Background: an optimization exercise with open tools, aiming at small area, a short achievable clock period and few clock cycles per item. Do not read the settings as production practice. At most, simulation tests tie the RTL to the original design; equivalence was not proved. Some runs may be left out. An edit can pass the tests and still lose a function that they never use. Function not checked in runs 5 to 7: the RTL went through the layout flow alone. Power is estimated from default activity; no workload was simulated.

==> design.v <==
module lfgm_jdg (
  input wire    [2:0]         lo,
  input wire    [2:0]         hi,
  input wire                  mid,
  input wire                  ld_sel,
  input wire                  ld_bit,
  input wire                  step,
  input wire                  hold,                                                        
  output wire                 d_n
);
  logic         [1:0]         lo_sum;
  logic         [1:0]         hi_sum;
  logic                       nxt_gen_cell;
  lfgm_add3 lo_add ( .a ( lo[0] ), .b ( lo[1] ), .c ( lo[2] ), .sum ( lo_sum ) );
  lfgm_add3 hi_add ( .a ( hi[0] ), .b ( hi[1] ), .c ( hi[2] ), .sum ( hi_sum ) );
  assign nxt_gen_cell = ~hi_sum[1] & (hi_sum[0] ^ lo_sum[1]) & (lo_sum[0] | mid);
  lfgm_sel3n d_sel (
    .s0   ( ld_sel ), .d0 ( ld_bit ),
    .s1   ( step ),   .d1 ( nxt_gen_cell ),
    .s2   ( hold ),   .d2 ( mid ),
    .q_n  ( d_n )
  );
endmodule
module lfgm_add3 (
  input wire                  a,
  input wire                  b,
  input wire                  c,
  output wire   [1:0]         sum
);
  assign sum = a + b + c;
endmodule
module lfgm_add2 (
  input wire                  a,
  input wire                  b,
  output wire   [1:0]         sum
);
  assign sum = a + b;
endmodule
module lfgm_sel3n (
  input wire                  s0,
  input wire                  d0,
  input wire                  s1,
  input wire                  d1,
  input wire                  s2,
  input wire                  d2,
  output wire                 q_n
);
  assign q_n = ~((s0 & d0) | (s1 & d1) | (s2 & d2));
endmodule
module lfgm_add_h (
  input wire    [1:0]         h,                                                           
  input wire                  b,
  output wire   [1:0]         sum
);
  assign sum = {h[1] | (h[0] & b), h[0] ^ b};
endmodule
module lfgm_gen_ln #(
  parameter                   GP_COLS                       = 40
)(
  input wire    [GP_COLS-1:0] up,
  input wire    [GP_COLS-1:0] mid,
  input wire    [GP_COLS-1:0] dn,
  input wire                  ld_sel,
  input wire    [GP_COLS-1:0] ld_data,
  input wire                  step,
  output wire   [GP_COLS-1:0] d_n
);
  logic                       hold;
  assign hold  = ~(ld_sel | step);
  logic         [GP_COLS+1:0] w_up, w_mid, w_dn;
  assign w_up  = {1'b0, up,  1'b0};
  assign w_mid = {1'b0, mid, 1'b0};
  assign w_dn  = {1'b0, dn,  1'b0};
  logic         [1:0]         v [0:GP_COLS+1];
  logic         [1:0]         h [0:GP_COLS+1];
  genvar i;
  generate
    for(i = 0; i < GP_COLS + 2; i = i + 1) begin: col
      lfgm_add2 h_add ( .a ( w_up[i] ), .b ( w_dn[i] ), .sum ( h[i] ) );
      lfgm_add_h v_add ( .h ( h[i] ), .b ( w_mid[i] ), .sum ( v[i] ) );
    end
    for(i = 0; i < GP_COLS; i = i + 1) begin: jdg_block
      lfgm_jdg lfgm_jdg_inst (
        .lo           ( {v[i][0], h[i+1][0], v[i+2][0]} ),
        .hi           ( {v[i][1], h[i+1][1], v[i+2][1]} ),
        .mid          ( mid[i] ),
        .ld_sel       ( ld_sel ),
        .ld_bit       ( ld_data[i] ),
        .step         ( step ),
        .hold         ( hold ),
        .d_n          ( d_n[i] )
      );
    end
  endgenerate
endmodule
module lfgm_ctrl (
  input wire                  clk,
  input wire                  rst_n,
  input wire                  start_trg,
  output wire                 step,                                                        
  output wire                 phase,                                                       
  output reg                  parity,                                                      
  output wire                 busy
);
  logic                       busy_q;                                                      
  logic                       busy_nq;                                                     
  always_ff @( posedge clk, negedge rst_n ) begin
    if(~rst_n)
                              busy_q                        <= 1'b0;
    else
                              busy_q                        <= ~busy_q & start_trg;
  end
  always_ff @( posedge clk, negedge rst_n ) begin
    if(~rst_n)
                              busy_nq                       <= 1'b1;
    else
                              busy_nq                       <= ~(busy_nq & start_trg);
  end
  always_ff @( posedge clk, negedge rst_n ) begin
    if(~rst_n)
                              parity                        <= 1'b0;
    else
                              parity                        <= ~parity;
  end
  assign                      step                          = ~busy_nq | start_trg;
  assign                      phase                         = ~busy_nq;
  assign                      busy                          = busy_q;
endmodule
module lfgm_cram #(
  parameter                   GP_COLS                       = 40,
  parameter                   GP_ROWS                       = 30
)(
  input wire                  clock,
  input wire                  rst_n,
  input wire                  parity,
  input wire    [GP_COLS*GP_ROWS/2-1:0] lower_d_n,                                      
  output wire   [GP_COLS*GP_ROWS-1:0] slots,                                            
  output wire   [GP_ROWS/2-1:0] lower_ld_sel,                                           
  input wire                  ld_we,
  input wire    [4:0]         ld_row,
  input wire    [GP_COLS-1:0] ld_data,
  input wire    [4:0]         rd_row,
  output reg    [GP_COLS-1:0] rd_data
);
  localparam                  LP_HALF                       = GP_ROWS / 2;
  logic         [GP_COLS-1:0] mem_u [0:LP_HALF-1];                                         
  logic         [GP_COLS-1:0] mem_ln [0:LP_HALF-1];                                        
  logic         [GP_ROWS-1:0] rd_sel_v;
  logic         [GP_COLS-1:0] rd_mux;
  logic         [GP_ROWS:1]   ld_dec;
  logic         [GP_ROWS:1]   rd_dec;
  logic         [GP_COLS-1:0] ld_data_n;
  assign                      ld_data_n                     = ~ld_data;
  genvar i;
  generate
    for(i = 1; i <= GP_ROWS; i = i + 1) begin: dec
      assign                  ld_dec[i]                     = ld_we && (ld_row == i);
      assign                  rd_dec[i]                     = (rd_row == i);
    end
  endgenerate
  generate
    for(i = 0; i < GP_ROWS; i = i + 1) begin: word
      localparam              LP_ROW_P0                     = i + 1;                       
      localparam              LP_ROW_P1                     = (i + LP_HALF) % GP_ROWS + 1;  
      logic                   ld_sel;
      logic                   rd_sel;
      logic   [GP_COLS-1:0]   cells;
      assign                  ld_sel                        = parity ? ld_dec[LP_ROW_P0] : ld_dec[LP_ROW_P1];
      assign                  rd_sel                        = parity ? rd_dec[LP_ROW_P1] : rd_dec[LP_ROW_P0];
      if(i < LP_HALF) begin: upper
        logic [GP_COLS-1:0]   d;
        genvar                c;
        for(c = 0; c < GP_COLS; c = c + 1) begin: bit_c
          lfgm_mux2i d_mux ( .s ( ld_sel ), .a0 ( mem_ln[i][c] ), .a1 ( ld_data_n[c] ), .y ( d[c] ) );
        end
        always_ff @( posedge clock, negedge rst_n ) begin
          if(~rst_n)
                              mem_u[i]                      <= '0;
          else
                              mem_u[i]                      <= d;
        end
        assign                cells                         = mem_u[i];
      end
      else begin: lower
        always_ff @( posedge clock, negedge rst_n ) begin
          if(~rst_n)
                              mem_ln[i - LP_HALF]           <= '1;
          else
                              mem_ln[i - LP_HALF]           <= lower_d_n[(i - LP_HALF)*GP_COLS +: GP_COLS];
        end
        assign                cells                         = ~mem_ln[i - LP_HALF];
        assign                lower_ld_sel[i - LP_HALF]     = ld_sel;
      end
      assign                  slots[i*GP_COLS +: GP_COLS]   = cells;
      assign                  rd_sel_v[i]                   = rd_sel;
    end
  endgenerate
  generate
    for(i = 0; i < GP_COLS; i = i + 1) begin: rd_col
      logic   [LP_HALF-1:0]   col_u;
      logic   [LP_HALF-1:0]   col_ln;
      genvar                  r;
      for(r = 0; r < LP_HALF; r = r + 1) begin: bit_r
        assign                col_u[r]                      = mem_u[r][i];
        assign                col_ln[r]                     = mem_ln[r][i];
      end
      lfgm_rdsel rdsel (
        .sel_u  ( rd_sel_v[LP_HALF-1:0] ),
        .d_u    ( col_u ),
        .sel_ln ( ~rd_sel_v[GP_ROWS-1:LP_HALF] ),
        .d_ln   ( col_ln ),
        .q      ( rd_mux[i] )
      );
    end
  endgenerate
  always_ff @( posedge clock ) begin
                              rd_data                       <= rd_mux;
  end
endmodule
module lfgm_mux2i (
  input wire                  s,
  input wire                  a0,
  input wire                  a1,
  output wire                 y
);
  assign y = ~(s ? a1 : a0);
endmodule
module lfgm_rdsel (
  input wire    [14:0]        sel_u,
  input wire    [14:0]        d_u,
  input wire    [14:0]        sel_ln,
  input wire    [14:0]        d_ln,
  output wire                 q
);
  logic         [4:0]         u_n;
  logic         [7:0]         l;
  genvar k;
  generate
    for(k = 0; k < 5; k = k + 1) begin: triple
      lfgm_aoi222 u_tri ( .a0 ( sel_u[3*k] ),   .b0 ( d_u[3*k] ),
                          .a1 ( sel_u[3*k+1] ), .b1 ( d_u[3*k+1] ),
                          .a2 ( sel_u[3*k+2] ), .b2 ( d_u[3*k+2] ), .y ( u_n[k] ) );
    end
    for(k = 0; k < 7; k = k + 1) begin: pair
      lfgm_oai22 l_pair ( .a0 ( sel_ln[2*k] ), .b0 ( d_ln[2*k] ), .a1 ( sel_ln[2*k+1] ), .b1 ( d_ln[2*k+1] ), .y ( l[k] ) );
    end
  endgenerate
  lfgm_nor2  l_last ( .a ( sel_ln[14] ), .b ( d_ln[14] ), .y ( l[7] ) );
  assign q = ~&u_n | |l;
endmodule
module lfgm_aoi222 ( input wire a0, input wire b0, input wire a1, input wire b1, input wire a2, input wire b2, output wire y );
  assign y = ~((a0 & b0) | (a1 & b1) | (a2 & b2));
endmodule
module lfgm_aoi22 ( input wire a0, input wire b0, input wire a1, input wire b1, output wire y );
  assign y = ~((a0 & b0) | (a1 & b1));
endmodule
module lfgm_oai22 ( input wire a0, input wire b0, input wire a1, input wire b1, output wire y );
  assign y = ~((a0 | b0) & (a1 | b1));
endmodule
module lfgm_nand2 ( input wire a, input wire b, output wire y );
  assign y = ~(a & b);
endmodule
module lfgm_nor2 ( input wire a, input wire b, output wire y );
  assign y = ~(a | b);
endmodule
module lfgm_nand4 ( input wire a, input wire b, input wire c, input wire d, output wire y );
  assign y = ~(a & b & c & d);
endmodule
module lfgm_nor4 ( input wire a, input wire b, input wire c, input wire d, output wire y );
  assign y = ~(a | b | c | d);
endmodule
module lfgm_top (
  input wire                  clk,
  input wire                  rst_n,
  input wire                  start,                                                       
  output wire                 busy,
  input wire                  ld_we,
  input wire    [4:0]         ld_row,
  input wire    [39:0]        ld_data,
  input wire    [4:0]         rd_row,
  output wire   [39:0]        rd_data
);
  localparam                  LP_COLS                       = 40;
  localparam                  LP_ROWS                       = 30;
  localparam                  LP_HALF                       = LP_ROWS / 2;
  logic                       step;
  logic                       phase;
  logic                       parity;
  logic         [LP_COLS*LP_ROWS-1:0] slots;
  logic         [LP_COLS*LP_HALF-1:0] lower_d_n;
  logic         [LP_HALF-1:0] lower_ld_sel;
  logic         [LP_COLS-1:0] bnd;                                                         
  lfgm_ctrl lfgm_ctrl_inst (
    .clk        ( clk ),
    .rst_n      ( rst_n ),
    .start_trg  ( start ),
    .step       ( step ),
    .phase      ( phase ),
    .parity     ( parity ),
    .busy       ( busy )
  );
  lfgm_cram #(.GP_COLS(LP_COLS), .GP_ROWS(LP_ROWS))
    cell_ram (
    .clock        ( clk ),
    .rst_n        ( rst_n ),
    .parity       ( parity ),
    .lower_d_n    ( lower_d_n ),
    .slots        ( slots ),
    .lower_ld_sel ( lower_ld_sel ),
    .ld_we        ( ld_we ),
    .ld_row       ( ld_row ),
    .ld_data      ( ld_data ),
    .rd_row       ( rd_row ),
    .rd_data      ( rd_data )
  );
  always_ff @( posedge clk ) begin
    bnd <= parity ? slots[0 +: LP_COLS] : slots[(LP_HALF-1)*LP_COLS +: LP_COLS];
  end
  genvar j;
  generate
    for(j = 0; j < LP_HALF; j = j + 1) begin: row
      logic [LP_COLS-1:0] up, dn;
      if(j == 0)
        assign up = ~parity ? '0 : (phase ? bnd : slots[(LP_ROWS-1)*LP_COLS +: LP_COLS]);
      else
        assign up = slots[(j-1)*LP_COLS +: LP_COLS];
      if(j == LP_HALF-1)
        assign dn = parity ? '0 : (phase ? bnd : slots[LP_HALF*LP_COLS +: LP_COLS]);
      else
        assign dn = slots[(j+1)*LP_COLS +: LP_COLS];
      lfgm_gen_ln #(.GP_COLS(LP_COLS))
        lfgm_gen_ln_inst (
        .up       ( up ),
        .mid      ( slots[j*LP_COLS +: LP_COLS] ),
        .dn       ( dn ),
        .ld_sel   ( lower_ld_sel[j] ),
        .ld_data  ( ld_data ),
        .step     ( step ),
        .d_n      ( lower_d_n[j*LP_COLS +: LP_COLS] )
      );
    end
  endgenerate
endmodule
==> flow/run.sh <==
#!/bin/bash
set -euo pipefail
SETUP_MARGIN=${SETUP_MARGIN:-6.4}
bash standard.sh SETUP_SLACK_MARGIN=$SETUP_MARGIN finish > standard_flow.log 2>&1
==> standard.sh <==
#!/bin/bash
# synth_recipe.tcl (not shown) runs the flow's synth.tcl, then flattens the netlist and writes it again
# the make line also repeats each setting of config.mk as NAME=value (left out here)
make -C /OpenROAD-flow-scripts/flow DESIGN_CONFIG=/design/flow/config.mk WORK_HOME=/design/flow/orfs CLKGATE_MAP_FILE= SYNTH_SCRIPT=/design/flow/synth_recipe.tcl "${@:-finish}"
==> config.mk <==
export PLATFORM = sky130hd
export DESIGN_NAME = lfgm_top
export DESIGN_NICKNAME = lfgm_top
export VERILOG_FILES = /design/flow/design.v
export SDC_FILE = /design/flow/constraint.sdc
export NUM_CORES = 4
export LEC_CHECK = 0
export CAP_MARGIN = 20
export CORE_MARGIN = 2
export CORE_UTILIZATION = 45
export PLACE_DENSITY = 0.55
export SLEW_MARGIN = 20
export SYNTH_HIERARCHICAL = 1
export SYNTH_MINIMUM_KEEP_SIZE = 0
==> constraint.sdc <==
create_clock -name core_clock -period 10.0 [get_ports {clk}]
set_input_delay 2.0000 -clock core_clock [delete_from_list [all_inputs] [get_ports {clk}]]
set_output_delay 2.0000 -clock core_clock [all_outputs]
set_load 0.01 [all_outputs]
Figure 1. Sequential cells grouped by signal name (run 1).
Scale: 1 px per um. Other sequential cells in the stronger gray, the rest of the logic in the fainter gray.
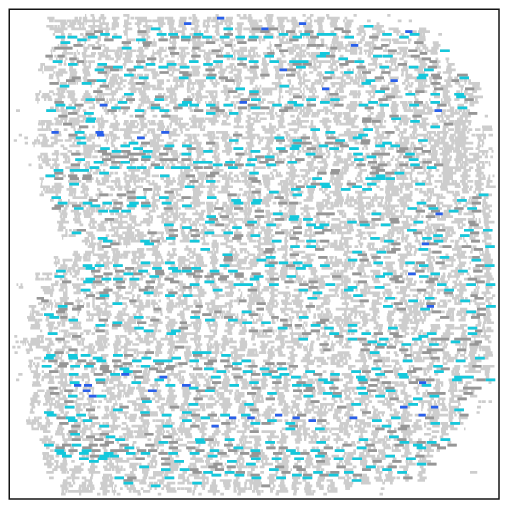
Key: cyan = `cell_ram.mem_ln` [sequential cells 600, where spread over the die]; blue = `cell_ram.rd_data` [sequential cells 40, where spread over the die]
Another 643 sequential cells are not colored.

Figure 2. Routing view (run 1).
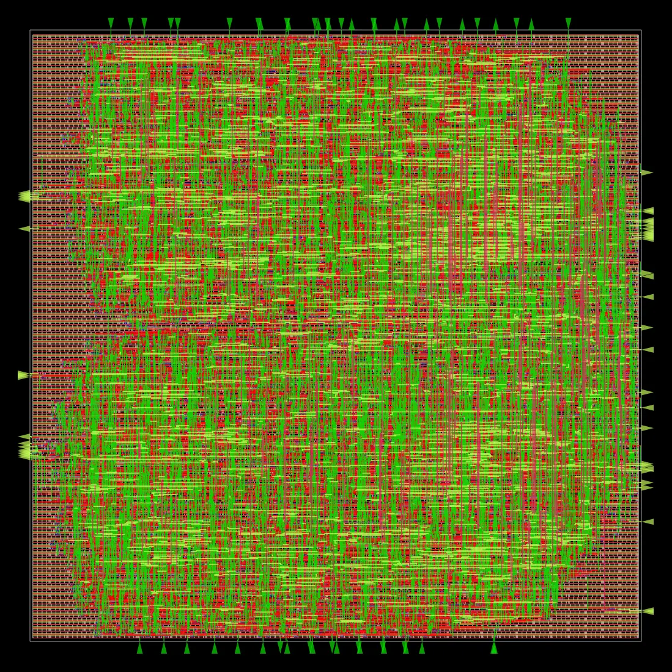
routed vias: 83100
met3 wire length: 37000 um
WL per Instance: 34.4 um
global-route total usage across every layer: 33.9%

Figure 3. Placement density heat map (run 1).
The die is cut into 24 by 24 equal tiles; black is low, pale yellow is high, 0 to 100% covered.
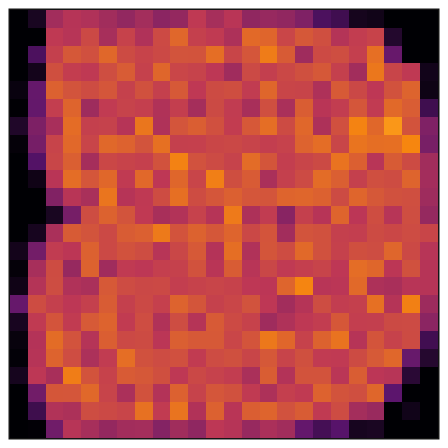
The mean over all tiles is 48%. 6.1% of the tiles are nearly empty. The fullest tile reaches 77%. 0.20% of the tiles are over 75% full.

==> impl_metrics.yaml, run 1 <==
outcome:
  run_status: "no timing/DRC/antenna violations"
global_routing:
  grtUsageMet2_pct: 52.1
  grt.met3_usage_pct: 6.60
  globalRoute.busiestLayer: "met2"
  grt_pass1_wl_um: 595000
  grt_pass1_vias: 85800
  overflow: 0
clock_tree:
  cts_sinks: 1283
  cts_tree: "built"
  root_buffer: "clkbuf_16"
  post_cts_buffers: 53
  htreeDepth: 4
  clock_latency_ps: 850
pwr:
  share_seq_of_total_power_pct: 25.3
  combinationalPower_w: 0.0247
  clockPowerShare_pct: 15.1
  maxPowerGroup: "combinational logic"
  comb_power_share_pct: 59.6
sta:
  slew_headroom_pct: 18.3
  hold_violations: 0
  tns_ps: 0
  min_period_ps: 3600
  hold_ws_ps: 502
  timing.fmax_mhz: 278
  layout_setup_ws_ps: 6400
detailed_routing:
  wl_met1_um: 170000
  drc: 0
  wl_met2_um: 183000
  ant_nets: 0
  routed_wl_um: 407000
  vias_per_cell: 7.04
floorplanning:
  initial_core_util_pct: 45.3
  core-area_mm2: 0.233
  dieArea_mm2: 0.238
  nWellTaps: 3132
placement:
  port_buffers: 94
  place_inst: 11400
critical_path:
  critPathArrivalTime_ps: 4330
  crit_buf_inv: 3
  regToRegSetupSlack_ps: 6480
  setup.worst_path.end: "cell_ram.mem_ln[0][38]"
  worst_r2r_path_depth: 11
  critical_path_class: "input pin to flop"
  crit_slowest_cell: "or4bb_4"
  slowest_delay_ps: 640
  start_kind: "input pin"
  critPathCaptureType: "flop"
final_layout:
  layout.nets: 11000
  reg_top3: "cell_ram.mem_ln: 600 flops, cell_ram.mem_u: 600 flops"
  seq-cell-share_pct: 27.3
  post-route-cell-area_mm2: 0.119
  n_all_inverters: 123
  final-clk-cell-share_pct: 4.67
  n_antenna_cell: 3
  final_common_cell: "ha_1"
  fill_cells: 20000
  layout-drive-gt1-share_pct: 14.7
  seq_area_mm2: 0.0325
  fin_util_pct: 51.2
  nonClkBufAreaFrac_pct: 2.58
synthesis:
  syn_area_mm2: 0.105
  synth_warnings: 16
  synth_cells: 8061
run:
  drv_cap: 0
Testbench counts for the RTL of run 1, summed over its fixed seeds: cycles 512, gens 256.
Figure 4. Layout detail (run 1).
Region (234, 332) to (254, 352) um. Cells in gray, sequential cells in the stronger gray; small squares are vias.
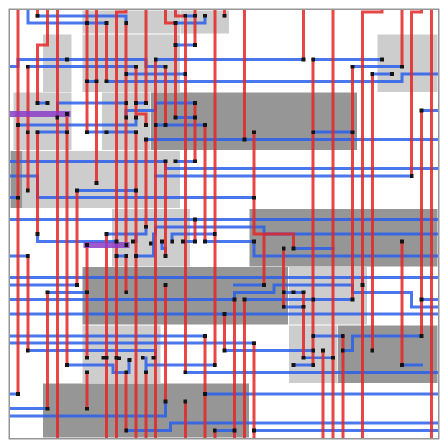

==> run 1 -> run 2 <==
==> flow/run.sh (replaced) <==
#!/bin/bash
set -euo pipefail
SETUP_MARGIN=${SETUP_MARGIN:-6.7}
bash standard.sh SETUP_SLACK_MARGIN=$SETUP_MARGIN finish > standard_flow.log 2>&1
Figure 5. Layout detail (run 2).
Region (234, 332) to (254, 352) um. Cells in gray, sequential cells in the stronger gray; small squares are vias.
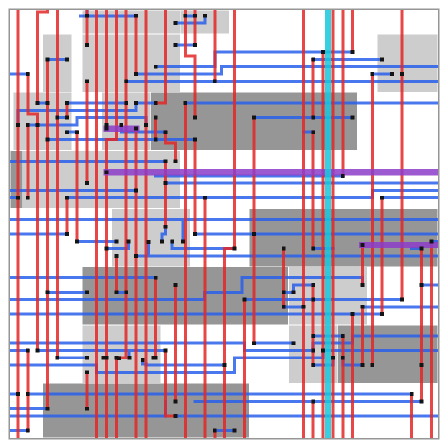
Key: purple = met3; blue = met1; red = met2; cyan = met4
Netlist names of flops here include `cell_ram.mem_ln` (3), `cell_ram.mem_u` (2). Sequential cells in the window: 5. 15 logic cells have their middle in the window. Most frequent: dfstp_2 (3).

Figure 6. Routing view (run 2).
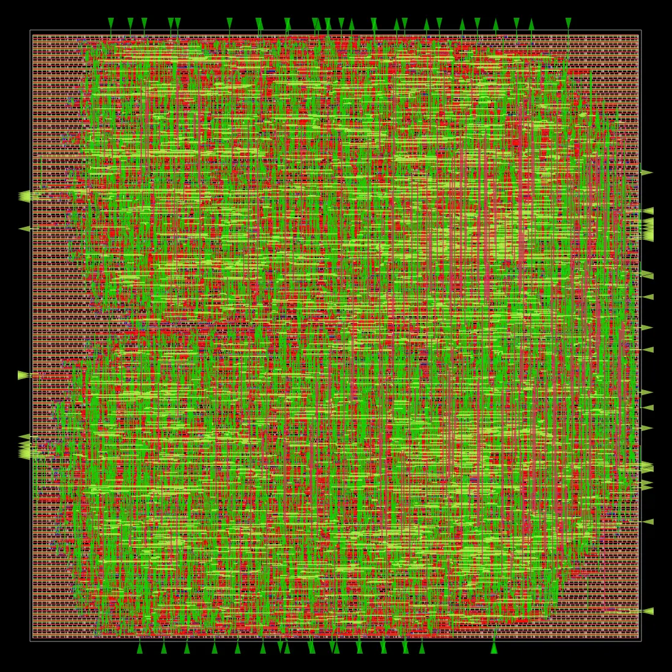
met3 wire length: 40400 um
WL per Instance: 35.0 um

==> impl_metrics.yaml, run 2 <==
critical_path:
  worst_r2r_path_depth: 11
  regToRegSetupSlack_ps: 6680
  r2r-end: "cell_ram.mem_ln[14][25]"
  critPathCaptureType: "flop"
  cp_top_family: "buffers and inverters"
  startpoint: "ld_we"
  slowest_delay_ps: 500
  crit_buf_inv: 4
  crit_slowest_cell: "or3b_4"
  cp_max_fo: 40
  r2r-start: "lfgm_ctrl_inst.busy_nq"
  start_kind: "input pin"
  setup.worst_path.end: "cell_ram.mem_ln[0][38]"
  critPathArrivalTime_ps: 4100
  worstPathRequired_ps: 10720
  critical_path_class: "input pin to flop"
sta:
  setup_viol: 0
  timing.fmax_mhz: 296
  rsz0062_at_grt: "true"
  tns_ps: 0
  hold_ws_ps: 504
  worstMarginPinSlew_ps: 1110
  report.final.slew_viol_count: 0
  slew_headroom_pct: 25.7
  layout_setup_ws_ps: 6620
  min_period_ps: 3380
  finClkSkew_ps: 29.7
  hold_violations: 0
  finalCritPeriodShare_pct: 33.8
clock_tree:
  cts_tree: "built"
  cts.clk_slew.worst_paths_ps: 60
  post_cts_buffers: 62
  cts_sinks: 1283
  root_buffer: "clkbuf_16"
  clock_latency_ps: 860
  clock_path_buffers: 3
  htreeDepth: 4
floorplanning:
  dieArea_mm2: 0.238
  num_rows: 177
  nWellTaps: 3132
  chipHeight_um: 488
  design.portCount: 95
final_layout:
  seq-cell-share_pct: 27.1
  num-nonclk-buffers: 313
  layout-drive-gt1-share_pct: 16.3
  fill_cells: 19900
  post-route-cell-area_mm2: 0.120
  final_common_cell: "ha_1"
  multiInputGateArea_mm2: 0.0738
  multi_input_comb_cells: 6682
  layout.nets: 11100
  n_all_inverters: 123
  clkbuf_count: 243
  mostFrequentLayoutCells: "ha_1, fa_1, o22ai_1"
  stdcell_count: 11800
  reg_top3: "cell_ram.mem_ln: 600 flops, cell_ram.mem_u: 600 flops"
  nonClkBufAreaFrac_pct: 3.24
  seq_area_mm2: 0.0326
  seq_cell_count: 1283
  largest_cell_class: "multi-input gates"
  n_antenna_cell: 6
  final-clk-cell-share_pct: 4.63
detailed_routing:
  vias_per_cell: 7.08
  routed_wl_um: 414000
  wl_met1_um: 171000
  wl_met2_um: 184000
  ant_nets: 0
  drc: 0
  dr.max_layer_used: "met4"
  drt_iter0_markers: 12600
  via_count: 83800
  drt_pre_antenna_iters: 11
global_routing:
  overflow: 0
  grt.met3_usage_pct: 6.50
  globalRoute.busiestLayer: "met2"
  grt_pass1_vias: 86000
  grt_pass1_wl_um: 599000
  antenna_found_initial: 6
  grt_util_met1_pct: 47.8
  grtUsageMet2_pct: 52.2
  grt_usage_pct: 34.3
  grt_max_degree: 150
pwr:
  comb_power_share_pct: 59.8
  maxPowerGroup: "combinational logic"
  share_seq_of_total_power_pct: 25.2
  ir_worst_vdd_uv: 229
  p_leak_nw: 55.2
  sw_frac_of_total_pct: 44.4
  powerClk_w: 0.00625
  combinationalPower_w: 0.0249
  clockPowerShare_pct: 15.0
  p_int_w: 0.0231
placement:
  port_buffers: 94
  placed_area_mm2: 0.112
  place_inst: 11400
  gp_congestion: 0.917
  dp_hpwl_um: 295000
  place_ws_ps: 3720
outcome:
  run_status: "no timing/DRC/antenna violations"
synthesis:
  synth_cells: 8061
  avgSynthCellArea_um2: 13.1
  syn_area_mm2: 0.105
  synth_warnings: 16
worst_hold_path:
  holdPathStages: 1
  hold_end: "cell_ram.mem_u[12][30]"
  hp-start: "cell_ram.mem_ln[12][30]"
run:
  drv_cap: 0
Figure 7. Placement density heat map (run 2).
The die is cut into 24 by 24 equal tiles; black is low, pale yellow is high, 0 to 100% covered.
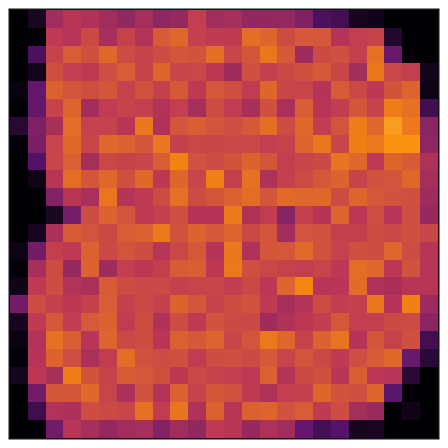
Layout Utilization: 51.6%
initial core utilization: 45.3%
Core Box Area: 0.233 mm2

Figure 8. Sequential cells grouped by signal name (run 2).
Scale: 1 px per um. Other sequential cells in the stronger gray, the rest of the logic in the fainter gray.
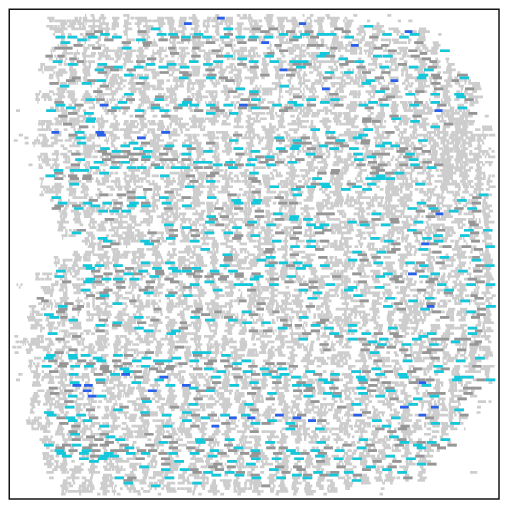

==> run 2 -> run 3 <==
--- a/design.v
+++ b/design.v
@@ -1,2 +1,4 @@
-module lfgm_jdg (
+module lfgm_jdg #(
+  parameter                   GP_EDGE                       = 0                            
+)(
   input wire    [2:0]         lo,
@@ -13,4 +15,16 @@
   logic                       nxt_gen_cell;
-  lfgm_add3 lo_add ( .a ( lo[0] ), .b ( lo[1] ), .c ( lo[2] ), .sum ( lo_sum ) );
-  lfgm_add3 hi_add ( .a ( hi[0] ), .b ( hi[1] ), .c ( hi[2] ), .sum ( hi_sum ) );
+  generate
+    if(GP_EDGE == 1) begin: right_edge
+      lfgm_add2 lo_add ( .a ( lo[1] ), .b ( lo[2] ), .sum ( lo_sum ) );
+      lfgm_add2 hi_add ( .a ( hi[1] ), .b ( hi[2] ), .sum ( hi_sum ) );
+    end
+    else if(GP_EDGE == 2) begin: left_edge
+      lfgm_add2 lo_add ( .a ( lo[0] ), .b ( lo[1] ), .sum ( lo_sum ) );
+      lfgm_add2 hi_add ( .a ( hi[0] ), .b ( hi[1] ), .sum ( hi_sum ) );
+    end
+    else begin: inner
+      lfgm_add3 lo_add ( .a ( lo[0] ), .b ( lo[1] ), .c ( lo[2] ), .sum ( lo_sum ) );
+      lfgm_add3 hi_add ( .a ( hi[0] ), .b ( hi[1] ), .c ( hi[2] ), .sum ( hi_sum ) );
+    end
+  endgenerate
   assign nxt_gen_cell = ~hi_sum[1] & (hi_sum[0] ^ lo_sum[1]) & (lo_sum[0] | mid);
@@ -54,3 +68,10 @@
 );
-  assign sum = {h[1] | (h[0] & b), h[0] ^ b};
+  lfgm_xor2 sum0 ( .a ( h[0] ), .b ( b ), .y ( sum[0] ) );
+  lfgm_ao21 sum1 ( .a0 ( h[0] ), .a1 ( b ), .b ( h[1] ), .y ( sum[1] ) );
+endmodule
+module lfgm_xor2 ( input wire a, input wire b, output wire y );
+  assign y = a ^ b;
+endmodule
+module lfgm_ao21 ( input wire a0, input wire a1, input wire b, output wire y );
+  assign y = (a0 & a1) | b;
 endmodule
@@ -77,3 +98,7 @@
   generate
-    for(i = 0; i < GP_COLS + 2; i = i + 1) begin: col
+    assign v[0] = 2'd0;
+    assign h[0] = 2'd0;
+    assign v[GP_COLS+1] = 2'd0;
+    assign h[GP_COLS+1] = 2'd0;
+    for(i = 1; i <= GP_COLS; i = i + 1) begin: col
       lfgm_add2 h_add ( .a ( w_up[i] ), .b ( w_dn[i] ), .sum ( h[i] ) );
@@ -82,3 +107,3 @@
     for(i = 0; i < GP_COLS; i = i + 1) begin: jdg_block
-      lfgm_jdg lfgm_jdg_inst (
+      lfgm_jdg #(.GP_EDGE((i == 0) ? 2 : (i == GP_COLS-1) ? 1 : 0)) lfgm_jdg_inst (
         .lo           ( {v[i][0], h[i+1][0], v[i+2][0]} ),
@@ -136,3 +161,5 @@
   input wire    [GP_COLS*GP_ROWS/2-1:0] lower_d_n,                                      
-  output wire   [GP_COLS*GP_ROWS-1:0] slots,                                            
+  output wire   [GP_COLS*GP_ROWS/2-1:0] upper_q,                                       
+  output wire   [GP_COLS-1:0] slot15_n,                                                   
+  output wire   [GP_COLS-1:0] slot29_n,                                                   
   output wire   [GP_ROWS/2-1:0] lower_ld_sel,                                           
@@ -166,3 +193,2 @@
       logic                   rd_sel;
-      logic   [GP_COLS-1:0]   cells;
       assign                  ld_sel                        = parity ? ld_dec[LP_ROW_P0] : ld_dec[LP_ROW_P1];
@@ -181,3 +207,3 @@
         end
-        assign                cells                         = mem_u[i];
+        assign                upper_q[i*GP_COLS +: GP_COLS] = mem_u[i];
       end
@@ -190,6 +216,10 @@
         end
-        assign                cells                         = ~mem_ln[i - LP_HALF];
         assign                lower_ld_sel[i - LP_HALF]     = ld_sel;
+        if(i == LP_HALF) begin: first
+          assign              slot15_n                      = mem_ln[i - LP_HALF];
+        end
+        if(i == GP_ROWS - 1) begin: last
+          assign              slot29_n                      = mem_ln[i - LP_HALF];
+        end
       end
-      assign                  slots[i*GP_COLS +: GP_COLS]   = cells;
       assign                  rd_sel_v[i]                   = rd_sel;
@@ -288,3 +318,5 @@
   logic                       parity;
-  logic         [LP_COLS*LP_ROWS-1:0] slots;
+  logic         [LP_COLS*LP_HALF-1:0] slots;                                               
+  logic         [LP_COLS-1:0] slot15_n;
+  logic         [LP_COLS-1:0] slot29_n;
   logic         [LP_COLS*LP_HALF-1:0] lower_d_n;
@@ -307,3 +339,5 @@
     .lower_d_n    ( lower_d_n ),
-    .slots        ( slots ),
+    .upper_q      ( slots ),
+    .slot15_n     ( slot15_n ),
+    .slot29_n     ( slot29_n ),
     .lower_ld_sel ( lower_ld_sel ),
@@ -323,3 +357,3 @@
       if(j == 0)
-        assign up = ~parity ? '0 : (phase ? bnd : slots[(LP_ROWS-1)*LP_COLS +: LP_COLS]);
+        assign up = ~parity ? '0 : (phase ? bnd : ~slot29_n);
       else
@@ -327,3 +361,3 @@
       if(j == LP_HALF-1)
-        assign dn = parity ? '0 : (phase ? bnd : slots[LP_HALF*LP_COLS +: LP_COLS]);
+        assign dn = parity ? '0 : (phase ? bnd : ~slot15_n);
       else
==> flow/run.sh (replaced) <==
#!/bin/bash
set -euo pipefail
SETUP_MARGIN=${SETUP_MARGIN:-6.6}
bash standard.sh SETUP_SLACK_MARGIN=$SETUP_MARGIN finish > standard_flow.log 2>&1
Figure 9. Sequential cells grouped by signal name (run 3).
Scale: 1 px per um. Other sequential cells in the stronger gray, the rest of the logic in the fainter gray.
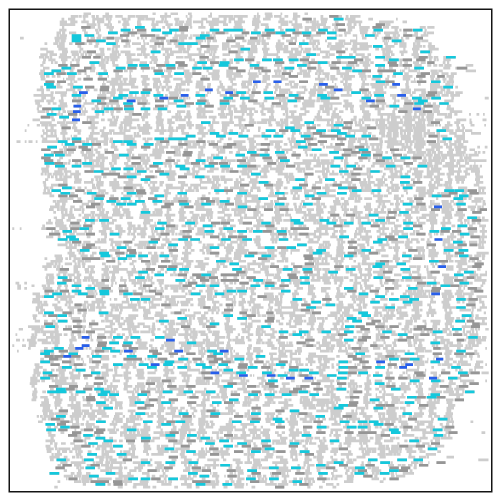
Key: blue = `cell_ram.rd_data` [sequential cells 40]; cyan = `cell_ram.mem_ln` [sequential cells 600, where spread over the die]

Figure 10. Placement density heat map (run 3).
The die is cut into 24 by 24 equal tiles; black is low, pale yellow is high, 0 to 100% covered.
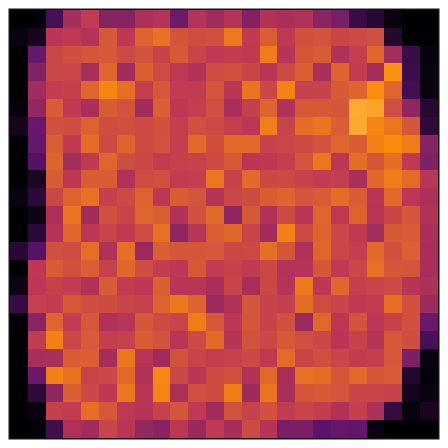
5.0% of the tiles are nearly empty. The mean over all tiles is 49%. The fullest tile reaches 81%. 0.90% of the tiles are over 75% full.

Figure 11. Layout detail (run 3).
Region (231, 327) to (251, 347) um. Cells in gray, sequential cells in the stronger gray; small squares are vias.
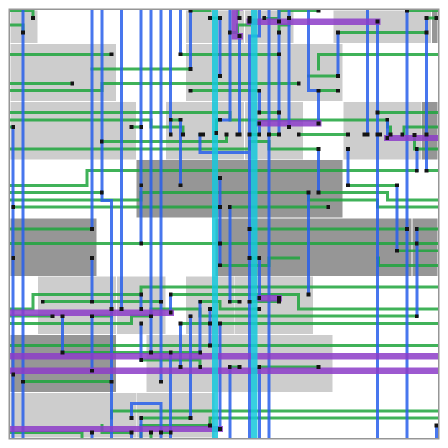
Key: cyan = met4; purple = met3; blue = met2; green = met1
19 logic cells have their middle in the window. Sequential cells in the window: 3. Netlist names of flops here include `cell_ram.mem_u` (2), `cell_ram.mem_ln` (1). Most frequent: o22ai_1 (3), mux2i_1 (3), fa_1 (3).

==> impl_metrics.yaml, run 3 <==
placement:
  port_buffers: 94
  dp_hpwl_um: 303000
  place_ws_ps: 4070
detailed_routing:
  drc: 0
  routed_wl_um: 427000
  dr.max_layer_used: "met5"
  ant_nets: 0
  via_count: 84200
  wl_per_cell_um: 37.1
  wl_met1_um: 173000
sta:
  hold_ws_ps: 506
  min_period_ps: 3480
critical_path:
  crit_slowest_cell: "or3b_4"
  slowest_delay_ps: 460
  r2r-start: "lfgm_ctrl_inst.busy_nq"
  critPathArrivalTime_ps: 4230
  critical_path_class: "input pin to flop"
  crit_buf_inv: 6
  setup.worst_path.end: "cell_ram.mem_ln[7][28]"
final_layout:
  n_antenna_cell: 9
  multiInputGateArea_mm2: 0.0709
  multi_input_comb_cells: 6501
  seq_cell_count: 1283
  clkbuf_count: 229
  num-nonclk-buffers: 372
  fin_util_pct: 51.8
  mostFrequentLayoutCells: "fa_1, o22ai_1, a222oi_1"
pwr:
  sw_frac_of_total_pct: 43.9
  p_int_w: 0.0193
  comb_power_share_pct: 53.1
  ir_worst_vdd_uv: 225
  clockPowerShare_pct: 18.2
  powerClk_w: 0.00625
outcome:
  run_status: "no timing/DRC/antenna violations"
clock_tree:
  root_buffer: "clkbuf_16"
  clock_path_buffers: 3
  clock_latency_ps: 860
  post_cts_buffers: 75
floorplanning:
  chipHeight_um: 481
  num_rows: 175
  dieArea_mm2: 0.231
worst_hold_path:
  hp-start: "cell_ram.mem_ln[11][28]"
global_routing:
  grtUsageMet2_pct: 53.3
  antenna_found_initial: 12
  grt_max_degree: 156
synthesis:
  avgSynthCellArea_um2: 13.0
Testbench counts for the RTL of run 3, summed over its fixed seeds: cycles 512, gens 256.
Figure 12. Routing view (run 3).
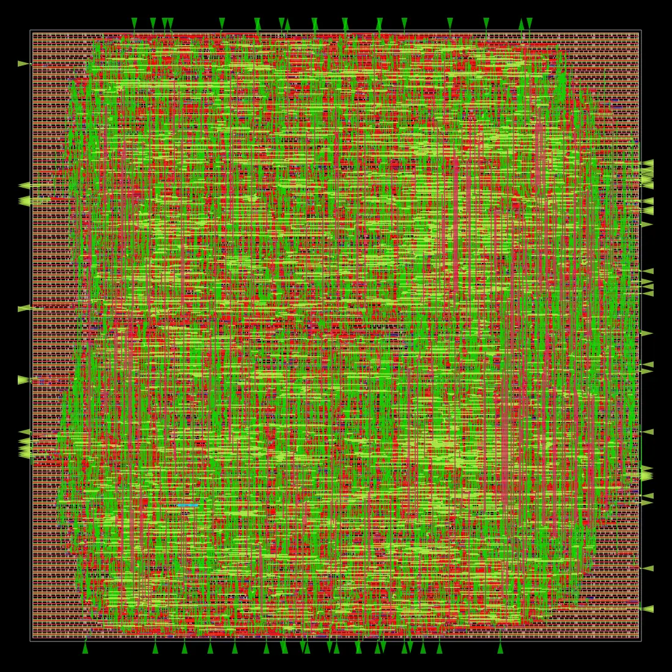

==> run 3 -> run 4 <==
--- a/design.v
+++ b/design.v
@@ -176,4 +176,4 @@
   logic         [GP_COLS-1:0] rd_mux;
-  logic         [GP_ROWS:1]   ld_dec;
-  logic         [GP_ROWS:1]   rd_dec;
+  logic         [GP_ROWS-1:0] ld_sel_v;                                                    
+  logic         [GP_ROWS-1:0] rd_sel_q;                                                    
   logic         [GP_COLS-1:0] ld_data_n;
@@ -181,16 +181,10 @@
   genvar i;
-  generate
-    for(i = 1; i <= GP_ROWS; i = i + 1) begin: dec
-      assign                  ld_dec[i]                     = ld_we && (ld_row == i);
-      assign                  rd_dec[i]                     = (rd_row == i);
-    end
-  endgenerate
+  lfgm_dec #(.GP_ROWS(GP_ROWS)) ld_dec ( .en ( ld_we ), .row ( ld_row ), .flip ( ~parity ), .sel ( ld_sel_v ) );
+  lfgm_dec #(.GP_ROWS(GP_ROWS)) rd_dec ( .en ( 1'b1 ),  .row ( rd_row ), .flip ( parity ),  .sel ( rd_sel_q ) );
   generate
     for(i = 0; i < GP_ROWS; i = i + 1) begin: word
-      localparam              LP_ROW_P0                     = i + 1;                       
-      localparam              LP_ROW_P1                     = (i + LP_HALF) % GP_ROWS + 1;  
       logic                   ld_sel;
       logic                   rd_sel;
-      assign                  ld_sel                        = parity ? ld_dec[LP_ROW_P0] : ld_dec[LP_ROW_P1];
-      assign                  rd_sel                        = parity ? rd_dec[LP_ROW_P1] : rd_dec[LP_ROW_P0];
+      assign                  ld_sel                        = ld_sel_v[i];
+      assign                  rd_sel                        = rd_sel_q[i];
       if(i < LP_HALF) begin: upper
@@ -301,2 +295,36 @@
 endmodule
+module lfgm_dec #(
+  parameter                   GP_ROWS                       = 30
+)(
+  input wire                  en,
+  input wire    [4:0]         row,
+  input wire                  flip,
+  output wire   [GP_ROWS-1:0] sel
+);
+  localparam                  LP_HALF                       = GP_ROWS / 2;
+  logic         [3:0]         hi_f;                                                        
+  logic         [3:0]         hi_n;                                                        
+  logic         [7:0]         lo;                                                          
+  lfgm_pdec2 hi_f_dec ( .en ( flip ),  .a ( row[4:3] ), .y ( hi_f ) );
+  lfgm_pdec2 hi_n_dec ( .en ( ~flip ), .a ( row[4:3] ), .y ( hi_n ) );
+  lfgm_pdec3 lo_dec   ( .en ( en ),    .a ( row[2:0] ), .y ( lo ) );
+  genvar s;
+  generate
+    for(s = 0; s < GP_ROWS; s = s + 1) begin: slot
+      localparam              LP_ROW_N                      = s + 1;                       
+      localparam              LP_ROW_F                      = (s + LP_HALF) % GP_ROWS + 1;  
+      lfgm_ao22 sel_ao ( .a0 ( hi_n[LP_ROW_N / 8] ), .a1 ( lo[LP_ROW_N % 8] ),
+                         .b0 ( hi_f[LP_ROW_F / 8] ), .b1 ( lo[LP_ROW_F % 8] ), .y ( sel[s] ) );
+    end
+  endgenerate
+endmodule
+module lfgm_pdec2 ( input wire en, input wire [1:0] a, output wire [3:0] y );
+  assign y = {4{en}} & (4'd1 << a);
+endmodule
+module lfgm_pdec3 ( input wire en, input wire [2:0] a, output wire [7:0] y );
+  assign y = {8{en}} & (8'd1 << a);
+endmodule
+module lfgm_ao22 ( input wire a0, input wire a1, input wire b0, input wire b1, output wire y );
+  assign y = (a0 & a1) | (b0 & b1);
+endmodule
 module lfgm_top (
==> flow/run.sh (replaced) <==
#!/bin/bash
set -euo pipefail
SETUP_MARGIN=${SETUP_MARGIN:-6.9}
bash standard.sh SETUP_SLACK_MARGIN=$SETUP_MARGIN finish > standard_flow.log 2>&1
Figure 13. Routing view (run 4).
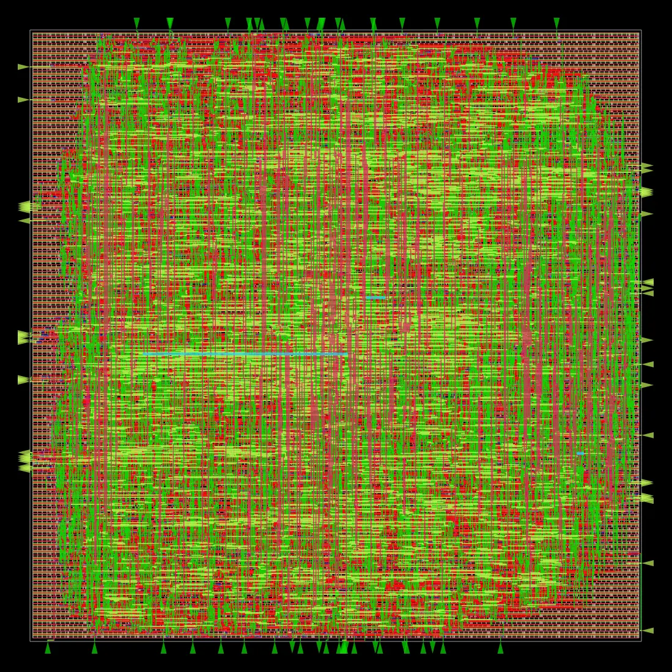
max layer used: met5
WL per Instance: 40.0 um
met3 wire length: 57400 um

Figure 14. Placement density heat map (run 4).
The die is cut into 24 by 24 equal tiles; black is low, pale yellow is high, 0 to 100% covered.
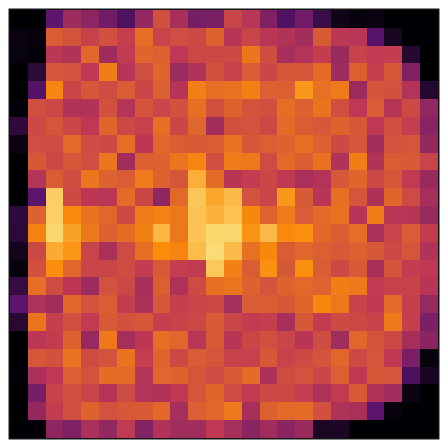
The fullest tile reaches 92%. 6.1% of the tiles are nearly empty. The densest ninth of the die: middle. 5.0% of the tiles are over 75% full.

==> impl_metrics.yaml, run 4 <==
outcome:
  run_status: "no timing/DRC/antenna violations"
sta:
  finClkSkew_ps: 52.8
  min_period_ps: 3400
  finalCritPeriodShare_pct: 34.0
  report.final.slew_viol_count: 0
  rsz0062_at_grt: "true"
  slew_headroom_pct: 24.1
  hold_ws_ps: 490
synthesis:
  avgSynthCellArea_um2: 13.1
  syn_area_mm2: 0.102
  synth_cells: 7840
  synth_warnings: 18
critical_path:
  startpoint: "rd_row[2]"
  cp_max_fo: 8
  critical_path_class: "input pin to flop"
  crit_buf_inv: 4
  worst_r2r_path_depth: 12
  start_kind: "input pin"
  worstPathRequired_ps: 10740
  crit_slowest_cell: "a222oi_1"
  slowest_delay_ps: 690
  setup.worst_path.end: "cell_ram.rd_data[9]"
  critPathArrivalTime_ps: 4140
  cp_top_family: "compound AO/OA/AOI/OAI gates"
  r2r-start: "lfgm_ctrl_inst.busy_nq"
  r2r-end: "cell_ram.mem_ln[0][21]"
final_layout:
  final_common_cell: "fa_1"
  multiInputGateArea_mm2: 0.0738
  stdcell_count: 11700
  multi_input_comb_cells: 6491
  fin_util_pct: 54.5
  mostFrequentLayoutCells: "fa_1, o22ai_1, a222oi_1"
  num-nonclk-buffers: 556
  largest_cell_class: "multi-input gates"
  final-clk-cell-share_pct: 4.40
  clkbuf_count: 254
  seq-cell-share_pct: 26.3
  n_antenna_cell: 33
  seq_cell_count: 1283
  seq_area_mm2: 0.0326
global_routing:
  antenna_found_initial: 24
  globalRoute.busiestLayer: "met2"
  overflow: 0
  grt_max_degree: 152
  grt_usage_pct: 39.7
  grtUsageMet2_pct: 56.5
  grt_pass1_vias: 87400
detailed_routing:
  wl_met1_um: 180000
  vias_per_cell: 7.49
  routed_wl_um: 470000
  via_count: 87900
  drc: 0
  ant_nets: 0
clock_tree:
  cts_tree: "built"
  root_buffer: "clkbuf_16"
  ctsResizeCount: 907
  clock_path_buffers: 3
  cts.clk_slew.worst_paths_ps: 60
  post_cts_buffers: 191
  cts_sinks: 1283
  clock_latency_ps: 870
worst_hold_path:
  hp-start: "cell_ram.mem_ln[7][22]"
pwr:
  powerDensity_mw_per_mm2: 291
  seq_power_w: 0.00994
  ir_worst_vdd_uv: 182
  comb_power_share_pct: 55.1
  combinationalPower_w: 0.0198
  sw_frac_of_total_pct: 44.0
  p_int_w: 0.0201
  powerClk_w: 0.00620
  clockPowerShare_pct: 17.2
floorplanning:
  chipHeight_um: 481
  num_rows: 175
  dieArea_mm2: 0.231
  nWellTaps: 3009
placement:
  gp_congestion: 0.925
  port_buffers: 94
  dp_hpwl_um: 291000
  place_ws_ps: 4380
Testbench counts for the RTL of run 4, summed over its fixed seeds: cycles 512, gens 256.
Figure 15. Sequential cells grouped by signal name (run 4).
Scale: 1 px per um. Other sequential cells in the stronger gray, the rest of the logic in the fainter gray.
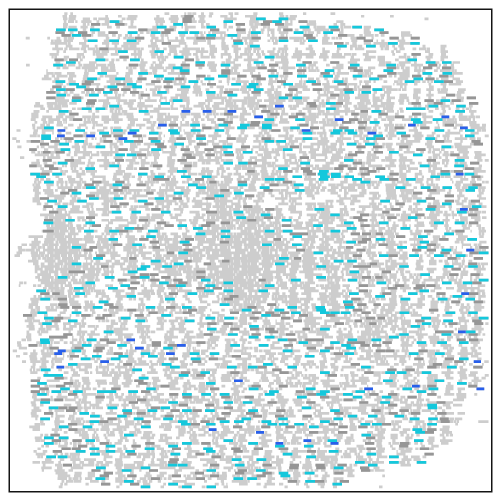
Key: blue = `cell_ram.rd_data` [sequential cells 40, where spread over the die]; cyan = `cell_ram.mem_ln` [sequential cells 600, where spread over the die]
Another 643 sequential cells are not colored.

Figure 16. Layout detail (run 4).
Region (230, 327) to (250, 347) um. Cells in gray, sequential cells in the stronger gray; small squares are vias.
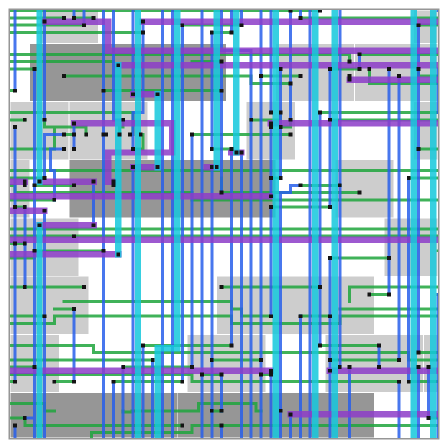

## Run 5: files that changed since run 4, shown whole
removed: flow/run.sh
removed: standard.sh
==> design.v <==
module lfgm_jdg (
  input wire    [2:0]         up,
  input wire    [2:0]         mid,
  input wire    [2:0]         dn,
  output wire                 nxt_gen_cell
);
  logic         [3:0]         alive_cnt;
  assign alive_cnt    = up[0] + up[1] + up[2] + mid[0] + mid[2] + dn[0] + dn[1] + dn[2];
  assign nxt_gen_cell = (alive_cnt == 4'd3) || (mid[1] && (alive_cnt == 4'd2));
endmodule
module lfgm_gen_ln #(
  parameter                   GP_COLS                       = 40
)(
  input wire    [GP_COLS-1:0] up,
  input wire    [GP_COLS-1:0] mid,
  input wire    [GP_COLS-1:0] dn,
  output wire   [GP_COLS-1:0] nxt
);
  logic         [GP_COLS+1:0] w_up, w_mid, w_dn;
  assign w_up  = {1'b0, up,  1'b0};
  assign w_mid = {1'b0, mid, 1'b0};
  assign w_dn  = {1'b0, dn,  1'b0};
  genvar i;
  generate
    for(i = 0; i < GP_COLS; i = i + 1) begin: jdg_block
      lfgm_jdg lfgm_jdg_inst (
        .up           ( w_up [i+2:i] ),
        .mid          ( w_mid[i+2:i] ),
        .dn           ( w_dn [i+2:i] ),
        .nxt_gen_cell ( nxt[i] )
      );
    end
  endgenerate
endmodule
module lfgm_ctrl (
  input wire                  clk,
  input wire                  rst_n,
  input wire                  start_trg,
  output wire                 step,                                                        
  output wire                 phase,                                                       
  output wire                 busy
);
  logic                       busy_q;
  always_ff @( posedge clk, negedge rst_n ) begin
    if(~rst_n)
                              busy_q                        <= 1'b0;
    else
                              busy_q                        <= ~busy_q & start_trg;
  end
  assign                      step                          = busy_q | start_trg;
  assign                      phase                         = busy_q;
  assign                      busy                          = busy_q;
endmodule
module lfgm_cram #(
  parameter                   GP_COLS                       = 40,
  parameter                   GP_ROWS                       = 30
)(
  input wire                  clock,
  input wire                  rst_n,
  input wire                  step,
  input wire    [GP_COLS*GP_ROWS/2-1:0] new_rows,                                       
  output wire   [GP_COLS*GP_ROWS-1:0] slots,                                            
  input wire                  ld_we,
  input wire    [4:0]         ld_row,
  input wire    [GP_COLS-1:0] ld_data,
  input wire    [4:0]         rd_row,
  output reg    [GP_COLS-1:0] rd_data
);
  localparam                  LP_HALF                       = GP_ROWS / 2;
  logic         [GP_COLS-1:0] mem [0:GP_ROWS-1];
  genvar i;
  generate
    for(i = 0; i < GP_ROWS; i = i + 1) begin: word
      always_ff @( posedge clock, negedge rst_n ) begin
        if(~rst_n)
                              mem[i]                        <= '0;
        else if(ld_we && (ld_row == i + 1))
                              mem[i]                        <= ld_data;
        else if(step)
                              mem[i]                        <= (i < LP_HALF) ? mem[(i + LP_HALF) % GP_ROWS] : new_rows[((i + LP_HALF) % LP_HALF)*GP_COLS +: GP_COLS];
        else
                              mem[i]                        <= mem[i];
      end
      assign                  slots[i*GP_COLS +: GP_COLS]   = mem[i];
    end
  endgenerate
  always_ff @( posedge clock ) begin
    if((rd_row >= 5'd1) && (rd_row <= GP_ROWS))
                              rd_data                       <= mem[rd_row - 5'd1];
    else
                              rd_data                       <= '0;
  end
endmodule
module lfgm_top (
  input wire                  clk,
  input wire                  rst_n,
  input wire                  start,                                                       
  output wire                 busy,
  input wire                  ld_we,
  input wire    [4:0]         ld_row,
  input wire    [39:0]        ld_data,
  input wire    [4:0]         rd_row,
  output wire   [39:0]        rd_data
);
  localparam                  LP_COLS                       = 40;
  localparam                  LP_ROWS                       = 30;
  localparam                  LP_HALF                       = LP_ROWS / 2;
  logic                       step;
  logic                       phase;
  logic         [LP_COLS*LP_ROWS-1:0] slots;
  logic         [LP_COLS*LP_HALF-1:0] new_rows;
  logic         [LP_COLS-1:0] bnd;                                                         
  lfgm_ctrl lfgm_ctrl_inst (
    .clk        ( clk ),
    .rst_n      ( rst_n ),
    .start_trg  ( start ),
    .step       ( step ),
    .phase      ( phase ),
    .busy       ( busy )
  );
  lfgm_cram #(.GP_COLS(LP_COLS), .GP_ROWS(LP_ROWS))
    cell_ram (
    .clock      ( clk ),
    .rst_n      ( rst_n ),
    .step       ( step ),
    .new_rows   ( new_rows ),
    .slots      ( slots ),
    .ld_we      ( ld_we ),
    .ld_row     ( ld_row ),
    .ld_data    ( ld_data ),
    .rd_row     ( rd_row ),
    .rd_data    ( rd_data )
  );
  always_ff @( posedge clk ) begin
    bnd <= slots[(LP_HALF-1)*LP_COLS +: LP_COLS];
  end
  genvar j;
  generate
    for(j = 0; j < LP_HALF; j = j + 1) begin: row
      logic [LP_COLS-1:0] up, dn;
      if(j == 0)
        assign up = phase ? bnd : '0;
      else
        assign up = slots[(j-1)*LP_COLS +: LP_COLS];
      if(j == LP_HALF-1)
        assign dn = phase ? '0 : slots[LP_HALF*LP_COLS +: LP_COLS];
      else
        assign dn = slots[(j+1)*LP_COLS +: LP_COLS];
      lfgm_gen_ln #(.GP_COLS(LP_COLS))
        lfgm_gen_ln_inst (
        .up   ( up ),
        .mid  ( slots[j*LP_COLS +: LP_COLS] ),
        .dn   ( dn ),
        .nxt  ( new_rows[j*LP_COLS +: LP_COLS] )
      );
    end
  endgenerate
endmodule
==> run.sh <==
#!/bin/bash
# synth_recipe.tcl (not shown) runs the flow's synth.tcl, then flattens the netlist and writes it again
# the make line also repeats each setting of config.mk as NAME=value (left out here)
make -C /OpenROAD-flow-scripts/flow DESIGN_CONFIG=/design/flow/config.mk WORK_HOME=/design/flow/orfs CLKGATE_MAP_FILE= SYNTH_SCRIPT=/design/flow/synth_recipe.tcl finish
==> config.mk <==
export PLATFORM = sky130hd
export DESIGN_NAME = lfgm_top
export DESIGN_NICKNAME = lfgm_top
export VERILOG_FILES = /design/flow/design.v
export SDC_FILE = /design/flow/constraint.sdc
export NUM_CORES = 4
export LEC_CHECK = 0
export CAP_MARGIN = 20
export CORE_MARGIN = 2
export CORE_UTILIZATION = 25
export PLACE_DENSITY = 0.35
export SLEW_MARGIN = 20
Figure 17. Layout detail (run 5).
Region (396, 558) to (416, 578) um. Cells in gray, sequential cells in the stronger gray; small squares are vias.
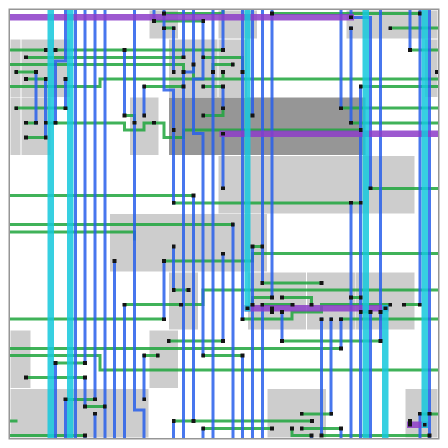

Figure 18. Sequential cells grouped by signal name (run 5).
Scale: 1 px per um. Other sequential cells in the stronger gray, the rest of the logic in the fainter gray.
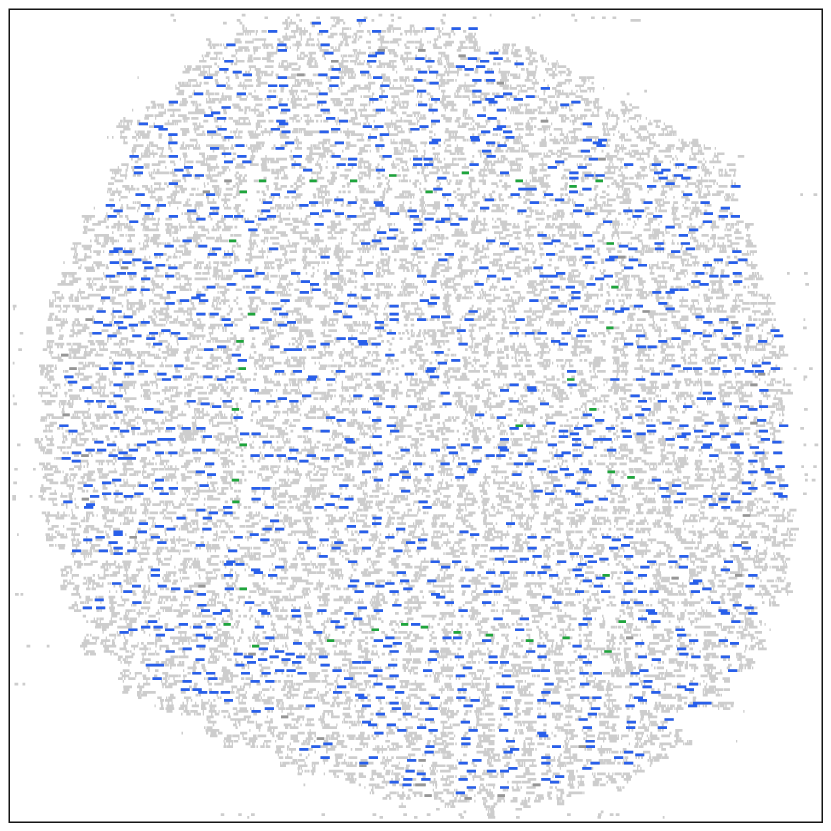
Key: green = `cell_ram.rd_data` [sequential cells 40]; blue = `cell_ram.mem` [sequential cells 1200, where spread over the die]

==> impl_metrics.yaml, run 5 <==
critical_path:
  setup.worst_path.end: "busy"
  critical_path_class: "flop to primary output"
  start_kind: "flop"
  cp_max_fo: 25
  r2r-start: "lfgm_ctrl_inst.busy_q"
  worstPathRequired_ps: 8000
  crit_buf_inv: 3
  worst_r2r_path_depth: 13
  startpoint: "lfgm_ctrl_inst.busy_q"
  critPathArrivalTime_ps: 3340
  crit_slowest_cell: "dfrtp_4"
synthesis:
  synth_warnings: 4
  synth_cells: 18400
  avgSynthCellArea_um2: 8.84
  syn_area_mm2: 0.163
final_layout:
  seq-cell-share_pct: 17.5
  largest_cell_class: "multi-input gates"
  clkbuf_count: 305
  mostFrequentLayoutCells: "inv_1, fa_1, ha_1"
  final-clk-cell-share_pct: 3.84
  n_antenna_cell: 29
  seq_area_mm2: 0.0317
  num-nonclk-buffers: 319
  final_common_cell: "inv_1"
  fin_util_pct: 27.9
  multi_input_comb_cells: 12000
pwr:
  p_int_w: 0.0326
  powerDensity_mw_per_mm2: 383
  ir_worst_vdd_uv: 159
  sw_frac_of_total_pct: 53.0
  clockPowerShare_pct: 11.4
  combinationalPower_w: 0.0485
  powerClk_w: 0.00790
  seq_power_w: 0.0129
  comb_power_share_pct: 70.0
clock_tree:
  ctsResizeCount: 0
  cts_tree: "built"
  clock_path_buffers: 4
  cts_sinks: 1281
  cts.clk_slew.worst_paths_ps: 70
  clock_latency_ps: 980
global_routing:
  grtUsageMet2_pct: 35.7
  antenna_found_initial: 56
  grt_max_degree: 143
  grt_pass1_vias: 132000
  globalRoute.busiestLayer: "met2"
sta:
  finalCritPeriodShare_pct: 53.4
  report.final.slew_viol_count: 0
  min_period_ps: 5340
  rsz0062_at_grt: "false"
  hold_ws_ps: 554
placement:
  port_buffers: 94
  gp_congestion: 0.850
  place_ws_ps: 4140
worst_hold_path:
  hp-start: "cell_ram.mem[27][3]"
floorplanning:
  nWellTaps: 8642
  chipHeight_um: 811
  dieArea_mm2: 0.659
detailed_routing:
  routed_wl_um: 735000
  wl_met1_um: 342000
  ant_nets: 0
  vias_per_cell: 4.84
outcome:
  run_status: "no timing/DRC/antenna violations"
Figure 19. Routing view (run 5).
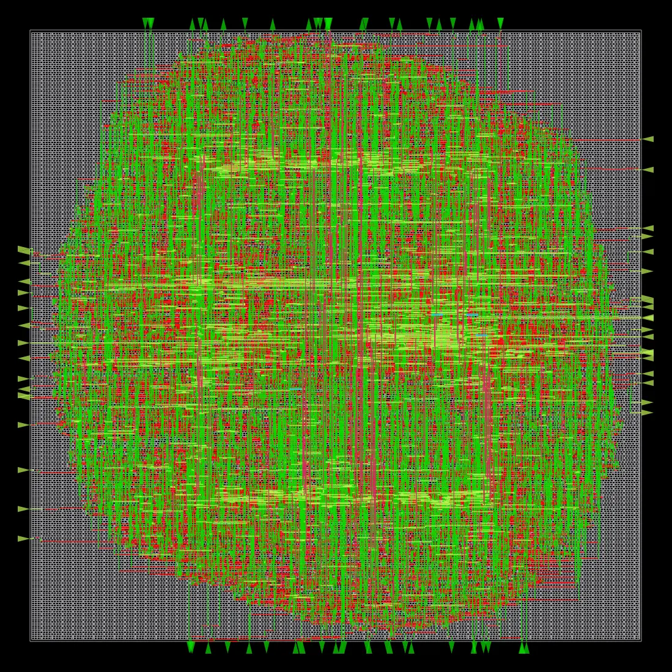
met3 wire length: 35400 um
global-route total usage across every layer: 22.2%
routed vias: 131000
WL per Instance: 27.2 um

Figure 20. Placement density heat map (run 5).
Scale: 0.5 px per um. The die is cut into 20 by 20 equal tiles; black is low, pale yellow is high, 0 to 100% covered.
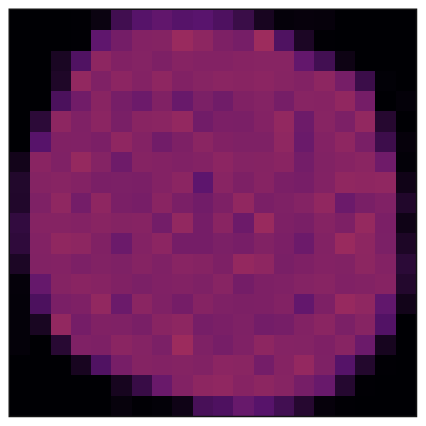

==> run 6: a larger rewrite; changed files in full <==
==> design.v <==
module lfgm_jdg (
  input wire    [2:0]         lo,
  input wire    [2:0]         hi,
  input wire                  mid,
  output wire                 nxt_gen_cell
);
  logic         [1:0]         lo_sum;
  logic         [1:0]         hi_sum;
  assign lo_sum       = lo[0] + lo[1] + lo[2];
  assign hi_sum       = hi[0] + hi[1] + hi[2];
  assign nxt_gen_cell = ~hi_sum[1] & (hi_sum[0] ^ lo_sum[1]) & (lo_sum[0] | mid);
endmodule
module lfgm_gen_ln #(
  parameter                   GP_COLS                       = 40
)(
  input wire    [GP_COLS-1:0] up,
  input wire    [GP_COLS-1:0] mid,
  input wire    [GP_COLS-1:0] dn,
  output wire   [GP_COLS-1:0] nxt
);
  logic         [GP_COLS+1:0] w_up, w_mid, w_dn;
  assign w_up  = {1'b0, up,  1'b0};
  assign w_mid = {1'b0, mid, 1'b0};
  assign w_dn  = {1'b0, dn,  1'b0};
  logic         [1:0]         v [0:GP_COLS+1];
  logic         [1:0]         h [0:GP_COLS+1];
  genvar i;
  generate
    for(i = 0; i < GP_COLS + 2; i = i + 1) begin: col
      assign v[i] = w_up[i] + w_mid[i] + w_dn[i];
      assign h[i] = w_up[i] + w_dn[i];
    end
    for(i = 0; i < GP_COLS; i = i + 1) begin: jdg_block
      lfgm_jdg lfgm_jdg_inst (
        .lo           ( {v[i][0], h[i+1][0], v[i+2][0]} ),
        .hi           ( {v[i][1], h[i+1][1], v[i+2][1]} ),
        .mid          ( mid[i] ),
        .nxt_gen_cell ( nxt[i] )
      );
    end
  endgenerate
endmodule
module lfgm_ctrl (
  input wire                  clk,
  input wire                  rst_n,
  input wire                  start_trg,
  output wire                 step,                                                        
  output wire                 phase,                                                       
  output reg                  parity,                                                      
  output wire                 busy
);
  logic                       busy_q;                                                      
  logic                       busy_nq;                                                     
  always_ff @( posedge clk, negedge rst_n ) begin
    if(~rst_n)
                              busy_q                        <= 1'b0;
    else
                              busy_q                        <= ~busy_q & start_trg;
  end
  always_ff @( posedge clk, negedge rst_n ) begin
    if(~rst_n)
                              busy_nq                       <= 1'b1;
    else
                              busy_nq                       <= ~(busy_nq & start_trg);
  end
  always_ff @( posedge clk, negedge rst_n ) begin
    if(~rst_n)
                              parity                        <= 1'b0;
    else
                              parity                        <= ~parity;
  end
  assign                      step                          = ~busy_nq | start_trg;
  assign                      phase                         = ~busy_nq;
  assign                      busy                          = busy_q;
endmodule
module lfgm_cram #(
  parameter                   GP_COLS                       = 40,
  parameter                   GP_ROWS                       = 30
)(
  input wire                  clock,
  input wire                  rst_n,
  input wire                  step,
  input wire                  parity,
  input wire    [GP_COLS*GP_ROWS/2-1:0] new_rows,                                       
  output wire   [GP_COLS*GP_ROWS-1:0] slots,                                            
  input wire                  ld_we,
  input wire    [4:0]         ld_row,
  input wire    [GP_COLS-1:0] ld_data,
  input wire    [4:0]         rd_row,
  output reg    [GP_COLS-1:0] rd_data
);
  localparam                  LP_HALF                       = GP_ROWS / 2;
  logic         [GP_COLS-1:0] mem [0:GP_ROWS-1];
  logic         [GP_COLS-1:0] rd_mux [0:GP_ROWS];
  logic         [GP_ROWS:1]   ld_dec;
  logic         [GP_ROWS:1]   rd_dec;
  genvar i;
  generate
    for(i = 1; i <= GP_ROWS; i = i + 1) begin: dec
      assign                  ld_dec[i]                     = ld_we && (ld_row == i);
      assign                  rd_dec[i]                     = (rd_row == i);
    end
  endgenerate
  assign                      rd_mux[0]                     = '0;
  generate
    for(i = 0; i < GP_ROWS; i = i + 1) begin: word
      localparam              LP_ROW_P0                     = i + 1;                       
      localparam              LP_ROW_P1                     = (i + LP_HALF) % GP_ROWS + 1;  
      logic                   ld_sel;
      logic                   rd_sel;
      assign                  ld_sel                        = parity ? ld_dec[LP_ROW_P0] : ld_dec[LP_ROW_P1];
      assign                  rd_sel                        = parity ? rd_dec[LP_ROW_P1] : rd_dec[LP_ROW_P0];
      if(i < LP_HALF) begin: upper
        always_ff @( posedge clock, negedge rst_n ) begin
          if(~rst_n)
                              mem[i]                        <= '0;
          else if(ld_sel)
                              mem[i]                        <= ld_data;
          else
                              mem[i]                        <= mem[i + LP_HALF];
        end
      end
      else begin: lower
        always_ff @( posedge clock, negedge rst_n ) begin
          if(~rst_n)
                              mem[i]                        <= '0;
          else
                              mem[i]                        <= ({GP_COLS{ld_sel}}           & ld_data) |
                                                               ({GP_COLS{step}}             & new_rows[(i - LP_HALF)*GP_COLS +: GP_COLS]) |
                                                               ({GP_COLS{~(ld_sel | step)}} & mem[i - LP_HALF]);
        end
      end
      assign                  slots[i*GP_COLS +: GP_COLS]   = mem[i];
      assign                  rd_mux[i+1]                   = rd_mux[i] | ({GP_COLS{rd_sel}} & mem[i]);
    end
  endgenerate
  always_ff @( posedge clock ) begin
                              rd_data                       <= rd_mux[GP_ROWS];
  end
endmodule
module lfgm_top (
  input wire                  clk,
  input wire                  rst_n,
  input wire                  start,                                                       
  output wire                 busy,
  input wire                  ld_we,
  input wire    [4:0]         ld_row,
  input wire    [39:0]        ld_data,
  input wire    [4:0]         rd_row,
  output wire   [39:0]        rd_data
);
  localparam                  LP_COLS                       = 40;
  localparam                  LP_ROWS                       = 30;
  localparam                  LP_HALF                       = LP_ROWS / 2;
  logic                       step;
  logic                       phase;
  logic                       parity;
  logic         [LP_COLS*LP_ROWS-1:0] slots;
  logic         [LP_COLS*LP_HALF-1:0] new_rows;
  logic         [LP_COLS-1:0] bnd;                                                         
  lfgm_ctrl lfgm_ctrl_inst (
    .clk        ( clk ),
    .rst_n      ( rst_n ),
    .start_trg  ( start ),
    .step       ( step ),
    .phase      ( phase ),
    .parity     ( parity ),
    .busy       ( busy )
  );
  lfgm_cram #(.GP_COLS(LP_COLS), .GP_ROWS(LP_ROWS))
    cell_ram (
    .clock      ( clk ),
    .rst_n      ( rst_n ),
    .step       ( step ),
    .parity     ( parity ),
    .new_rows   ( new_rows ),
    .slots      ( slots ),
    .ld_we      ( ld_we ),
    .ld_row     ( ld_row ),
    .ld_data    ( ld_data ),
    .rd_row     ( rd_row ),
    .rd_data    ( rd_data )
  );
  always_ff @( posedge clk ) begin
    bnd <= parity ? slots[0 +: LP_COLS] : slots[(LP_HALF-1)*LP_COLS +: LP_COLS];
  end
  genvar j;
  generate
    for(j = 0; j < LP_HALF; j = j + 1) begin: row
      logic [LP_COLS-1:0] up, dn;
      if(j == 0)
        assign up = ~parity ? '0 : (phase ? bnd : slots[(LP_ROWS-1)*LP_COLS +: LP_COLS]);
      else
        assign up = slots[(j-1)*LP_COLS +: LP_COLS];
      if(j == LP_HALF-1)
        assign dn = parity ? '0 : (phase ? bnd : slots[LP_HALF*LP_COLS +: LP_COLS]);
      else
        assign dn = slots[(j+1)*LP_COLS +: LP_COLS];
      lfgm_gen_ln #(.GP_COLS(LP_COLS))
        lfgm_gen_ln_inst (
        .up   ( up ),
        .mid  ( slots[j*LP_COLS +: LP_COLS] ),
        .dn   ( dn ),
        .nxt  ( new_rows[j*LP_COLS +: LP_COLS] )
      );
    end
  endgenerate
endmodule
==> config.mk <==
export PLATFORM = sky130hd
export DESIGN_NAME = lfgm_top
export DESIGN_NICKNAME = lfgm_top
export VERILOG_FILES = /design/flow/design.v
export SDC_FILE = /design/flow/constraint.sdc
export NUM_CORES = 4
export LEC_CHECK = 0
export ABC_CLOCK_PERIOD_IN_PS = 3500
export CAP_MARGIN = 20
export CORE_MARGIN = 2
export CORE_UTILIZATION = 55
export PLACE_DENSITY = 0.65
export SETUP_SLACK_MARGIN = 5
export SLEW_MARGIN = 20
Figure 21. Placement density heat map (run 6).
The die is cut into 24 by 24 equal tiles; black is low, pale yellow is high, 0 to 100% covered.
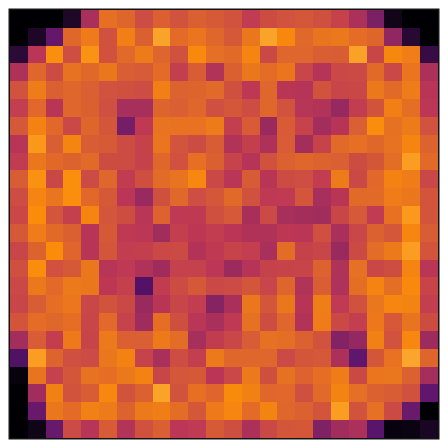
3.1% of the tiles are over 75% full. The fullest tile reaches 81%. The mean over all tiles is 57%.

Figure 22. Sequential cells grouped by signal name (run 6).
Scale: 1 px per um. Other sequential cells in the stronger gray, the rest of the logic in the fainter gray.
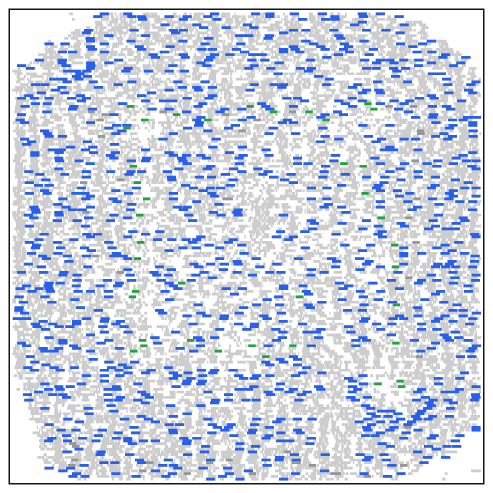
Key: green = `cell_ram.rd_data` [sequential cells 40]; blue = `cell_ram.mem` [sequential cells 1200, where spread over the die]

==> impl_metrics.yaml, run 6 <==
sta:
  report.final.slew_viol_count: 0
  rsz0062_at_grt: "false"
  min_period_ps: 5160
  setup_viol: 0
  tns_ps: 0
  hold_ws_ps: 460
  finalCritPeriodShare_pct: 51.6
critical_path:
  cp_max_fo: 33
  critPathArrivalTime_ps: 5950
  crit_buf_inv: 3
  setup.worst_path.end: "cell_ram.rd_data[10]"
  startpoint: "rd_row[1]"
  worst_r2r_path_depth: 8
  critical_path_class: "input pin to flop"
  start_kind: "input pin"
  worstPathRequired_ps: 10790
  r2r-start: "lfgm_ctrl_inst.parity"
  critPathCaptureType: "flop"
  crit_slowest_cell: "a21boi_4"
final_layout:
  nonClkBufAreaFrac_pct: 2.01
  seq_area_mm2: 0.0317
  layout.nets: 13200
  fin_util_pct: 59.6
  area_delta_synth_final_pct: 8.02
  fill_cells: 18100
  seq-cell-share_pct: 24.3
  n_antenna_cell: 28
  final_common_cell: "fa_1"
  mostFrequentLayoutCells: "fa_1, inv_1, dfrtp_1"
  clkbuf_count: 256
  largest_cell_class: "multi-input gates"
  final-clk-cell-share_pct: 4.23
  num-nonclk-buffers: 298
  multi_input_comb_cells: 7649
global_routing:
  grt_pass1_vias: 97300
  grt_util_met1_pct: 61.6
  grtUsageMet2_pct: 66.6
  grt_max_degree: 213
  antenna_found_initial: 45
  globalRoute.busiestLayer: "met2"
pwr:
  powerClk_w: 0.00633
  ir_worst_vdd_uv: 236
  sw_frac_of_total_pct: 50.9
  p_int_w: 0.0271
  seq_power_w: 0.0117
  powerDensity_mw_per_mm2: 423
  combinationalPower_w: 0.0373
  clockPowerShare_pct: 11.4
  comb_power_share_pct: 67.4
  power.total_w: 0.0553
detailed_routing:
  drt_iter0_markers: 13900
  vias_per_cell: 6.98
  ant_nets: 0
  routed_wl_um: 527000
  met3_length_um: 72500
synthesis:
  synth_cells: 11000
  synthArstFlopShare_pct: 93.8
  ys_top_cells_by_count: "fa_1, inv_1, dfrtp_1"
  synth_warnings: 8
  avgSynthCellArea_um2: 11.1
  synth_adder_area_share_pct: 35.6
  syn_area_mm2: 0.121
clock_tree:
  clock_latency_ps: 870
  cts.clk_slew.worst_paths_ps: 60
  clock_path_buffers: 3
  ctsResizeCount: 1
  cts_tree: "built"
  cts_sinks: 1283
floorplanning:
  dieArea_mm2: 0.224
  nWellTaps: 2871
  initial_core_util_pct: 55.2
  chipHeight_um: 473
placement:
  place_ws_ps: 4010
  gp_congestion: 1.06
  port_buffers: 94
worst_hold_path:
  holdPathStages: 1
  hp-start: "lfgm_ctrl_inst.busy_q"
outcome:
  run_status: "no timing/DRC/antenna violations"
Figure 23. Routing view (run 6).
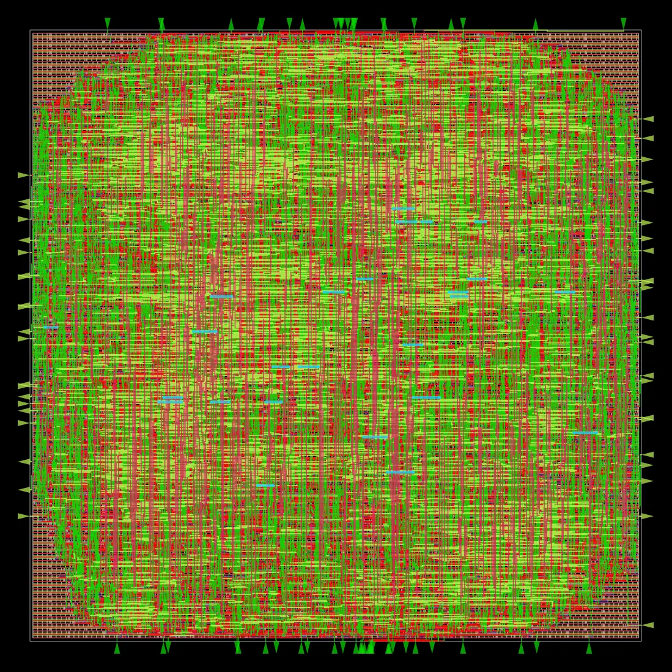
routed vias: 96500
global-route total usage across every layer: 47.5%
wl on met1: 190000 um
met2 wire length: 219000 um
WL per Instance: 38.1 um

Figure 24. Layout detail (run 6).
Region (227, 321) to (247, 341) um. Cells in gray, sequential cells in the stronger gray; small squares are vias.
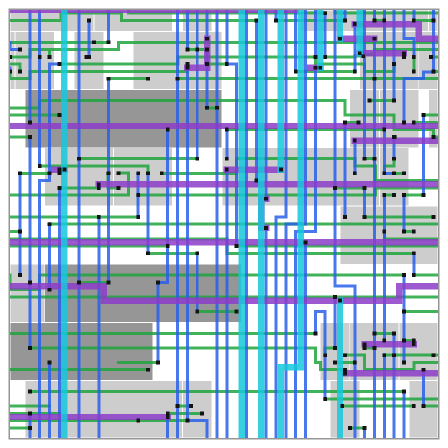

==> run 6 -> run 7 <==
==> flow/run.sh (new file) <==
#!/bin/bash
set -euo pipefail
SETUP_MARGIN=${SETUP_MARGIN:-6.4}
bash standard.sh SETUP_SLACK_MARGIN=$SETUP_MARGIN finish > standard_flow.log 2>&1
==> standard.sh (new file) <==
#!/bin/bash
# synth_recipe.tcl (not shown) runs the flow's synth.tcl, then flattens the netlist and writes it again
# the make line also repeats each setting of config.mk as NAME=value (left out here)
make -C /OpenROAD-flow-scripts/flow DESIGN_CONFIG=/design/flow/config.mk WORK_HOME=/design/flow/orfs CLKGATE_MAP_FILE= SYNTH_SCRIPT=/design/flow/synth_recipe.tcl "${@:-finish}"
--- a/config.mk
+++ b/config.mk
@@ -7,3 +7,2 @@
 export LEC_CHECK = 0
-export ABC_CLOCK_PERIOD_IN_PS = 3500
 export CAP_MARGIN = 20
@@ -12,3 +11,2 @@
 export PLACE_DENSITY = 0.65
-export SETUP_SLACK_MARGIN = 5
 export SLEW_MARGIN = 20
removed: run.sh
Figure 25. Layout detail (run 7).
Region (227, 321) to (247, 341) um. Cells in gray, sequential cells in the stronger gray; small squares are vias.
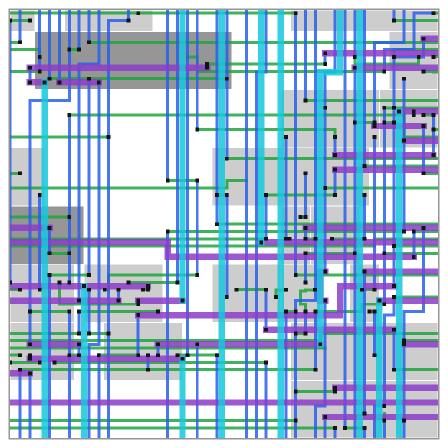
Key: green = met1; purple = met3; cyan = met4; blue = met2
Most frequent: fa_1 (3), inv_1 (2), o211ai_1 (2). Netlist names of flops here include `cell_ram.mem` (1). Sequential cells in the window: 1. 17 logic cells have their middle in the window.

Figure 26. Placement density heat map (run 7).
The die is cut into 24 by 24 equal tiles; black is low, pale yellow is high, 0 to 100% covered.
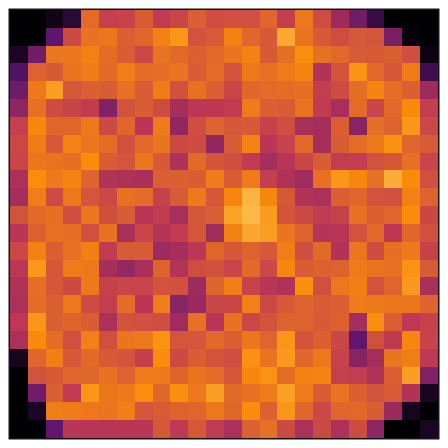
6.1% of the tiles are over 75% full. 3.0% of the tiles are nearly empty. The fullest tile reaches 85%. The mean over all tiles is 58%.

==> impl_metrics.yaml, run 7 <==
clock_tree:
  cts_tree: "built"
  clock_latency_ps: 880
  cts_sinks: 1283
  cts.clk_slew.worst_paths_ps: 60
  clock_path_buffers: 3
  ctsResizeCount: 261
worst_hold_path:
  holdPathStages: 1
  hp-start: "lfgm_ctrl_inst.busy_q"
synthesis:
  syn_area_mm2: 0.121
  synth_adder_area_share_pct: 35.6
  synth_cells: 11000
  synthArstFlopShare_pct: 93.8
  avgSynthCellArea_um2: 11.1
final_layout:
  num-nonclk-buffers: 384
  seq_cell_count: 1283
  multi_input_area_share_pct: 62.1
  n_antenna_cell: 39
  final-clk-cell-share_pct: 4.05
  largest_cell_class: "multi-input gates"
  area_delta_synth_final_pct: 9.68
  nonClkBufAreaFrac_pct: 3.23
  fill_cells: 17800
  fin_util_pct: 60.5
  seq_area_mm2: 0.0318
  final_common_cell: "fa_1"
  multi_input_comb_cells: 7651
  mostFrequentLayoutCells: "fa_1, inv_1, dfrtp_1"
global_routing:
  grtUsageMet2_pct: 67.4
  antenna_found_initial: 51
  grt_pass1_vias: 98900
  grt_max_degree: 166
sta:
  report.final.slew_viol_count: 0
  layout_setup_ws_ps: 6270
  worstMarginPinSlew_ps: 1300
  finalCritPeriodShare_pct: 37.3
  hold_ws_ps: 421
  tns_ps: 0
  rsz0062_at_grt: "false"
  min_period_ps: 3730
  setup_viol: 0
detailed_routing:
  ant_nets: 0
  wl_per_cell_um: 39.1
  dr.max_layer_used: "met5"
  via_count: 98500
  drt_iter0_markers: 14400
  vias_per_cell: 7.07
pwr:
  seq_power_w: 0.0115
  p_int_w: 0.0271
  powerClk_w: 0.00620
  clockPowerShare_pct: 11.2
  comb_power_share_pct: 67.9
  powerDensity_mw_per_mm2: 417
  sw_frac_of_total_pct: 51.0
  ir_worst_vdd_uv: 219
floorplanning:
  dieArea_mm2: 0.224
  nWellTaps: 2871
  chipHeight_um: 473
  fp.dieW_um: 473
  initial_core_util_pct: 55.2
critical_path:
  setup.worst_path.end: "cell_ram.rd_data[34]"
  crit_buf_inv: 1
  critPathCaptureType: "flop"
  worstPathRequired_ps: 10750
  cp_top_family: "multiplexers"
  critPathArrivalTime_ps: 4470
  start_kind: "input pin"
  r2r-start: "lfgm_ctrl_inst.parity"
  crit_slowest_cell: "mux2i_1"
  critical_path_class: "input pin to flop"
  cp_max_fo: 39
outcome:
  run_status: "no timing/DRC/antenna violations"
placement:
  gp_congestion: 1.03
  port_buffers: 94
  place_ws_ps: 3710
Figure 27. Routing view (run 7).
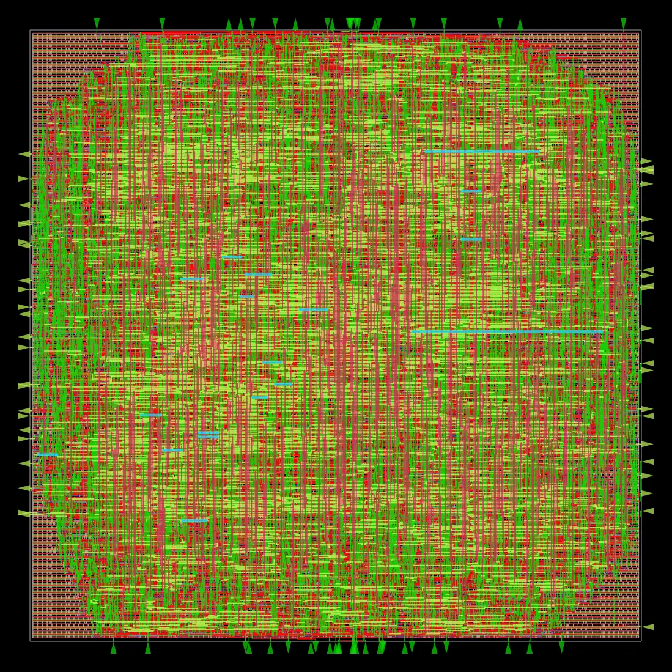
global-route total usage across every layer: 48.8%
final WL: 544000 um
wl on met1: 193000 um
met3 wire length: 74200 um
met2 wire length: 222000 um

[port drivers added, routing unchanged]
In the flow no input, the clock included, has a driving cell. The finished layouts below were timed again as built, in two steps.
Step 1, drivers: a clkbuf_16 drives clk and a buf_2 each remaining input, both assumed.
Step 2 also shifts input and output timing later by t, the mid clock arrival at the registers, as if the neighbouring blocks saw the same clock.
Three values: ideal, step 1, step 2; two values: the first two.
run | shift t [ns] | slack for setup (ns) | slew at the worst register clock pin (ns)
run 1 | 0.935 | 6.398 / 6.362 / 5.546 | 0.07 / 0.07
run 2 | 0.940 | 6.625 / 6.523 / 5.753 | 0.06 / 0.06
run 3 | 0.945 | 6.516 / 6.506 / 5.609 | 0.07 / 0.07
run 4 | 0.947 | 6.601 / 6.500 / 5.704 | 0.07 / 0.07
run 5 | 1.064 | 4.661 / 4.538 / 3.697 | 0.07 / 0.07
run 6 | 0.950 | 4.844 / 4.917 / 3.968 | 0.07 / 0.07
run 7 | 0.980 | 6.273 / 6.095 / 5.115 | 0.07 / 0.07
After both steps setup and hold are still met in every run listed. For run 7, which loses most, drivers alone change the setup slack by -0.178 ns; drivers and shift together by -1.158 ns.
